This is an optimization exercise on Yosys and OpenROAD, whose aim is small area, a short achievable clock period and few clock cycles per item, not a production implementation. The RTL was checked by simulation tests, not by an equivalence proof against the original design. The series may have gaps, and a smaller design here may also do less where the tests do not look.

==> flow/design.v, too long to show whole: its modules and the start of the top module <==
// module matrix_mul: 3883 lines
// module g_inv: 3 lines
// module g_nand: 3 lines
// module g_nor: 3 lines
// module g_xor: 3 lines
// module g_xnor: 3 lines
// module g_aoi21b: 3 lines
// module g_oai21b: 3 lines
// module g_aoi21: 3 lines
// module g_oai21: 3 lines
// module fa: 4 lines
// module xnr: 3 lines
module matrix_mul(
    input wire clk,
    input wire reset,
    input wire start,
    input wire [8:0][7:0] matrix_a,
    input wire [8:0][7:0] matrix_b,
    output reg [8:0][15:0] result,
    output reg done
);
  // ...
==> flow/flow/run.sh <==
#!/bin/bash
# Standard ORFS layout; the only change: ports are buffered with buf_1 cells
# instead of the default delay buffers. Full tool output goes to standard.log.
bash standard.sh finish "BUFFER_PORTS_ARGS=-buffer_cell sky130_fd_sc_hd__buf_1" > standard.log 2>&1
==> flow/standard.sh <==
#!/bin/bash
# synth_recipe.tcl (not shown) runs the flow's synth.tcl, then flattens the netlist and writes it again
# the make line also repeats each setting of config.mk as NAME=value (left out here)
make -C /OpenROAD-flow-scripts/flow DESIGN_CONFIG=/design/flow/config.mk WORK_HOME=/design/flow/orfs CLKGATE_MAP_FILE= SYNTH_SCRIPT=/design/flow/synth_recipe.tcl "${@:-finish}"
==> flow/config.mk <==
export PLATFORM = sky130hd
export DESIGN_NAME = matrix_mul
export DESIGN_NICKNAME = matrix_mul
export VERILOG_FILES = /design/flow/design.v
export SDC_FILE = /design/flow/constraint.sdc
export NUM_CORES = 4
export LEC_CHECK = 0
export CAP_MARGIN = 20
export CORE_MARGIN = 2
export CORE_UTILIZATION = 40
export PLACE_DENSITY = 0.6
export SETUP_SLACK_MARGIN = 4
export SLEW_MARGIN = 20
export SYNTH_HIERARCHICAL = 1
export TNS_END_PERCENT = 5
==> flow/constraint.sdc <==
create_clock -name core_clock -period 10.0 [get_ports {clk}]
set_input_delay 2.0000 -clock core_clock [delete_from_list [all_inputs] [get_ports {clk}]]
set_output_delay 2.0000 -clock core_clock [all_outputs]
set_load 0.01 [all_outputs]
==> run_1/clk_routes.png <==
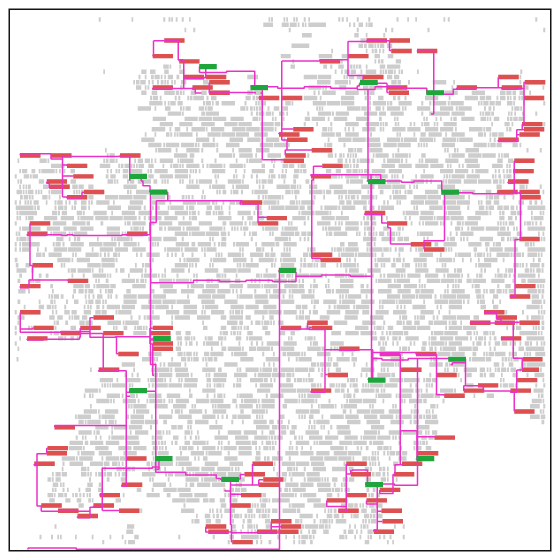
Key: clock wires = magenta [length 3500 µm]; clock drivers = green [count 17]; flip-flops = red [count 146]
Position of the flops: widely spread. There are 18 routed clock nets.

==> run_1/io_fan.png <==
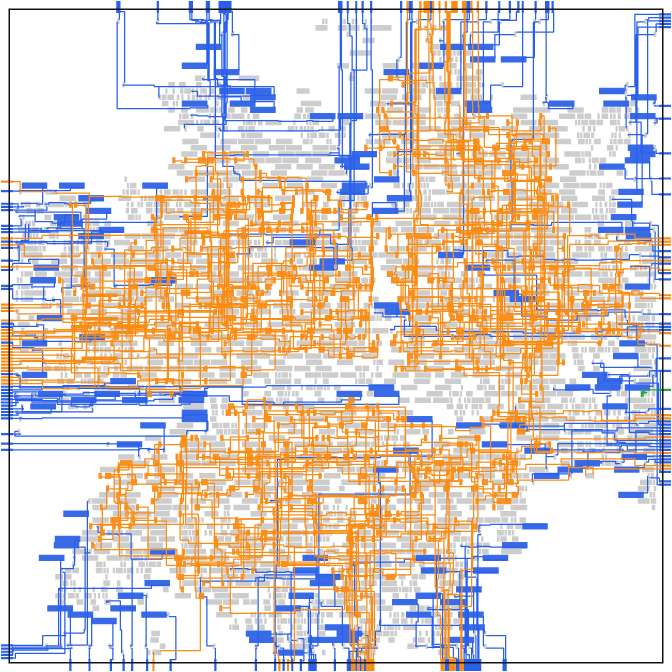
Key: reset = green [bits 1, direction input, end cells 1, buffers 1, wire 11.4 µm]; result = blue [bits 144, direction output, end cells 144, buffers 144, wire 9360 µm]; matrix_a = orange [bits 72, direction input, end cells 945, buffers 94, wire 23.9 mm]

==> run_1/ir_drop.png <==
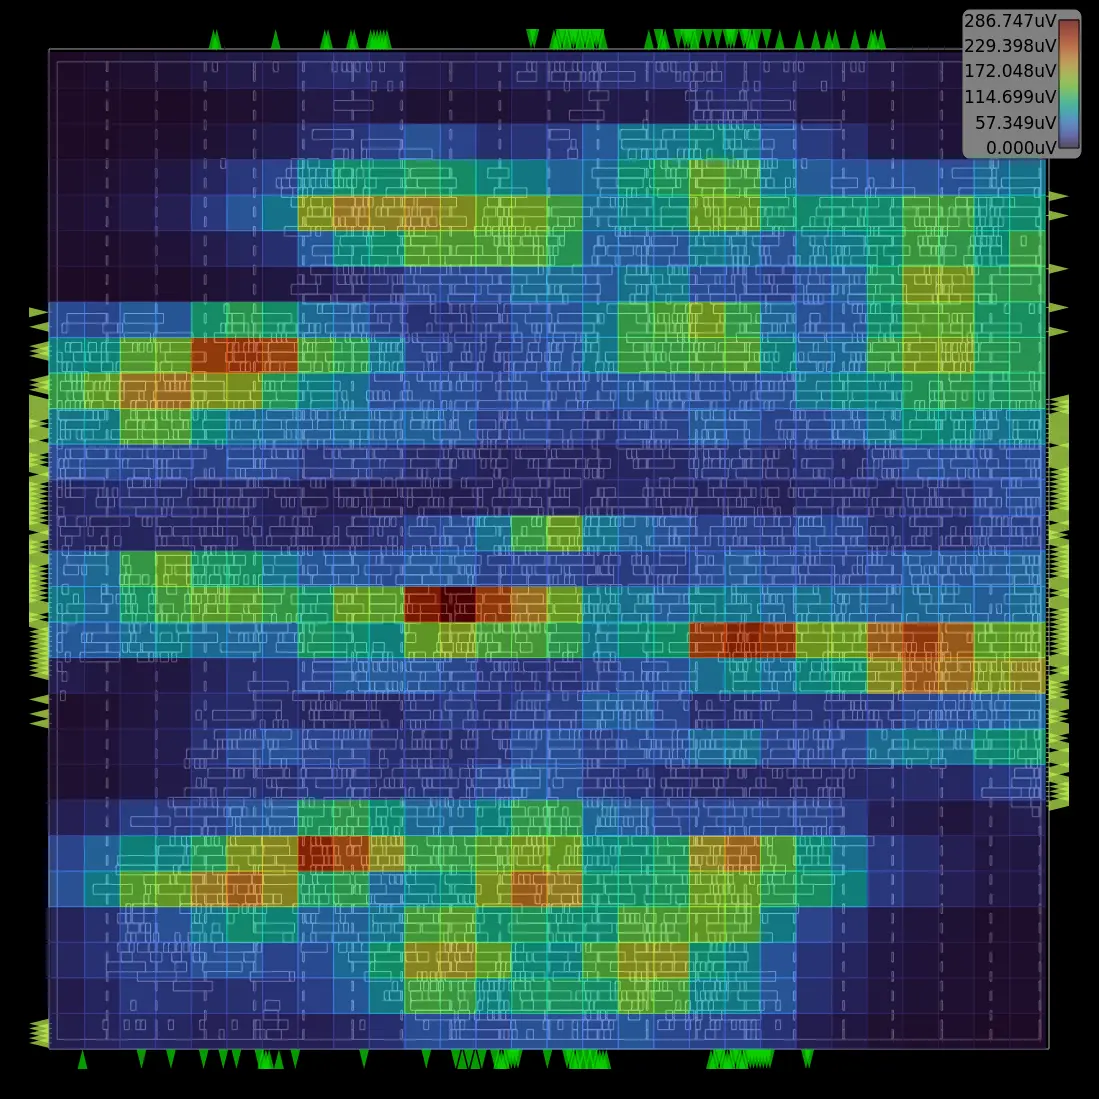

==> run summary, run 1 <==
* #FFs+latches synth at 146
* Slew Limit Headroom at 0.282
* Synthesized area per cell at 9.57 µm²
* Final period utilization at 0.596
* Placer congestion estimate at 0.877
* Post-Syn Area at 30700 µm²
* Crit path time final at 5960 ps
* Status: finished clean
* Crit path max-delay cell type: fa_1
* Floorplan row count at 101
* Hold depth at 1
* First-pass GRT wire length at 152000 µm
* Hold Vio Cnt, Final at 0
* Horiz. Die Dim at 281 µm
* F_max at 168 MHz
* CP arrival at ~6200 ps
* Fraction of area in registers at 0.128
* Nets@finish at about 4300
* Setup ws final at 4040 ps
* Avg Vias per Cell at 5.49
* Starting density of the core at 0.404
* Worst-skew pair later-pin latency at 520 ps
* Post-synth cell types at 23
* Avg WL per Cell at 24.0 µm
* Multi-input gate area at 25600 µm²
* Top-level I/O count at 292
* Layout Utilization at 0.451
* Crit-path most repeated cell: fa_1
* Crit-path cells: clkbuf_2 > mux2_4 > buf_12 > nand2_1 > fa_1 > fa_1 > fa_1 > fa_1 > fa_1 > nand2_1 > a21oi_2 > o21ai_1 > a21oi_4 > o21ai_1 > xor2_1
* CP Max Fanout at 9
* Die area at 79000 µm²
* Area-dominant class: multi-input gates
* Worst path max stage delay at 580 ps
* CTS Buffer Depth at 2
* Post-synthesis sequential area ratio at 0.142
* Routed Antenna Nets at 0
* DR iter-0 viols at about 2500
* Ys Warns at 7
* Global route overflow at 0
* Clk cell area share at 0.0171
* Via Count at 24500
* Multi-In Gates at roughly 2800
* RSZ-0062 raised after global routing: true
* Largest net degree at the start of global routing at a little over 90
* Slew Limit Fails at 0
* WL final at around 110000 µm
* Gate Count Post-Synth at 3210
* Largest cells by area after synthesis: fa_1 46%, nand2_1 15%, edfxtp_1 14%
* Fraction of area in multi-input gates at 0.749
* Max-cap violations at 0
* Clock Skew at 15.2 ps
* CTS sink cnt at 146
* Vias in the first global route at ~25000
* Crit. End Element: register
* Layout clock buffers at 19
* Crit Path Category: input pin to register
* PortBufs at between 200 and 300
* Die H at roughly 280 µm
* Post-Place Setup Slack at about 2300 ps
* Worst slew pin tran at roughly 1100 ps
* Total GRT Usage at 0.262
* Worst reg2reg setup slack at ~4200 ps
Testbench counts for the RTL of run 1, summed over its fixed seeds: cycles 1,024, items 512.
-- run 1: per-stage QoR --
stage          std cells  hold slack, ps  cell area (µm²)
2_1_floorplan       3210             518            30700
6_report            4460             483            34200
3_3_place_gp        4375             462            32400
3_5_place_dp        4375             470            32400
4_1_cts             4413             487            33400
5_1_grt             4456             502            34200
-- run 1: synthesized netlist by cell type, drive strengths merged --
master  number
nand2     1188
fa         702
xor2       189
nor2       163
xnor2      162
a21oi      144
edfxtp     144
buf        113
inv        101
o21ai       90
clkbuf      75
nand4       63
mux2        36
nand3b      18
or2         10
o21bai       9
dfrtp        2
a21o         1
-- run 1: logic make-up (layout without fill, tap and decap cells) --
| logic type | after synthesis | after routing | share of synthesized area |
|---|---|---|---|
| adder cells (fa/ha/maj) | 702 | 702 | 0.458 |
| flip-flops | 146 | 146 | 0.142 |
| multiplexers | 36 | 48 | 0.0141 |
| buffers and inverters | 289 | 489 | 0.0431 |
| AO/OA/AOI/OAI | 244 | 244 | 0.0582 |
| XOR/XNOR | 351 | 351 | 0.100 |
| AND/OR/NAND/NOR | 1442 | 1442 | 0.184 |
| other | 0 | 8 | 0 |
-- run 1: layout by cell type (no fill, tap or decap), types with 36 or more instances in the layout --
| cell type | instances |
|---|---|
| a21oi_2 | 134 |
| buf_1 | 232 |
| buf_4 | 49 |
| clkbuf_2 | 36 |
| edfxtp_1 | 144 |
| fa_1 | 698 |
| inv_1 | 101 |
| nand2_1 | 1188 |
| nand4_1 | 63 |
| nor2_1 | 153 |
| o21ai_1 | 77 |
| xnor2_1 | 162 |
| xor2_1 | 189 |
-- run 1: timing repair --
| item | CTS | global route |
|---|---|---|
| hold buffers | 0 | 0 |
| pin swaps | 0 | 12 |
| cloned | 4 | 8 |
| endpoints found under the setup margin | 93 | 73 |
| resized for setup | 76 | 115 |
| buffers inserted | 2 | 31 |
-- run 1: metal layers --
layer,wire length [µm],GRT usage,up-vias
li1,-,-,10400
met1,42300,0.349,12500
met2,48900,0.408,1431
met3,12800,0.0794,163
met4,2790,0.0862,12
met5,71,0,-
## Run 2: what changed since run 1
--- a/flow/config.mk
+++ b/flow/config.mk
@@ -10,5 +10,5 @@
 export CORE_UTILIZATION = 40
 export PLACE_DENSITY = 0.6
-export SETUP_SLACK_MARGIN = 4
+export SETUP_SLACK_MARGIN = 3.5
 export SLEW_MARGIN = 20
 export SYNTH_HIERARCHICAL = 1
==> run_2/clk_routes.png <==
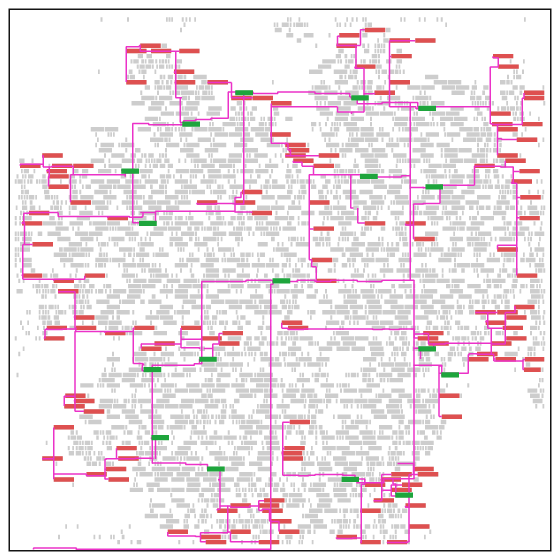
Clock Skew: 31.7 ps
worst-skew pair later-pin latency: 530 ps

==> run_2/io_fan.png <==
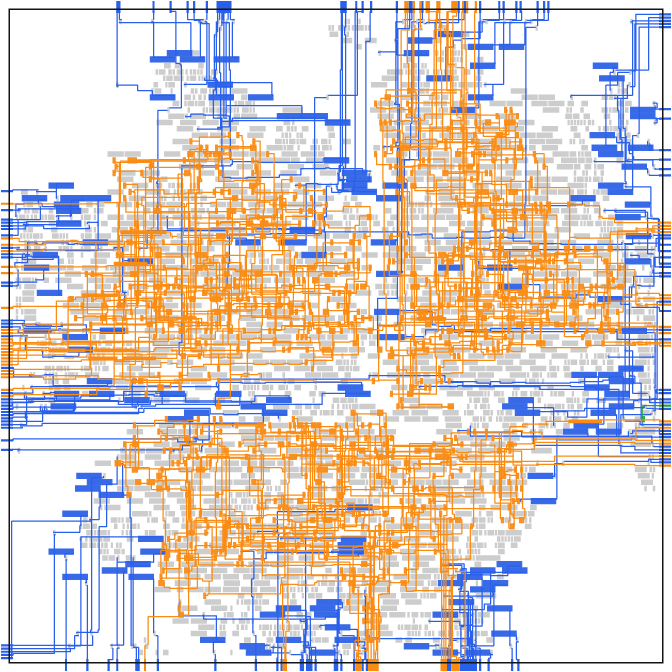
Key: result = blue [bits 144, direction output, end cells 144, buffers 144, wire 10200 µm]; matrix_a = orange [bits 72, direction input, end cells 945, buffers 91, wire 23.3 mm]; reset = green [bits 1, direction input, end cells 1, buffers 1, wire 13.8 µm]

==> run_2/cell_density.png <==
28 x 28 tiles, from white (low) to dark blue (high), 0 to 100% covered.
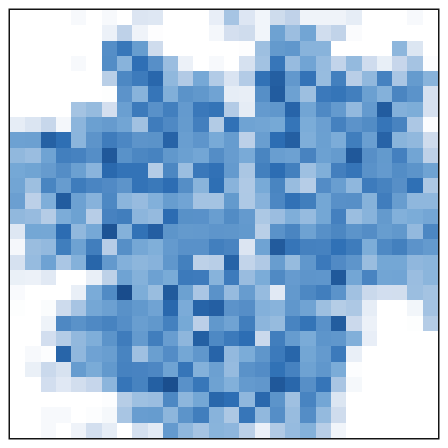
5.4% of the tiles are over 75% full. The mean over all tiles is 40%. The fullest tile reaches 89%.
starting density of the core: 0.404
core area: 75900 µm²
Layout Utilization: 0.436

==> run 2 against run 1 <==
- global-route usage decreased by 0.10 points
- register-to-register slack got worse by 300 ps
- clock skew is 16 ps higher
- synthesized cell count did not move
- final area down 3.2%
- via count shrank 2.0%
- clock-buffer cell count shrank 2
- sequential share of layout area increased by 0.42 points
- cell count is 1.2% lower
- critical path type unchanged
- critical endpoint is now result[30]
- highest routed layer unchanged
==> run summary, run 2 <==
* Crit. End Element: register
* Synthesis-to-layout area growth at 7.89%
* Status: finished clean
* CP Data Required Time at 10280 ps
* #FFs+latches synth at 146 (unchanged)
* Worst min-delay path category: register to register
* Gate Count Post-Synth at 3210 (unchanged)
* Global route overflow at 0 (unchanged)
* # fillers at 7389
* Post-synthesis sequential area ratio at 0.142 (unchanged)
* First-pass GRT wire length at 153000 µm (+0.57%)
* Worst slew pin tran at 1130 ps (+49.3 ps)
* Floorplan row count at 101 (unchanged)
* Largest net degree at the start of global routing at 72 (-23%)
* Hold Vio Cnt, Final at 0 (unchanged)
* Slew Limit Headroom at 0.249 (-0.0329)
* Crit Path Category: input pin to register
* CTS sink cnt at 146 (unchanged)
* Horiz. Die Dim at 281 µm (unchanged)
* Synth area leader: fa_1
* Root buffer cell: clkbuf_16
* Most frequent cell after synthesis: nand2_1
* Total CTS buffers at 17
* Avg WL per Cell at 22.9 µm (-4.4%)
* Hold depth at 1 (unchanged)
* WL final at 101000 µm (-5.6%)
* Post-synth cell types at 23 (unchanged)
* Initial antenna violation count at 11
* Hpwl dp at 74000 µm
* Top-level I/O count at 292 (unchanged)
* EDFF count, synth at 144 (unchanged)
* Worst reg2reg setup slack at 3910 ps (-300 ps)
* WP depth at 14
* CP arrival at 6660 ps (+440 ps)
* Avg Vias per Cell at 5.44 (-0.89%)
* Post-Syn Area at 30700 µm² (unchanged)
* Die H at 281 µm (unchanged)
* Top-area cell type share of the netlist area at 0.458
* Synth cell count leaders: 1188 x nand2_1, 702 x fa_1, 189 x xor2_1
* Asr flop ratio synth at 0.0137 (unchanged)
* R2R cell count at 15
* CP Max Fanout at 12 (+3)
* Clock slew at reported path FFs at 90 ps
* Total GRT Usage at 0.261 (-0.00104)
* Type of element launching the critical path: input pin
* Routed Antenna Nets at 0 (unchanged)
* Top delay family on crit path: adder cells
* Sum of negative setup slack at 0 ps
* Commonest non-fill, non-tap cells in the layout: 1188 x nand2_1, 702 x fa_1, 284 x buf_1
* Crit path time final at 6370 ps (+412 ps)
* RSZ-0062 raised after global routing: true
* CTS Buffer Depth at 2 (unchanged)
* Vias in the first global route at 24900 (+0.60%)
* Placer congestion estimate at 0.865 (-1.3%)
* Slew Limit Fails at 0 (unchanged)
* Die area at 79000 µm² (unchanged)
* CTS H-tree depth at 4
* CTS tree: done
* Ys Warns at 7 (unchanged)
* Nets@finish at 4213 (-1.1%)
* Number of buffers and inverters on the critical path at 2
* DR iter-0 viols at 2204 (-13%)
* Post-Syn Nets at between 4000 and 5000
* Final period utilization at 0.637 (+0.0412)
* PortBufs at 291 (unchanged)
* Top FF cell, synth: edfxtp_1
* Max FFs per register at 144
* Max-cap violations at 0 (unchanged)
* Share of cells above drive strength 1 at 0.0761
* Synthesized area per cell at 9.57 µm² (unchanged)
* # DRC at 0
* # setup viols final at 0
* F_max at 157 MHz (-6.5%)
* Via Count at 24000 (-2.0%)
* Crit-path cells: buf_1 > nand2_1 > fa_1 > fa_1 > fa_1 > fa_1 > fa_1 > nor2_1 > a21oi_2 > o21ai_1 > inv_1 > o21ai_1 > o21bai_1 > xnor2_1
* Crit-path most repeated cell: fa_1
* Crit path max-delay cell type: buf_1
* Largest cells by area after synthesis: fa_1 46%, nand2_1 15%, edfxtp_1 14%
* TritonRoute pass-1 iters at 5
* Most common cell after layout, fill and taps aside: nand2_1
* Worst path max stage delay at 770 ps (+190 ps)
==> run 2: through the flow <==
stage | std cells | hold slack (ps) | cell area [µm²] | worst slack [ps]
detailed placement | 4371 | 475 | 32400 | 2770
global route | 4408 | 509 | 33100 | 3450
CTS | 4403 | 491 | 33000 | 3480
floorplan | 3210 | 518 | 30700 | 3810
finish | 4408 | 484 | 33100 | 3630
global placement | 4371 | 462 | 32400 | 2850
==> run 2: metal layers <==
metal,wire (µm),global-route usage
met1,41700,0.355
met2,46100,0.407
met3,10600,0.0752
met4,2500,0.0756
met5,122,0
==> run 2: layout make-up <==
| type | instances | area (µm²) | share of cell area |
|---|---|---|---|
| inverter | 101 | 379 | 0.0114 |
| antenna | 1 | 2.50 | 0.0000755 |
| clock inverter | 15 | 180 | 0.00544 |
| clock buffer | 17 | 425 | 0.0128 |
| timing repair buffer | 322 | 1380 | 0.0415 |
| sequential | 146 | 4380 | 0.132 |
| multi-input combinational | 2776 | 25100 | 0.758 |
| tap | 1030 | 1290 | 0.0389 |
==> run 2: timing repair <==
| action | in CTS | in global routing |
|---|---|---|
| pin swaps | 0 | 0 |
| hold buffers | 0 | 0 |
| endpoints found under the setup margin | 24 | 65 |
| buffers inserted | 0 | 2 |
| gates resized for setup | 1 | 31 |
| cloned | 0 | 1 |
==> run 2: kinds of logic (layout without fill, tap and decap cells) <==
logic type | count (synthesis) | in the layout | synth area share
multiplexers | 36 | 37 | 0.0141
adder cells (fa/ha/maj) | 702 | 702 | 0.458
other | 0 | 1 | 0
XOR/XNOR | 351 | 351 | 0.100
flip-flops | 146 | 146 | 0.142
AND/OR/NAND/NOR | 1442 | 1442 | 0.184
AO/OA/AOI/OAI | 244 | 244 | 0.0582
buffers and inverters | 289 | 455 | 0.0431
## Run 3: what changed since run 2
--- a/flow/config.mk
+++ b/flow/config.mk
@@ -10,5 +10,5 @@
 export CORE_UTILIZATION = 40
 export PLACE_DENSITY = 0.6
-export SETUP_SLACK_MARGIN = 3.5
+export SETUP_SLACK_MARGIN = 4.5
 export SLEW_MARGIN = 20
 export SYNTH_HIERARCHICAL = 1
==> run_3/cell_density.png <==
28 x 28 tiles, from white (low) to dark blue (high), 0 to 100% covered.
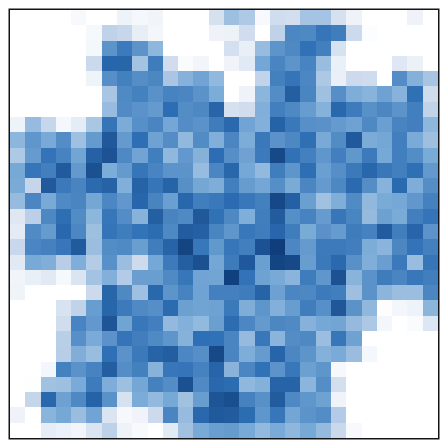
Layout Utilization: 0.481

==> run_3/ir_drop.png <==
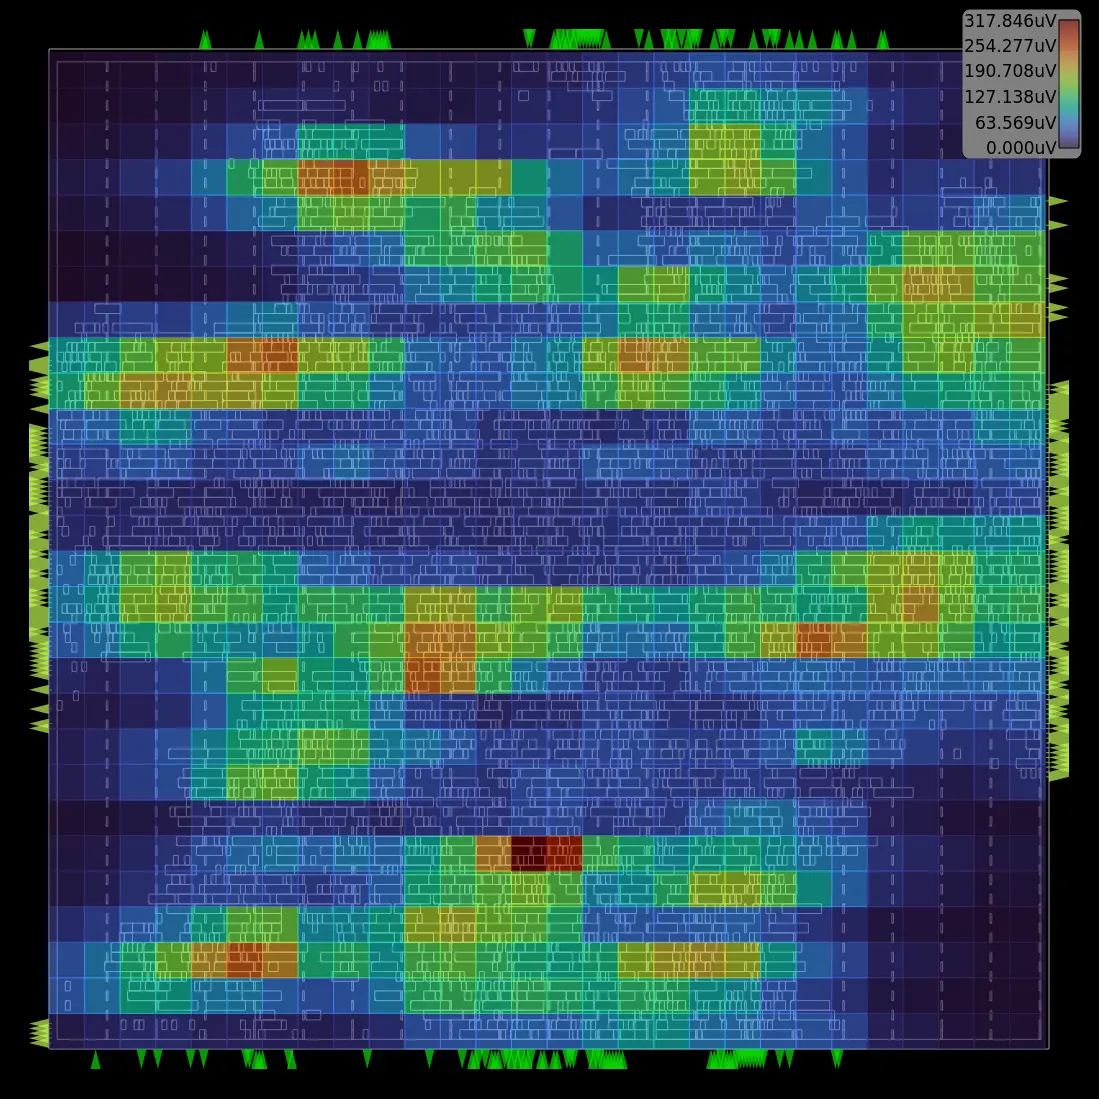

==> run_3/io_fan.png <==
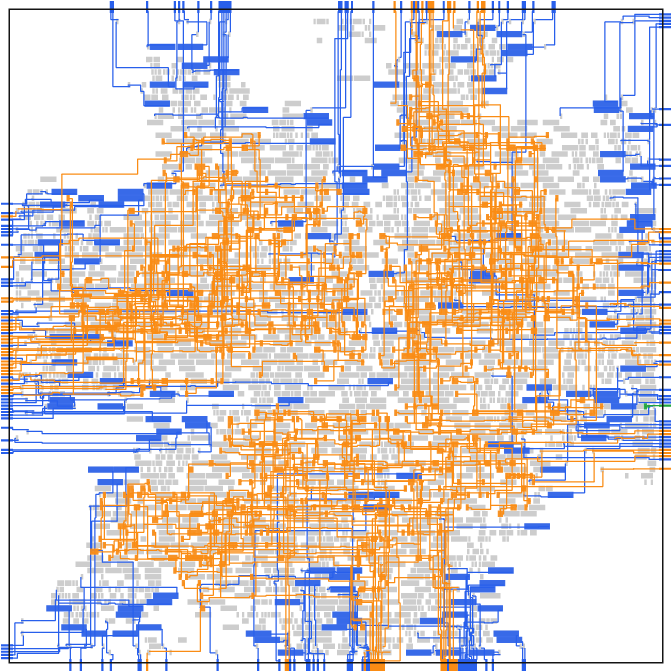
Key: result = blue [bits 144, direction output, end cells 144, buffers 144, wire 8850 µm]; reset = green [bits 1, direction input, end cells 1, buffers 1, wire 8.60 µm]; matrix_a = orange [bits 72, direction input, end cells 945, buffers 94, wire 23.3 mm]
PortBufs: 291
top-level I/O count: 292

==> run 3 against run 2 <==
- synthesized area did not move
- critical path type unchanged
- still clean
- cell count grew 4.6%
- worst hold slack improved by 1.3 ps
==> run summary, run 3 <==
* Most common cell after layout, fill and taps aside: nand2_1
* # DRC at 0 (unchanged)
* Status: finished clean
* Floorplan row count at 101 (unchanged)
* #FFs+latches synth at 146 (unchanged)
* Synthesis-to-layout area growth at 19.1%
* Synthesized area per cell at 9.57 µm² (unchanged)
* CP arrival at 6090 ps (-570 ps)
* TritonRoute pass-1 iters at 6 (+1)
* DR iter-0 viols at 2830 (+28%)
* Max FFs per register at 144 (unchanged)
* EDFF count, synth at 144 (unchanged)
* Worst-skew pair later-pin latency at 510 ps (-20 ps)
* Ys Warns at 7 (unchanged)
* Max-cap violations at 0 (unchanged)
* Total GRT Usage at 0.308 (+0.0468)
* Total CTS buffers at 17 (unchanged)
* Avg WL per Cell at 26.7 µm (+16%)
* Die H at 281 µm (unchanged)
* Slew Limit Fails at 0 (unchanged)
* Post-route design area at 36600 µm² (+10%)
* Most frequent cell after synthesis: nand2_1
* Horiz. Die Dim at 281 µm (unchanged)
* Final period utilization at 0.583 (-0.0545)
* Hold depth at 1 (unchanged)
* WL final at 123000 µm (+22%)
* Largest net degree at the start of global routing at 71 (-1.4%)
* F_max at 172 MHz (+9.3%)
* CP Max Fanout at 12 (unchanged)
* CTS sink cnt at 146 (unchanged)
* R2R cell count at 16 (+1)
* Commonest non-fill, non-tap cells in the layout: 1143 x nand2_1, 613 x fa_1, 209 x buf_1
* Sum of negative setup slack at 0 ps (unchanged)
* Slew Limit Headroom at 0.383 (+0.134)
* Post-synthesis sequential area ratio at 0.142 (unchanged)
* Root buffer cell: clkbuf_16
* # setup viols final at 0 (unchanged)
* Share of cells above drive strength 1 at 0.203 (+0.126)
* Hpwl dp at 74100 µm (+0.12%)
* Die area at 79000 µm² (unchanged)
* Placer congestion estimate at 0.878 (+1.5%)
* Post-Syn Area at 30700 µm² (unchanged)
* Via Count at 26200 (+9.5%)
* Clock Skew at 16.5 ps (-15.1 ps)
* Global route overflow at 0 (unchanged)
* Core area at 75900 µm² (unchanged)
* Type of element launching the critical path: input pin
* Setup ws final at 4170 ps (+545 ps)
* Avg Vias per Cell at 5.69 (+4.6%)
* RSZ-0062 raised after global routing: true
* Crit Path Category: input pin to register
* Vias in the first global route at 26800 (+7.8%)
* Routed Antenna Nets at 0 (unchanged)
* Post-synth cell types at 23 (unchanged)
* Top-area cell type share of the netlist area at 0.458 (unchanged)
* Top FF cell, synth: edfxtp_1
* Largest cells by area after synthesis: fa_1 46%, nand2_1 15%, edfxtp_1 14%
* CTS tree: done
* Starting density of the core at 0.404 (unchanged)
* Hold Vio Cnt, Final at 0 (unchanged)
* Synth area leader: fa_1
* Nets@finish at 4410 (+4.7%)
* Crit. End Element: register
* CP Data Required Time at 10260 ps (-20 ps)
* Worst reg2reg setup slack at 4260 ps (+350 ps)
## run 3: per-stage QoR
| step | hold WS, ps | cells |
|---|---|---|
| 2_1_floorplan | 518 | 3210 |
| 6_report | 486 | 4612 |
| 4_1_cts | 490 | 4570 |
| 3_5_place_dp | 474 | 4385 |
| 5_1_grt | 510 | 4607 |
| 3_3_place_gp | 463 | 4384 |
## run 3: per-layer routing
metal,up-vias,part of all wire,track usage
li1,10700,-,-
met2,1855,0.42,0.448
met3,416,0.15,0.122
met4,20,0.060,0.155
met1,13200,0.37,0.396
met5,-,0.0021,0.0138
## run 3: worst max-delay path: stages
cell,delay [ps]
buf_2,190
mux2_4,390
nand2_1,130
fa_1,430
fa_1,420
fa_1,550
fa_1,450
fa_1,550
nand2_1,100
a21oi_2,200
o21ai_2,100
a21oi_4,190
buf_12,140
o21ai_1,70
xor2_1,160
## run 3: what timing repair did
action | in CTS | in global routing
gates cloned | 31 | 8
pin swaps | 135 | 72
resized for setup | 307 | 115
buffers inserted | 122 | 25
endpoints found under the setup margin | 98 | 100
## run 3: logic make-up after synthesis
logic type | synth area share
AOI/OAI and AO/OA | 0.0582
xor gates and xnor gates | 0.100
adders and majority gates | 0.458
buffers and inverters | 0.0431
DFF | 0.142
muxes | 0.0141
and+or+nand+nor | 0.184
## run 3: cell type report
class	count	area (µm²)	share of cell area
multi-input combinational	2805	26300	0.720
antenna	8	20.0	0.000547
sequential	146	4380	0.120
clock buffer	19	433	0.0118
tap	1030	1290	0.0352
inverter	101	384	0.0105
timing repair buffer	490	3610	0.0987
clock inverter	13	113	0.00308
## Run 4: what changed since run 3
--- a/flow/config.mk
+++ b/flow/config.mk
@@ -8,7 +8,7 @@
 export CAP_MARGIN = 20
 export CORE_MARGIN = 2
-export CORE_UTILIZATION = 40
-export PLACE_DENSITY = 0.6
-export SETUP_SLACK_MARGIN = 4.5
+export CORE_UTILIZATION = 55
+export PLACE_DENSITY = 0.7
+export SETUP_SLACK_MARGIN = 4
 export SLEW_MARGIN = 20
 export SYNTH_HIERARCHICAL = 1
==> run_4/io_fan.png <==
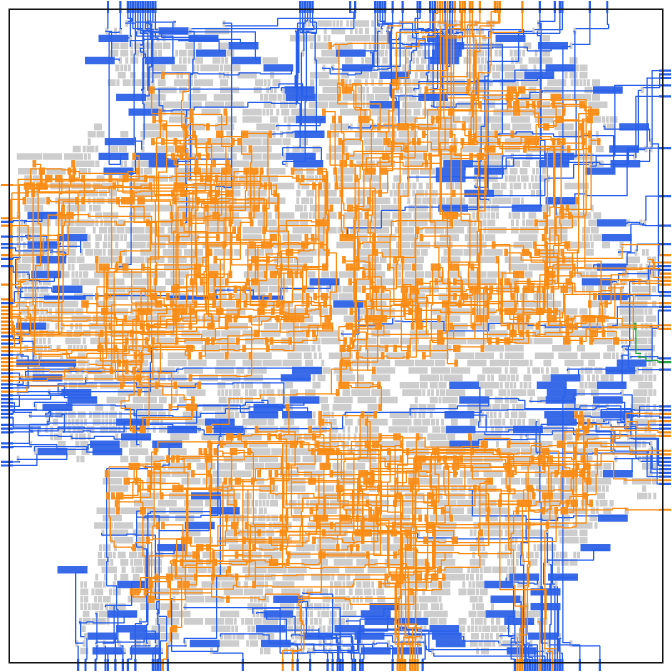
Key: result = blue [bits 144, direction output, end cells 144, buffers 144, wire 9160 µm]; reset = green [bits 1, direction input, end cells 1, buffers 1, wire 22.5 µm]; matrix_a = orange [bits 72, direction input, end cells 945, buffers 87, wire 21.2 mm]

==> run_4/cell_density.png <==
24 x 24 tiles, from white (low) to dark blue (high), 0 to 100% covered.
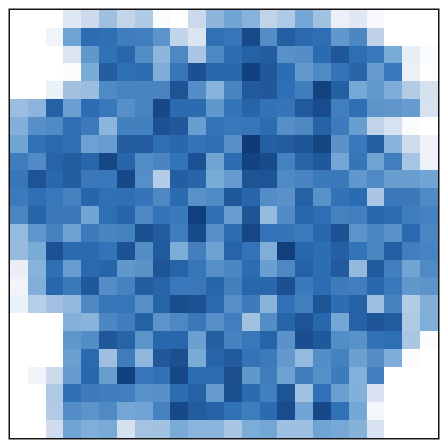
9.2% of the tiles are nearly empty. 28% of the tiles are over 75% full. The mean over all tiles is 57%. The fullest tile reaches 95%.
Layout Utilization: 0.619
core area: 55200 µm²
starting density of the core: 0.556

==> run_4/clk_routes.png <==
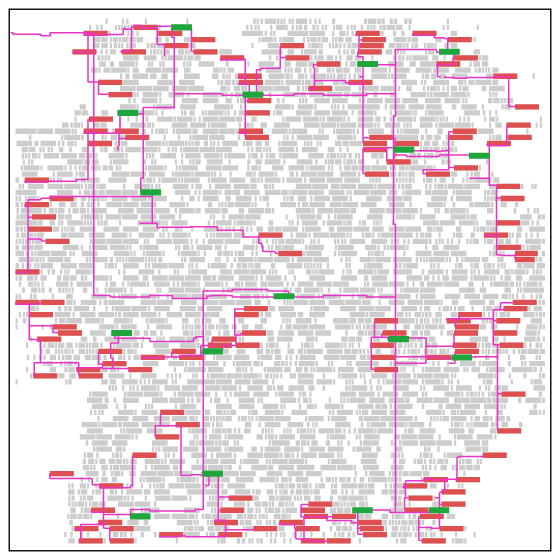
Key: clock drivers = green [count 17]; flip-flops = red [count 146]; clock wires = magenta [length 2930 µm]
There are 18 routed clock nets.

==> run 4 against run 3 <==
- synthesized cell count unchanged
- sequential share of layout area is 0.84 points higher
- routed wire length fell by 9.5%
- clock-buffer cell count is 1 higher
- critical endpoint is now result[26]
- largest cell class unchanged
==> run summary, run 4 <==
* Status: finished clean
* Share of cells above drive strength 1 at 0.126 (-0.0762)
* Die area at 57700 µm² (-27%)
* Most frequent cell after synthesis: nand2_1
* TritonRoute pass-1 iters at 6 (unchanged)
* Synthesis-to-layout area growth at 11.3%
* Largest cells by area after synthesis: fa_1 46%, nand2_1 15%, edfxtp_1 14%
* Largest net degree at the start of global routing at 95 (+34%)
* Horiz. Die Dim at 240 µm (-15%)
* Post-route design area at 34200 µm² (-6.6%)
* DP Area at 32000 µm²
* Gate Count Post-Synth at around 3200
* Post-synthesis sequential area ratio at 0.142 (unchanged)
* Top delay family on crit path: adder cells
* Avg WL per Cell at 26.5 µm (-0.57%)
* CTS tree: done
* Root buffer cell: clkbuf_16
* EDFF count, synth at 144 (unchanged)
* Avg Vias per Cell at 6.23 (+9.5%)
* Total CTS buffers at 17 (unchanged)
* Crit path max-delay cell type: fa_1
* Slew Limit Headroom at 0.321 (-0.0625)
* Floorplan row count at 86 (-15%)
* Hold Vio Cnt, Final at 0 (unchanged)
* #FFs+latches synth at 146 (unchanged)
* Hold depth at 1 (unchanged)
* Ys Warns at 7 (unchanged)
* Worst min-delay path category: register to register
* WL final at 111000 µm (-9.5%)
* Final hold slack at 499 ps (+13.2 ps)
* Crit. End Element: register
* Top-level I/O count at 292 (unchanged)
* Crit-path cells: clkbuf_2 > mux2_2 > nand2_1 > fa_1 > fa_1 > fa_1 > fa_1 > nand2_1 > nand2_1 > o21ai_1 > a21oi_4 > o21ai_1 > xor2_1
* Type of element launching the critical path: input pin
* PortBufs at 291 (unchanged)
* Routed Antenna Nets at 0 (unchanged)
* Worst reg2reg setup slack at 4200 ps (-60 ps)
* Post-synth cell types at 23 (unchanged)
* First-pass GRT wire length at 152000 µm
* Final period utilization at 0.606 (+0.0231)
* # DRC at 0 (unchanged)
* Synth area leader: fa_1
* Global route overflow at 0 (unchanged)
* Synthesized area per cell at 9.57 µm² (unchanged)
* Crit path time final at 6060 ps
* Vias in the first global route at 26900 (+0.23%)
* RSZ-0062 raised after global routing: true
* CP Max Fanout at 13 (+1)
* F_max at 165 MHz (-3.8%)
* Die H at 240 µm (-15%)
* WP depth at 13 (-2)
* Post-Syn Nets at 4059
* Crit Path Category: input pin to register
* CTS sink cnt at 146 (unchanged)
* Clock Skew at 24.1 ps (+7.59 ps)
* Commonest non-fill, non-tap cells in the layout: 1187 x nand2_1, 695 x fa_1, 210 x buf_1
* Worst-skew pair later-pin latency at 530 ps (+20 ps)
* Slew Limit Fails at 0 (unchanged)
* Hpwl dp at 71000 µm (-4.1%)
* Initial antenna violation count at 7
* Nets@finish at 4287 (-2.8%)
* Placer congestion estimate at 0.902 (+2.8%)
* Clock slew at reported path FFs at about 70 ps
* CP Data Required Time at 10260 ps (about the same)
* Worst slew pin tran at 1020 ps
* Max-cap violations at 0 (unchanged)
* Via Count at 26200 (-0.29%)
* Top-area cell type share of the netlist area at 0.458 (unchanged)
* DR iter-0 viols at 3348 (+18%)
* Crit-path most repeated cell: fa_1
* Top FF cell, synth: edfxtp_1
* Most common cell after layout, fill and taps aside: nand2_1
* CTS Buffer Depth at 2
* Number of buffers and inverters on the critical path at 1 (-1)
* Worst path max stage delay at 590 ps (+40 ps)
* Synth cell count leaders: 1188 x nand2_1, 702 x fa_1, 189 x xor2_1
* R2R cell count at 15 (-1)
* CTS H-tree depth at 4
* Asr flop ratio synth at 0.0137
* # setup viols final at 0 (unchanged)
* Max FFs per register at 144 (unchanged)
* Sum of negative setup slack at 0 ps (unchanged)
* Total GRT Usage at 0.355 (+0.0474)
* Hold-fix buffers at CTS at 0
* CP arrival at 6320 ps (+230 ps)
* Post-Syn Area at 30700 µm² (unchanged)
==> run 4: cell counts after synthesis <==
Identical to the previous run, type by type.
==> run 4: layout make-up <==
type | count | area, µm²
multi-input combinational | 2800 | 25800
sequential | 146 | 4380
timing repair buffer | 372 | 2090
tap | 748 | 936
fill | 4533 | 21000
antenna | 1 | 2.50
clock inverter | 12 | 140
clock buffer | 20 | 437
inverter | 101 | 379
==> run 4: what timing repair did <==
item                       4_1_cts  5_1_grt
resized for setup               68      159
buffers inserted                 0       62
gates cloned                     4       21
setup endpoints to repair       92       73
pin swaps                        0       20
==> run 4: metal layers <==
metal,vias to the layer above,GRT usage,share of wire
met1,13100,0.463,0.34
met4,10,0.160,0.060
li1,10500,-,-
met5,-,0,0.00063
met3,433,0.108,0.16
met2,2150,0.550,0.44
==> run 4: cell families (layout without fill, tap and decap cells) <==
logic type	after synthesis	in the layout	synth area share
other cells	0	1	0
fa+ha+maj	702	702	0.458
xor+xnor	351	351	0.100
simple gates	1442	1442	0.184
buf+inv	289	505	0.0431
compound gates	244	244	0.0582
mux	36	61	0.0141
flops	146	146	0.142
==> run 4: worst register-to-register path, delay by kind of cell (launching register included) <==
family / cells / cell delay (ps)
flops: 1 / 630
fa+ha+maj: 5 / 2430
compound gates: 4 / 730
xor+xnor: 1 / 100
buf+inv: 2 / 570
mux: 1 / 800
simple gates: 2 / 260
==> run 4: per-stage QoR <==
step	setup WS (ps)	std cells	util
4_1_cts	3920	4116	0.595
3_5_place_dp	2320	4080	0.579
3_3_place_gp	2380	4080	0.579
6_report	3940	4200	0.619
2_1_floorplan	3960	3210	-
5_1_grt	3890	4199	0.619
## Run 5: what changed since run 4
==> flow/flow/run.sh (replaced) <==
#!/bin/bash
# The standard ORFS layout (standard.sh, unchanged synthesis); the one
# change: ports are buffered with buf_1 cells instead of the default delay
# buffers. The full tool output goes to standard.log in this folder.
bash standard.sh finish "BUFFER_PORTS_ARGS=-buffer_cell sky130_fd_sc_hd__buf_1" > standard.log 2>&1
--- a/flow/config.mk
+++ b/flow/config.mk
@@ -8,6 +8,6 @@
 export CAP_MARGIN = 20
 export CORE_MARGIN = 2
-export CORE_UTILIZATION = 55
-export PLACE_DENSITY = 0.7
+export CORE_UTILIZATION = 40
+export PLACE_DENSITY = 0.6
 export SETUP_SLACK_MARGIN = 4
 export SLEW_MARGIN = 20
==> run_5/cell_density.png <==
28 x 28 tiles, from white (low) to dark blue (high), 0 to 100% covered.
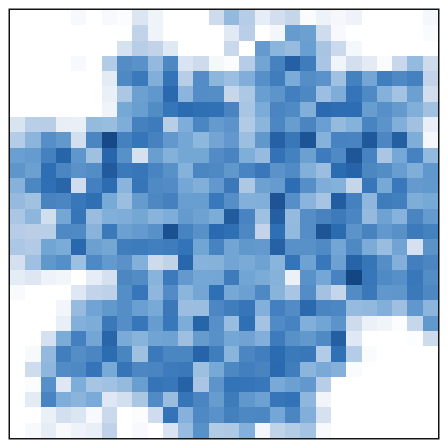
17% of the tiles are nearly empty. The fullest tile reaches 91%. The mean over all tiles is 42%. The emptiest ninth of the die: upper left. 5.4% of the tiles are over 75% full.

==> run_5/detail.png <==
The bar under the picture is 20 µm long. Window x 45 to 95, y 45 to 95 µm. Cells in gray, sequential cells in the stronger gray; small squares are vias.
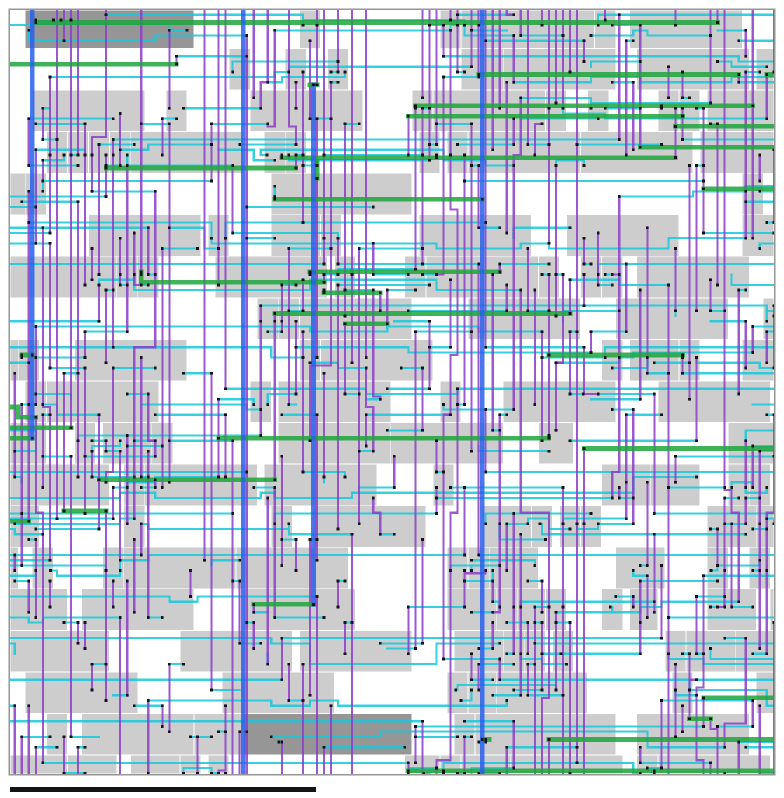
Key: metal 2 = purple; metal 4 = blue; metal 1 = cyan; metal 3 = green
Sequential cells in the window: 2. 146 logic cells have their middle in the window. Most frequent: nand2_1 (62), fa_1 (46), xor2_1 (8).

==> run 5 against run 4 <==
- still clean
- clock-buffer cell count down 1
- sequential share of layout area about the same
- sequential cell count unchanged
- worst setup slack better by 98 ps
- cell count up 6.2%
- first-iteration DRC count down 25%
- clock skew down 8.9 ps
- critical path depth up 2
- die area up 37%
- worst hold slack worse by 16 ps
- routed wire length down 4.0%
- via count down 6.5%
==> run summary, run 5 <==
* Most frequent cell after synthesis: nand2_1
* Worst slew pin tran at 1080 ps (+58.7 ps)
* Max FFs per register at 144 (unchanged)
* Post-Place Setup Slack at 2320 ps (-2.67 ps)
* Mux contribution to synthesized area at 0.0141 (unchanged)
* Core area at 75900 µm² (+38%)
* Most common cell after layout, fill and taps aside: nand2_1
* # fillers at 7314 (+61%)
* Avg Vias per Cell at 5.49 (-12%)
* Largest cells by area after synthesis: fa_1 46%, nand2_1 15%, edfxtp_1 14%
* Hpwl dp at 73400 µm (+3.4%)
* Synth Area in XOR/XNOR at 0.100 (unchanged)
* First-pass GRT wire length at 152000 µm (about the same)
* CP Data Required Time at 10260 ps (about the same)
* CTS tree: done
* TritonRoute pass-1 iters at 7 (+1)
* Initial antenna violation count at 14 (+7)
* Top delay family on crit path: adder cells
* Worst-skew pair later-pin latency at 520 ps (about the same)
* Ys Warns at 7 (unchanged)
* CP Max Fanout at 9 (-4)
* Multi-input gate area at 25600 µm² (-0.62%)
* # setup viols final at 0 (unchanged)
* Nets@finish at 4258 (-0.68%)
* Crit-path cells: clkbuf_2 > mux2_4 > buf_12 > nand2_1 > fa_1 > fa_1 > fa_1 > fa_1 > fa_1 > nand2_1 > a21oi_2 > o21ai_1 > a21oi_4 > o21ai_1 > xor2_1
* Vias in the first global route at 24700 (-8.0%)
* Hold Vio Cnt, Final at 0 (unchanged)
* Crit-path most repeated cell: fa_1
* Worst reg2reg setup slack at 4210 ps (about the same)
* Via Count at 24500 (-6.5%)
* Hold depth at 1 (unchanged)
* Avg WL per Cell at 24.0 µm (-9.6%)
* Worst path max stage delay at 580 ps (about the same)
* Status: finished clean
* Total GRT Usage at 0.262 (-0.0932)
* Die area at 79000 µm² (+37%)
* Adder-Cell Fraction of Synth Area at 0.458 (unchanged)
* Type of element launching the critical path: input pin
* Root buffer cell: clkbuf_16
* Floorplan row count at 101 (+17%)
* Crit path time final at 5960 ps (-97.9 ps)
* Number of buffers and inverters on the critical path at 2 (+1)
* Compound-Gate Fraction of Synth Area at 0.0582 (unchanged)
* #FFs+latches synth at 146 (unchanged)
* Horiz. Die Dim at 281 µm (+17%)
* Synth cell count leaders: 1188 x nand2_1, 702 x fa_1, 189 x xor2_1
* Top-level I/O count at 292 (unchanged)
* WL final at 107000 µm (-4.0%)
* Clock slew at reported path FFs at 70 ps (about the same)
* F_max at 168 MHz (+1.6%)
* Clock Skew at 15.2 ps (-8.92 ps)
* Largest family of logic cells by synthesized area: adder cells
* Top FF cell, synth: edfxtp_1
* CTS Buffer Depth at 2 (unchanged)
* # DRC at 0 (unchanged)
* Share of cells above drive strength 1 at 0.112 (-0.0144)
* Synth area leader: fa_1
* Worst min-delay path category: register to register
* Routed Antenna Nets at 0 (unchanged)
* Asr flop ratio synth at 0.0137 (unchanged)
* Synthesized area per cell at 9.57 µm² (unchanged)
* Slew Limit Headroom at 0.282 (-0.0392)
* Crit Path Category: input pin to register
* Synthesis-to-layout area growth at 11.4%
* Top-area cell type share of the netlist area at 0.458 (unchanged)
* Die H at 281 µm (+17%)
* DR iter-0 viols at 2523 (-25%)
* CTS sink cnt at 146 (unchanged)
* EDFF count, synth at 144 (unchanged)
* Starting density of the core at 0.404 (-0.152)
* Gate Count Post-Synth at 3210 (unchanged)
* Largest net degree at the start of global routing at 93 (-2.1%)
* Total CTS buffers at 17 (unchanged)
* Post-Syn Area at 30700 µm² (unchanged)
* Sum of negative setup slack at 0 ps (unchanged)
* CTS H-tree depth at 4 (unchanged)
* Crit. End Element: register
* PortBufs at 291 (unchanged)
* Crit path max-delay cell type: fa_1
* Post-synth cell types at 23 (unchanged)
* Sequential cell area at 4380 µm² (unchanged)
* Global route overflow at 0 (unchanged)
* Final period utilization at 0.596 (-0.00979)
* Layout Utilization at 0.451 (-0.168)
* Setup ws final at 4040 ps (+97.9 ps)
* Post-synthesis sequential area ratio at 0.142 (unchanged)
* R2R cell count at 15 (unchanged)
* Max-cap violations at 0 (unchanged)
* WP depth at 15 (+2)
* Hold-fix buffers at CTS at 0 (unchanged)
* Final Non-Filler Cells at 4460 (+6.2%)
* RSZ-0062 raised after global routing: true
* Simple-gate share of the synthesized area at 0.184 (unchanged)
* Post-Syn Nets at 4059 (unchanged)
* Placer congestion estimate at 0.877 (-2.8%)
* Post-placement cell count at 4375 (+7.2%)
* CP arrival at 6220 ps (-100 ps)
* Commonest non-fill, non-tap cells in the layout: 1188 x nand2_1, 698 x fa_1, 232 x buf_1
* Slew Limit Fails at 0 (unchanged)
## run 5: cell counts after synthesis
Identical to the previous run, type by type.
## run 5: cell type report
class | count | share of cell area
multi-input combinational | 2787 | 0.749
antenna | 8 | 0.000585
clock inverter | 13 | 0.00442
timing repair buffer | 356 | 0.0564
inverter | 101 | 0.0111
tap | 1030 | 0.0377
sequential | 146 | 0.128
clock buffer | 19 | 0.0127
## run 5: through the flow
step	hold slack [ps]	instance area [µm²]
after floorplan	518	30700
after global routing	502	34200
after global placement	462	32400
final	483	34200
after CTS	487	33400
after detailed placement	470	32400
## run 5: cells by family (layout without fill, tap and decap cells)
kind of cell,Yosys count,after routing
and+or+nand+nor,1442,1442
adders and majority gates,702,702
DFF,146,146
xor gates and xnor gates,351,351
muxes,36,48
other,0,8
buffers and inverters,289,489
AOI/OAI and AO/OA,244,244
## run 5: repair_timing
action	in CTS	in global routing
resized for setup	76	115
endpoints found under the setup margin	93	73
gates cloned	4	8
pin swaps	0	12
buffers inserted	2	31
## run 5: routing by layer
| metal | track usage | wire length (µm) |
|---|---|---|
| met2 | 0.408 | 48900 |
| met3 | 0.0794 | 12800 |
| met1 | 0.349 | 42300 |
| met4 | 0.0862 | 2790 |
| met5 | 0 | 71 |
## Run 6: large edit since run 5, in outline
flow/design.v: 3917 -> 4238 lines; modules unchanged: 11
  matrix_mul: edited, 3883 -> 4201 lines
  g_a222oi: new, 3 lines
==> module g_a222oi as of run 6 <==
module g_a222oi(input wire a, input wire b, input wire c, input wire d, input wire e, input wire f, output wire y);
    assign y = ~((a & b) | (c & d) | (e & f));
endmodule
==> flow/flow/run.sh (replaced) <==
#!/bin/bash
# Standard ORFS layout; the only change: ports are buffered with buf_1 cells
# instead of the default delay buffers. Full tool output goes to standard.log.
bash standard.sh finish "BUFFER_PORTS_ARGS=-buffer_cell sky130_fd_sc_hd__buf_1" > standard.log 2>&1
--- a/flow/config.mk
+++ b/flow/config.mk
@@ -7,4 +7,6 @@
 export LEC_CHECK = 0
 export CAP_MARGIN = 20
+export CELL_PAD_IN_SITES_DETAIL_PLACEMENT = 1
+export CELL_PAD_IN_SITES_GLOBAL_PLACEMENT = 1
 export CORE_MARGIN = 2
 export CORE_UTILIZATION = 40
==> run_6/cell_density.png <==
26 x 26 tiles, from white (low) to dark blue (high), 0 to 100% covered.
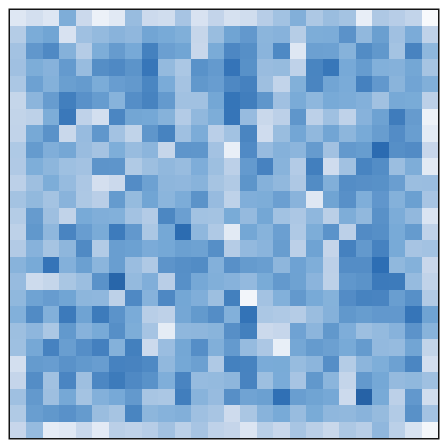
The fullest tile reaches 80%. 0.60% of the tiles are over 75% full. The mean over all tiles is 46%.

==> run_6/ir_drop.png <==
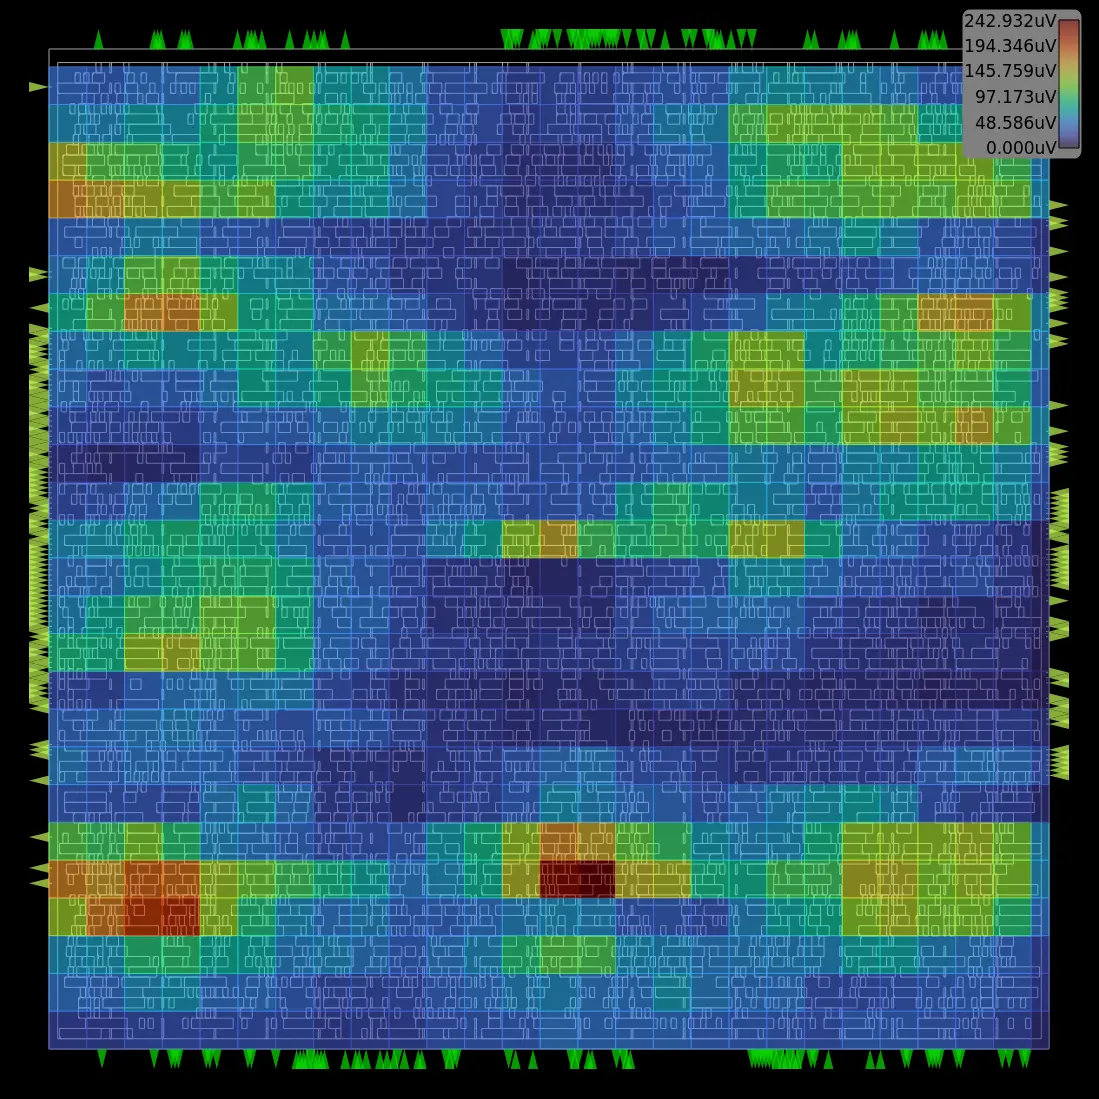

==> run_6/clk_routes.png <==
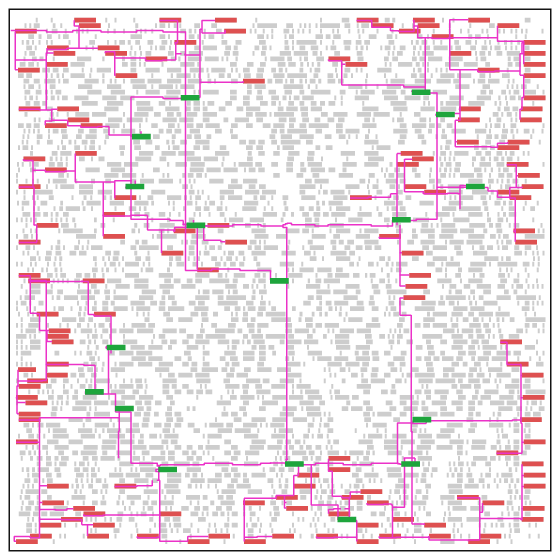
Key: flip-flops = red [count 146]; clock drivers = green [count 17]; clock wires = magenta [length 3590 µm]
Position of the flops: widely spread. There are 18 routed clock nets.
Clock Skew: 20.4 ps
worst-skew pair later-pin latency: 510 ps

==> run 6 against run 5 <==
- still clean
- final area down 3.2%
- clock skew up 5.2 ps
- clock-buffer cell count unchanged
- worst setup slack worse by 260 ps
- via count up 7.4%
- cell count down 8.1%
- largest cell class unchanged
==> run summary, run 6 <==
* Hold Vio Cnt, Final at 0 (unchanged)
* Crit path time final at 6220 ps (+259 ps)
* Commonest non-fill, non-tap cells in the layout: 640 x nand2_1, 408 x fa_1, 288 x a222oi_1
* Ys Warns at 7 (unchanged)
* Final period utilization at 0.622 (+0.0259)
* Synthesis-to-layout area growth at 21.8%
* Hpwl dp at 88100 µm (+20%)
* Worst min-delay path category: register to register
* Synthesized area per cell at 9.75 µm² (+1.9%)
* Post-Syn Nets at 3386 (-17%)
* First-pass GRT wire length at 181000 µm (+19%)
* Most frequent cell after synthesis: nand2_1
* PortBufs at 291 (unchanged)
* Hold depth at 1 (unchanged)
* CTS Buffer Depth at 2 (unchanged)
* Worst path max stage delay at 620 ps (+40 ps)
* Avg WL per Cell at 30.4 µm (+27%)
* Initial antenna violation count at 3 (-11)
* Largest cells by area after synthesis: fa_1 33%, edfxtp_1 16%, a222oi_1 11%
* Max-cap violations at 0 (unchanged)
* Top-level I/O count at 292 (unchanged)
* Placer congestion estimate at 0.893 (+1.9%)
* Status: finished clean
* F_max at 161 MHz (-4.2%)
* Asr flop ratio synth at 0.0137 (unchanged)
* CP Data Required Time at 10270 ps (about the same)
* Slew Limit Fails at 0 (unchanged)
* Starting density of the core at 0.404 (about the same)
* Global route overflow at 0 (unchanged)
* Post-synthesis sequential area ratio at 0.161 (+0.0184)
* Top FF cell, synth: edfxtp_1
* Routed Antenna Nets at 0 (unchanged)
* WL final at 124000 µm (+16%)
* Slew Limit Headroom at 0.219 (-0.0625)
* M2 GR Usage at 0.566 (+0.158)
* Core area at 67300 µm² (-11%)
* Worst slew pin tran at 1170 ps (+93.8 ps)
* # DRC at 0 (unchanged)
* Post-synth cell types at 28 (+22%)
* #FFs+latches synth at 146 (unchanged)
* Met3 GRT Util at 0.0835 (+0.00412)
* Crit-path most repeated cell: o21ai_4
* CP Max Fanout at 6 (-3)
* Crit. End Element: register
* Avg Vias per Cell at 6.41 (+17%)
* Max FFs per register at 144 (unchanged)
* Via Count at 26300 (+7.4%)
* EDFF count, synth at 144 (unchanged)
* Die H at 265 µm (-5.8%)
* # setup viols final at 0 (unchanged)
* Crit Path Category: input pin to register
* Post-Syn Area at 27200 µm² (-11%)
* Final hold slack at 482 ps (-1.26 ps)
* R2R cell count at 15 (unchanged)
* CTS H-tree depth at 4 (unchanged)
* Sum of negative setup slack at 0 ps (unchanged)
* Floorplan row count at 95 (-5.9%)
* Top-area cell type share of the netlist area at 0.331 (-0.126)
* Clock slew at reported path FFs at 80 ps (about the same)
* Type of element launching the critical path: input pin
* TritonRoute pass-1 iters at 15 (+8)
* Horiz. Die Dim at 265 µm (-5.8%)
* Gate Count Post-Synth at 2789 (-13%)
* Total CTS buffers at 17 (unchanged)
* CP arrival at 6490 ps (+270 ps)
* Nets@finish at 3808 (-11%)
* Total GRT Usage at 0.348 (+0.0858)
* Most common cell after layout, fill and taps aside: nand2_1
* Die area at 70100 µm² (-11%)
* M1 GR Usage at 0.444 (+0.0942)
* Crit-path cells: buf_1 > buf_6 > nor2_4 > o21ai_4 > a21oi_4 > o21ai_4 > xor2_4 > a222oi_1 > fa_1 > fa_2 > fa_1 > fa_2 > nand2_2 > a21oi_4 > o21ai_4 > buf_6 > buf_4 > a21oi_2 > xnor2_1
* CTS sink cnt at 146 (unchanged)
* Synth area leader: fa_1
* Most Used Layer, Global Route: met2
* Vias in the first global route at 28500 (+15%)
* Crit path max-delay cell type: fa_2
* Largest net degree at the start of global routing at 62 (-33%)
* Worst reg2reg setup slack at 3980 ps (-230 ps)
* RSZ-0062 raised after global routing: true
* CTS tree: done
* Share of cells above drive strength 1 at 0.223 (+0.111)
* DR iter-0 viols at 4197 (+66%)
* Root buffer cell: clkbuf_16
* Synth cell count leaders: 660 x nand2_1, 450 x fa_1, 288 x a222oi_1
Testbench counts for the RTL of run 6, summed over its fixed seeds: cycles 1,024, items 512.
==> run 6: cell count changes after synthesis, sizes merged, moves of 24 or more <==
cell / change
fa: -252
clkbuf: -47
a222oi: +288
nand2: -528
o21ai: +78
nand4: -54
nor2: +51
mux2: -24
xor2: +36
or2: +48
buf: -68
==> run 6: final cells by class <==
cell class / instances / area, µm²
Antenna cell: 2 / 5.00
Clock buffer: 19 / 433
Clock inverter: 13 / 150
Fill cell: 7548 / 34200
Inverter: 113 / 424
Multi-Input combinational cell: 2468 / 23700
Sequential cell: 146 / 4380
Tap cell: 873 / 1090
Timing Repair Buffer: 465 / 2960
==> run 6: per-layer routing <==
layer,wire (µm),vias up,share of wire
met5,16,-,0.00013
met4,5190,2,0.042
met3,12100,308,0.097
met2,58500,1567,0.47
met1,48700,13600,0.39
li1,-,10900,-
==> run 6: through the flow <==
| step | instance area [µm²] | setup slack, ps | util | cells |
|---|---|---|---|---|
| floorplan | 27700 | 3990 | - | 2789 |
| global placement | 29700 | 2540 | 0.442 | 3928 |
| finish | 33100 | 3780 | 0.492 | 4099 |
| detailed placement | 29700 | 2400 | 0.442 | 3928 |
| CTS | 32000 | 3930 | 0.476 | 4040 |
| global route | 33100 | 3610 | 0.492 | 4099 |
==> run 6: cell families (layout without fill, tap and decap cells) <==
logic type	count (synthesis)	count (layout)	synth area share
XOR/XNOR	369	375	0.119
flip-flops	146	146	0.161
AND/OR/NAND/NOR	974	979	0.145
AO/OA/AOI/OAI	652	652	0.204
other	0	2	0
adder cells (fa/ha/maj)	450	450	0.331
buffers and inverters	186	610	0.0344
multiplexers	12	12	0.00621
==> run 6: critical path: cells and delay by family <==
kind,cells,cell delay [ps]
buffers and inverters,4,450
AO/OA/AOI/OAI,7,1400
AND/OR/NAND/NOR,2,280
XOR/XNOR,2,290
adder cells (fa/ha/maj),4,2070
==> run 6: timing repair <==
| item | 4_1_cts | 5_1_grt |
|---|---|---|
| resized for setup | 312 | 151 |
| hold buffers | 0 | 0 |
| pin swaps | 117 | 130 |
| buffers inserted | 73 | 53 |
| setup endpoints to repair | 99 | 79 |
| gates cloned | 7 | 4 |
## Run 7: what changed since run 6
==> flow/config.mk (replaced) <==
export PLATFORM = sky130hd
export DESIGN_NAME = matrix_mul
export DESIGN_NICKNAME = matrix_mul
export VERILOG_FILES = /design/flow/design.v
export SDC_FILE = /design/flow/constraint.sdc
export NUM_CORES = 4
export LEC_CHECK = 0
export CAP_MARGIN = 20
export CORE_MARGIN = 2
export CORE_UTILIZATION = 35
export PLACE_DENSITY = 0.45
export SETUP_SLACK_MARGIN = 3.5
export SLEW_MARGIN = 20
export SYNTH_HIERARCHICAL = 1
export TNS_END_PERCENT = 5
==> run_7/io_fan.png <==
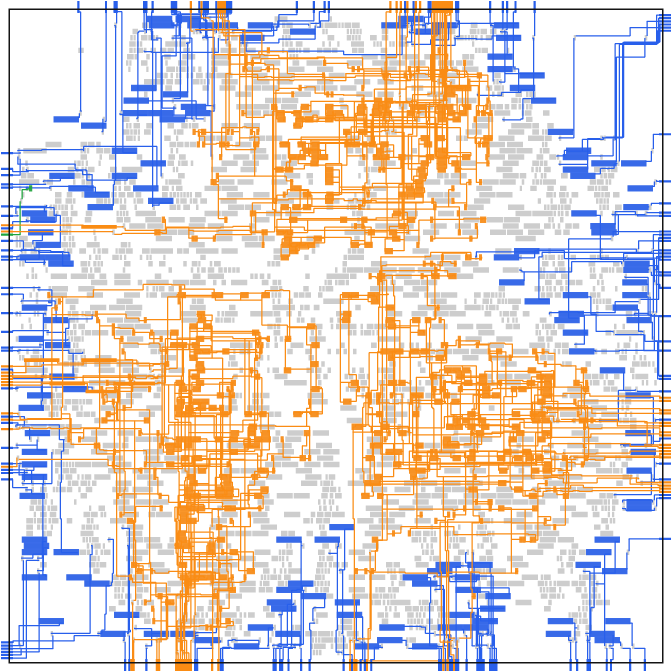
Key: reset = green [bits 1, direction input, end cells 1, buffers 1, wire 26.2 µm]; matrix_a = orange [bits 72, direction input, end cells 654, buffers 92, wire 18400 µm]; result = blue [bits 144, direction output, end cells 144, buffers 144, wire 6550 µm]

==> run_7/clk_routes.png <==
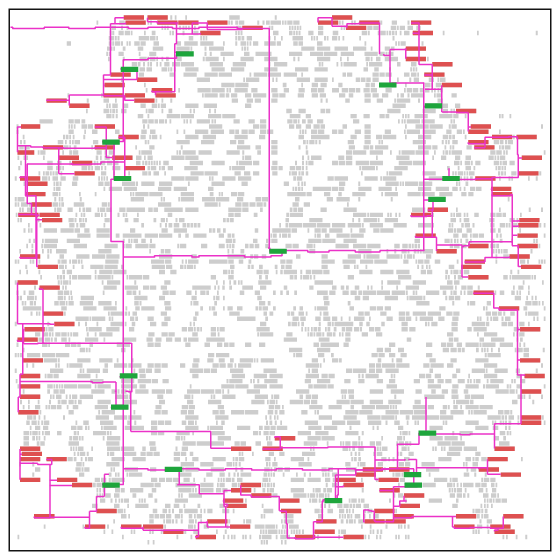
Key: clock wires = magenta [length 3550 µm]; clock drivers = green [count 17]; flip-flops = red [count 146]
Position of the flops: widely spread. There are 18 routed clock nets.

==> run_7/ir_drop.png <==
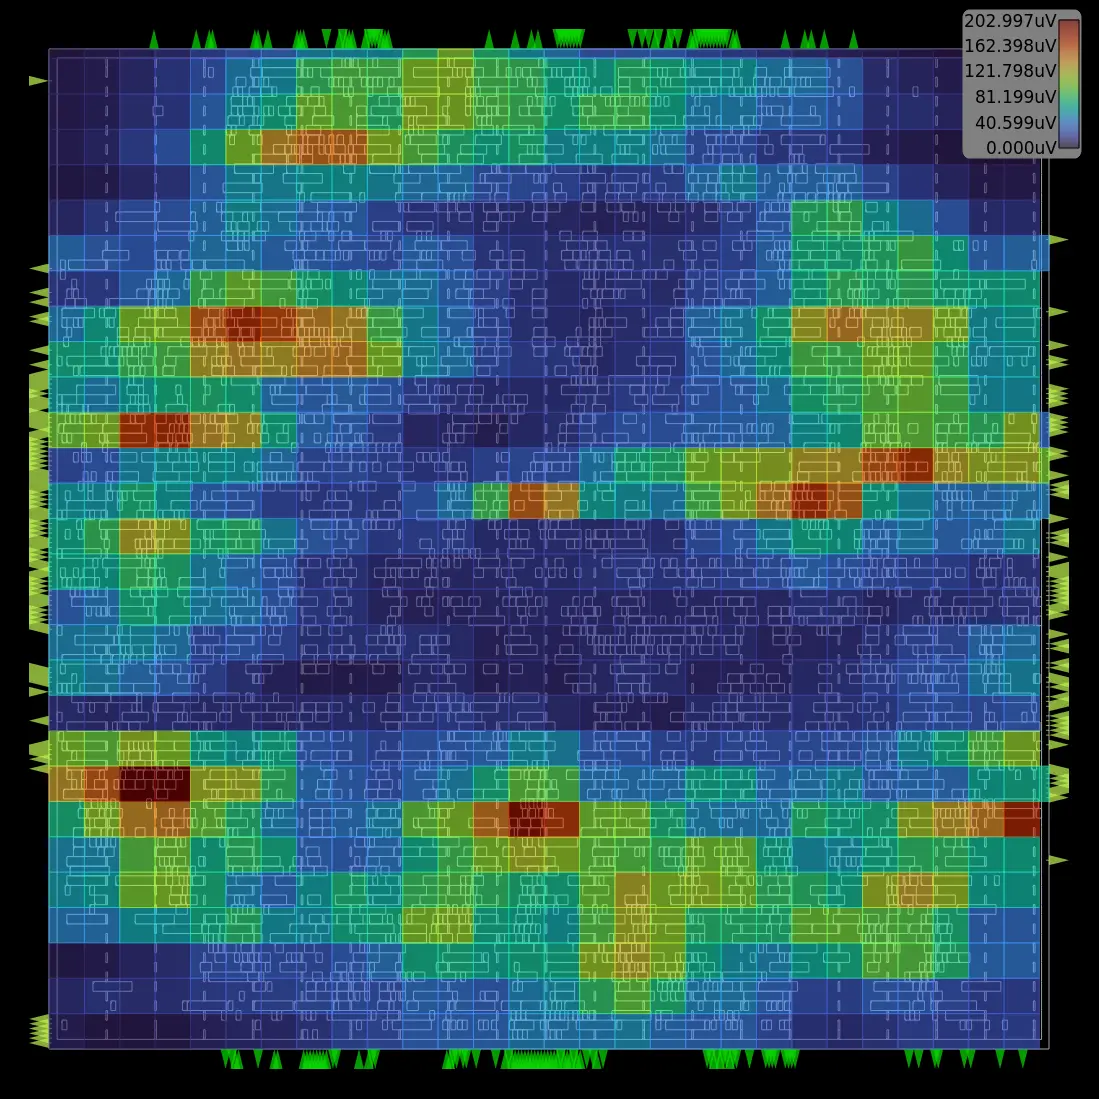

==> run 7 against run 6 <==
- fmax down 3.7%
- clock skew down 2.9 ps
- routed wire length down 12%
- sequential cell count unchanged
- synthesized cell count unchanged
- critical path type unchanged
- largest cell class unchanged
==> run summary, run 7 <==
* WL final at 110000 µm (-12%)
* Final period utilization at 0.646 (+0.0238)
* Ys Warns at 7 (unchanged)
* Worst min-delay path category: register to register
* CTS H-tree depth at 4 (unchanged)
* DR iter-0 viols at 4000 (-4.7%)
* Avg Vias per Cell at 5.90 (-8.0%)
* Vias in the first global route at 25200 (-12%)
* Hold Vio Cnt, Final at 0 (unchanged)
* Nets@finish at 3698 (-2.9%)
* Starting density of the core at 0.352 (-0.0520)
* Top-level I/O count at 292 (unchanged)
* F_max at 155 MHz (-3.7%)
* Most frequent cell after synthesis: nand2_1
* Synth cell count leaders: 660 x nand2_1, 450 x fa_1, 288 x a222oi_1
* CTS tree: done
* Total GRT Usage at 0.272 (-0.0760)
* Root buffer cell: clkbuf_16
* Avg WL per Cell at 26.4 µm (-13%)
* Global route overflow at 0 (unchanged)
* Routed Antenna Nets at 0 (unchanged)
* Top Metal Used: met5
* Type of element launching the critical path: input pin
* WL met1 at 47300 µm (-2.8%)
* Hold depth at 1 (unchanged)
* Max FFs per register at 144 (unchanged)
* Top-area cell type share of the netlist area at 0.331 (unchanged)
* # DRC at 0 (unchanged)
* Floorplan row count at 102 (+7.4%)
* # fillers at 7614 (+0.87%)
* Share of cells above drive strength 1 at 0.140 (-0.0830)
* CP arrival at 6710 ps (+220 ps)
* Max-cap violations at 0 (unchanged)
* Worst-skew pair later-pin latency at 510 ps (about the same)
* Final hold slack at 487 ps (+5.57 ps)
* Multi-input gate area at 22500 µm² (-4.8%)
* Crit. End Element: register
* #FFs+latches synth at 146 (unchanged)
* Synthesized area per cell at 9.75 µm² (unchanged)
* Post-Syn Nets at 3386 (unchanged)
* Worst slew pin tran at 1240 ps (+73.6 ps)
* Synth area leader: fa_1
* Gate Count Post-Synth at 2789 (unchanged)
* Post-synthesis sequential area ratio at 0.161 (unchanged)
* Status: finished clean
* Slew Limit Headroom at 0.168 (-0.0518)
* TritonRoute pass-1 iters at 17 (+2)
* Horiz. Die Dim at 283 µm (+6.8%)
* Sequential cell area at 4380 µm² (unchanged)
* First-pass GRT wire length at 160000 µm (-12%)
* Post-synth cell types at 28 (unchanged)
* Largest cells by area after synthesis: fa_1 33%, edfxtp_1 16%, a222oi_1 11%
* Total CTS buffers at 17 (unchanged)
* EDFF count, synth at 144 (unchanged)
* PortBufs at 291 (unchanged)
* Die H at 283 µm (+6.8%)
* Clock Skew at 17.5 ps (-2.93 ps)
* Top FF cell, synth: edfxtp_1
* Placer congestion estimate at 0.908 (+1.7%)
* Commonest non-fill, non-tap cells in the layout: 657 x nand2_1, 449 x fa_1, 288 x a222oi_1
* Sum of negative setup slack at 0 ps (unchanged)
* CTS Buffer Depth at 2 (unchanged)
* RSZ-0062 raised after global routing: true
* # setup viols final at 0 (unchanged)
* Crit path time final at 6460 ps (+238 ps)
* Post-Syn Area at 27200 µm² (unchanged)
* Worst reg2reg setup slack at 3860 ps (-120 ps)
* Initial antenna violation count at 13 (+10)
* Via Count at 24600 (-6.6%)
* Synthesis-to-layout area growth at 13.9%
* CP Max Fanout at 17 (+11)
* Asr flop ratio synth at 0.0137 (unchanged)
* Met3 Wirelength at 10200 µm (-16%)
* Core area at 77200 µm² (+15%)
* CP Data Required Time at 10250 ps (-20 ps)
* Largest net degree at the start of global routing at 66 (+6.5%)
* Die area at 79900 µm² (+14%)
* Crit Path Category: input pin to register
* CTS sink cnt at 146 (unchanged)
* Most common cell after layout, fill and taps aside: nand2_1
* DR WL met2 at 48600 µm (-17%)
* R2R cell count at 16 (+1)
* Slew Limit Fails at 0 (unchanged)
* Hpwl dp at 83900 µm (-4.8%)
* Clock slew at reported path FFs at 80 ps (about the same)
-- run 7: logic make-up after synthesis --
family / after synthesis / synth area share
flops: 146 / 0.161
fa+ha+maj: 450 / 0.331
compound gates: 652 / 0.204
mux: 12 / 0.00621
simple gates: 974 / 0.145
xor+xnor: 369 / 0.119
buf+inv: 186 / 0.0344
-- run 7: per-stage QoR --
stage                util  setup WS (ps)  instances  cell area (µm²)
finish              0.401           3540       4160            31000
global route        0.401           3420       4155            31000
global placement    0.383           2040       4107            29600
floorplan               -           3650       2789            27200
CTS                 0.394           3420       4143            30400
detailed placement  0.383           2030       4108            29600
-- run 7: what timing repair did --
item / CTS / global route
buffers inserted: 3 / 9
gates resized for setup: 63 / 89
pin swaps: 8 / 25
hold endpoints to repair: 0 / 0
gates cloned: 0 / 2
hold buffers: 0 / 0
setup endpoints to repair: 79 / 72
-- run 7: routing by layer --
layer | vias to the layer above | track usage
met5 | - | 0
li1 | 10600 | -
met2 | 1252 | 0.417
met4 | 16 | 0.0947
met1 | 12500 | 0.373
met3 | 178 | 0.0683
-- run 7: final cells by class --
class	count	area share
Inverter	113	0.0137
Sequential cell	146	0.141
Clock buffer	20	0.0141
Tap cell	1040	0.0420
Multi-Input combinational cell	2459	0.727
Timing Repair Buffer	364	0.0567
Clock inverter	12	0.00428
Antenna cell	6	0.000485
-- run 7: worst max-delay path: stages --
cell      delay, ps
buf_1           260
inv_1           100
o32ai_2         720
buf_4           450
a222oi_1        200
fa_1            500
fa_1            410
fa_1            480
fa_1            550
nand2_1         100
a21oi_2         130
o21ai_1         110
a21oi_4         300
inv_1           140
a21oi_2         160
xnor2_1          90
## Run 8: what changed since run 7
==> flow/flow/run.sh (replaced) <==
#!/bin/bash
# The standard ORFS layout (standard.sh, unchanged synthesis); the one
# change: ports are buffered with buf_1 cells instead of the default delay
# buffers. The full tool output goes to standard.log in this folder.
bash standard.sh finish "BUFFER_PORTS_ARGS=-buffer_cell sky130_fd_sc_hd__buf_1" > standard.log 2>&1
==> run_8/detail.png <==
The bar under the picture is 20 µm long. Window x 46 to 96, y 46 to 96 µm. Cells in gray, sequential cells in the stronger gray; small squares are vias.
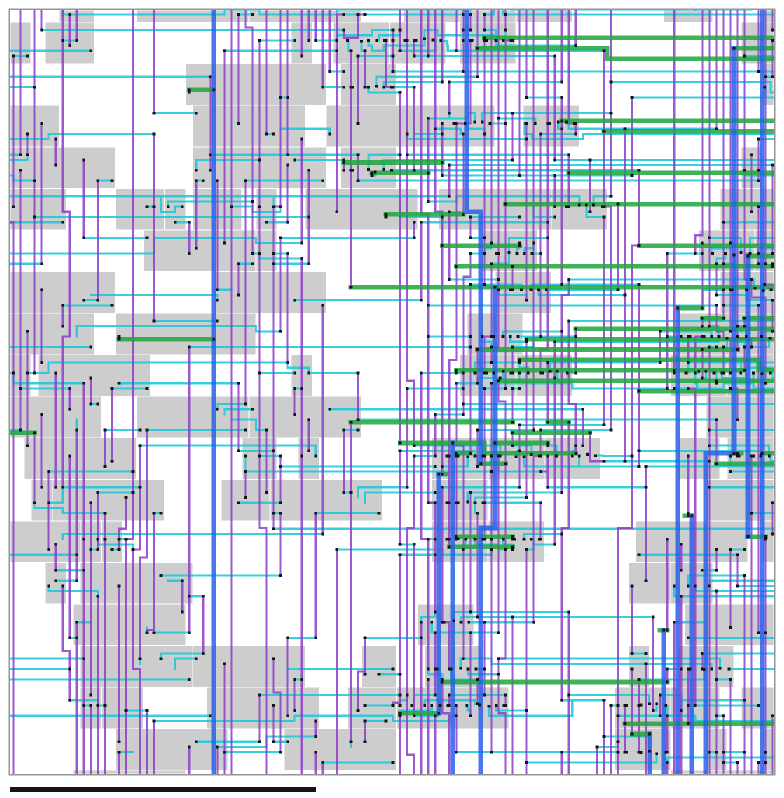
Key: metal 1 = cyan; metal 4 = blue; metal 2 = purple; metal 3 = green
Most frequent: a222oi_1 (33), fa_1 (30), nand2_1 (19). Sequential cells in the window: 0. 97 logic cells have their middle in the window.

==> run_8/cell_density.png <==
28 x 28 tiles, from white (low) to dark blue (high), 0 to 100% covered.
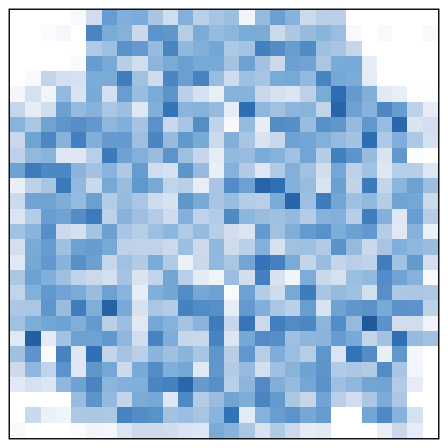
The fullest tile reaches 83%. The mean over all tiles is 37%. 7.9% of the tiles are nearly empty.

==> run 8 against run 7 <==
- still clean on timing, DRC and antenna
- critical path depth unchanged
- register-to-register slack about the same
- routed wire length unchanged
- fmax unchanged
- worst setup slack unchanged
- clock-buffer cell count unchanged
- cell count unchanged
- sequential cell count unchanged
- core utilization unchanged
- largest cell class unchanged
==> run summary, run 8 <==
* Status: finished clean
* Synth area leader: fa_1
* Largest net degree at the start of global routing at 66 (unchanged)
* Routed Antenna Nets at 0 (unchanged)
* Horiz. Die Dim at 283 µm (unchanged)
* Sequential cell area at 4380 µm² (unchanged)
* CTS tree: done
* Nets@finish at 3698 (unchanged)
* Hold depth at 1 (unchanged)
* Post-placement cell count at 4108 (unchanged)
* Gate Count Post-Synth at 2789 (unchanged)
* Floorplan row count at 102 (unchanged)
* Type of element launching the critical path: input pin
* Worst reg2reg setup slack at 3860 ps (about the same)
* Via Count at 24600 (unchanged)
* Top-area cell type share of the netlist area at 0.331 (unchanged)
* Most common cell after layout, fill and taps aside: nand2_1
* Hold Vio Cnt, Final at 0 (unchanged)
* DR iter-0 viols at 4000 (unchanged)
* Avg Vias per Cell at 5.90 (unchanged)
* CTS H-tree depth at 4 (unchanged)
* Worst slew pin tran at 1240 ps (unchanged)
* Commonest non-fill, non-tap cells in the layout: 657 x nand2_1, 449 x fa_1, 288 x a222oi_1
* Largest cells by area after synthesis: fa_1 33%, edfxtp_1 16%, a222oi_1 11%
* Crit Path Category: input pin to register
* Most frequent cell after synthesis: nand2_1
* Post-Place Setup Slack at 2030 ps (unchanged)
* Post-Syn Nets at 3386 (unchanged)
* Synthesis-to-layout area growth at 13.9% (unchanged)
* Clock Skew at 17.5 ps (unchanged)
* Synth cell count leaders: 660 x nand2_1, 450 x fa_1, 288 x a222oi_1
* # setup viols final at 0 (unchanged)
* Asr flop ratio synth at 0.0137 (unchanged)
* Top FF cell, synth: edfxtp_1
* Post-synthesis sequential area ratio at 0.161 (unchanged)
* Placer congestion estimate at 0.908 (unchanged)
* #FFs+latches synth at 146 (unchanged)
* First-pass GRT wire length at 160000 µm (unchanged)
* Slew Limit Headroom at 0.168 (unchanged)
* Total CTS buffers at 17 (unchanged)
* EDFF count, synth at 144 (unchanged)
* # fillers at 7614 (unchanged)
* CP Data Required Time at 10250 ps (about the same)
* Global route overflow at 0 (unchanged)
* Max FFs per register at 144 (unchanged)
* Final Non-Filler Cells at 4160 (unchanged)
* TritonRoute pass-1 iters at 17 (unchanged)
* Worst-skew pair later-pin latency at 510 ps (about the same)
* # DRC at 0 (unchanged)
* CTS Buffer Depth at 2 (unchanged)
* Starting density of the core at 0.352 (unchanged)
* Synthesized area per cell at 9.75 µm² (unchanged)
* Worst min-delay path category: register to register
* Top-level I/O count at 292 (unchanged)
* R2R cell count at 16 (unchanged)
* Crit. End Element: register
* F_max at 155 MHz (unchanged)
* Crit path time final at 6460 ps (unchanged)
* Max-cap violations at 0 (unchanged)
* WL final at 110000 µm (unchanged)
* CP arrival at 6710 ps (about the same)
* Die H at 283 µm (unchanged)
* Final period utilization at 0.646 (unchanged)
* Setup ws final at 3540 ps (unchanged)
* RSZ-0062 raised after global routing: true
* Root buffer cell: clkbuf_16
* Ys Warns at 7 (unchanged)
* Hpwl dp at 83900 µm (unchanged)
* Core area at 77200 µm² (unchanged)
* Sum of negative setup slack at 0 ps (unchanged)
* Clock slew at reported path FFs at 80 ps (about the same)
* Slew Limit Fails at 0 (unchanged)
* CP Max Fanout at 17 (unchanged)
* Post-Syn Area at 27200 µm² (unchanged)
* Multi-input gate area at 22500 µm² (unchanged)
* Share of cells above drive strength 1 at 0.140 (unchanged)
* Post-synth cell types at 28 (unchanged)
* Initial antenna violation count at 13 (unchanged)
[run 8: logic make-up after synthesis]
family / synth area share
AO/OA/AOI/OAI: 0.204
XOR/XNOR: 0.119
adder cells (fa/ha/maj): 0.331
buffers and inverters: 0.0344
flip-flops: 0.161
multiplexers: 0.00621
AND/OR/NAND/NOR: 0.145
[run 8: layout make-up]
class	instances	share of cell area
well taps	1040	0.0420
clock inverters	12	0.00428
inverters	113	0.0137
multi-input cells	2459	0.727
repair buffers	364	0.0567
clock buffers	20	0.0141
flip-flops and latches	146	0.141
diodes	6	0.000485
[run 8: stage by stage]
step	cell area [µm²]	hold WS (ps)	utilization
floorplan	27200	518	-
global placement	29600	469	0.383
detailed placement	29600	474	0.383
CTS	30400	494	0.394
global route	31000	512	0.401
finish	31000	487	0.401
[run 8: routing by layer]
layer  share of wire  vias to the layer above  GRT usage
met3           0.093                      178     0.0683
met2            0.44                     1252      0.417
met4           0.031                       16     0.0947
met1            0.43                    12500      0.373
li1                -                    10600          -
met5          0.0010                        -          0
[run 8: worst max-delay path, stage by stage]
cell and delay (ps):
buf_1 260, inv_1 100, o32ai_2 720, buf_4 450, a222oi_1 200, fa_1 500, fa_1 410, fa_1 480
fa_1 550, nand2_1 100, a21oi_2 130, o21ai_1 110, a21oi_4 300, inv_1 140, a21oi_2 160, xnor2_1 90
[run 8: timing repair]
action / 4_1_cts / 5_1_grt
setup endpoints to repair: 79 / 72
resized for setup: 63 / 89
gates cloned: 0 / 2
pin swaps: 8 / 25
endpoints found under the hold margin: 0 / 0
buffers inserted: 3 / 9

==> gallery <==
A small window of the routed layout.
(a)
The bar under the picture is 20 µm long. Window x 35 to 85, y 35 to 85 µm. Cells in gray, sequential cells in the stronger gray; small squares are vias.
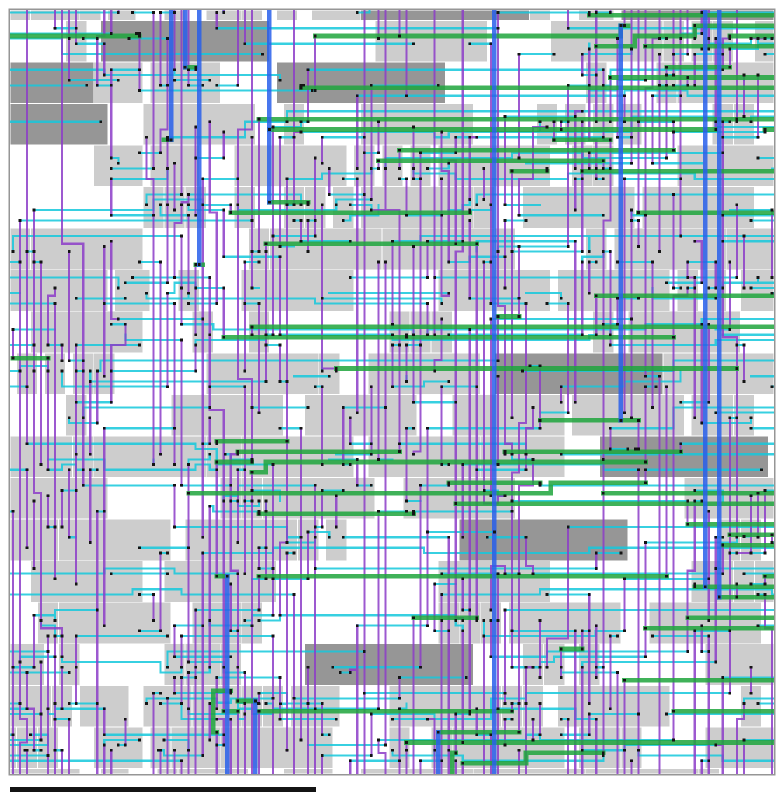
(b)
The bar under the picture is 20 µm long. Window x 45 to 95, y 45 to 95 µm. Cells in gray, sequential cells in the stronger gray; small squares are vias.
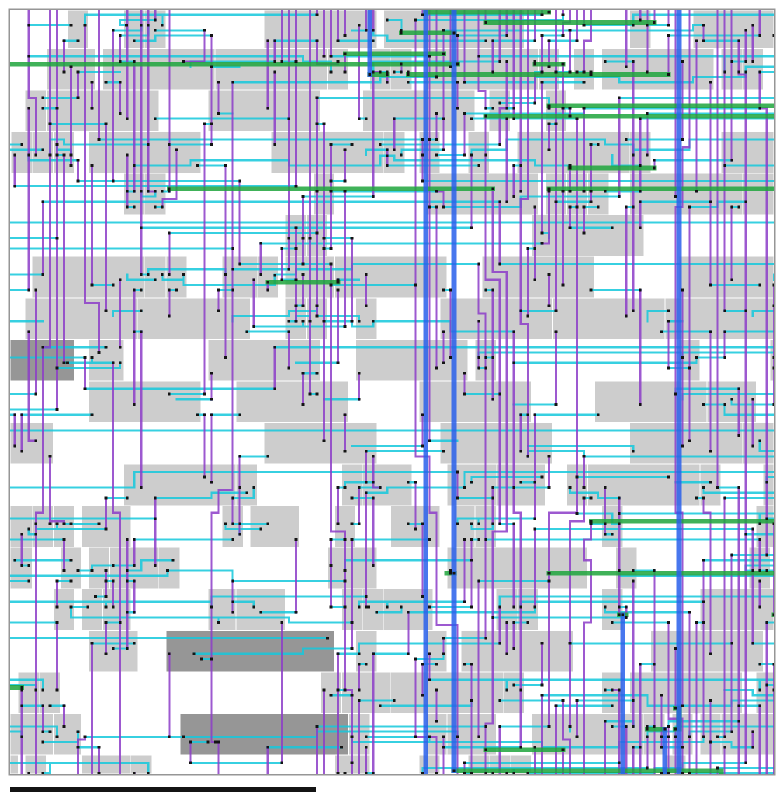
(c)
The bar under the picture is 20 µm long. Window x 45 to 95, y 45 to 95 µm. Cells in gray, sequential cells in the stronger gray; small squares are vias.
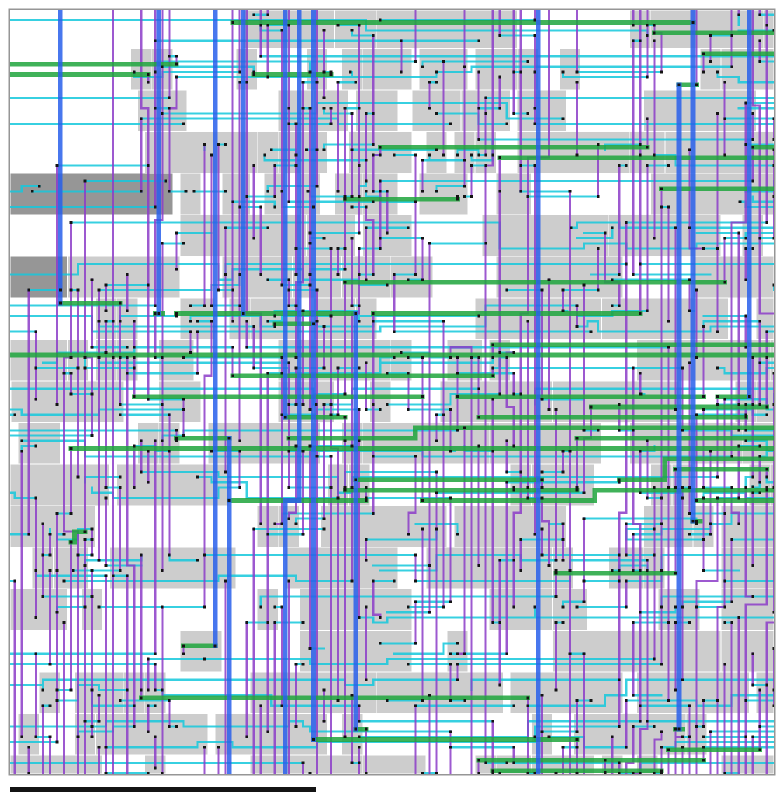
(d)
The bar under the picture is 20 µm long. Window x 41 to 91, y 41 to 91 µm. Cells in gray, sequential cells in the stronger gray; small squares are vias.
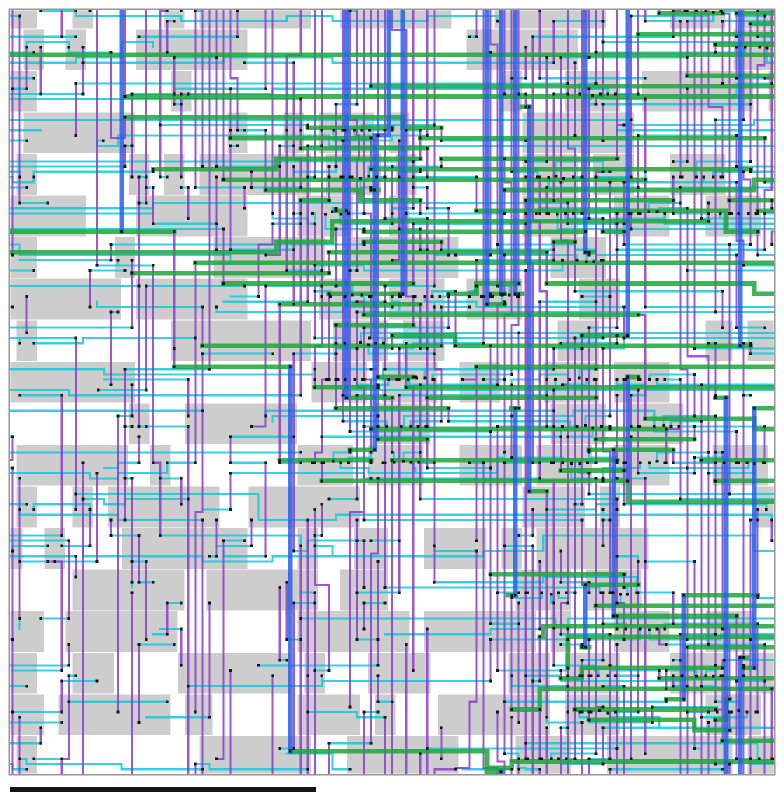
For run 6, see (d).
For run 3, see (c).
For run 4, see (a).
For run 2, see (b).

Key to (b):
Key: metal 4 = blue; metal 1 = cyan; metal 2 = purple; metal 3 = green
143 logic cells have their middle in the window. Most frequent: nand2_1 (65), fa_1 (41), xor2_1 (8). Sequential cells in the window: 2.

==> re-timing with driven ports <==
In the flow no input, the clock included, has a driving cell. The finished layouts below were timed again as built, in two steps.
Step 1 (the two cells are an assumption about what drives the block):
set clk [get_ports {clk}]
set_driving_cell -lib_cell sky130_fd_sc_hd__clkbuf_16 $clk
set_driving_cell -lib_cell sky130_fd_sc_hd__buf_2 [delete_from_list [all_inputs] $clk]
Step 2 also shifts input and output timing later by t, the mid clock arrival at the registers, as if the neighbouring blocks saw the same clock.
Slacks: ideal ports / drivers / drivers and shift; pairs: ideal ports / drivers.
run	shift t [ns]	setup slack, ns	worst setup path after step 2	worst data-port slew with drivers (ns)	pins driven straight from the clock port
run 1	0.577	4.038 / 4.026 / 3.448	input to register	0.11	1
run 2	0.573	3.627 / 3.641 / 3.068	input to register	0.12	1
run 3	0.568	4.171 / 4.203 / 3.635	input to register	0.09	1
run 4	0.581	3.940 / 3.978 / 3.397	input to register	0.06	1
run 5	0.577	4.038 / 4.026 / 3.448	input to register	0.11	1
run 6	0.570	3.779 / 3.755 / 3.186	input to register	0.14	1
run 7	0.566	3.541 / 3.570 / 3.004	input to register	0.14	1
run 8	0.566	3.541 / 3.570 / 3.004	input to register	0.14	1
After both steps every run listed still meets setup and hold. The setup slack of run 6, which loses most, moves by -0.024 ns with the drivers and by -0.593 ns with both steps.
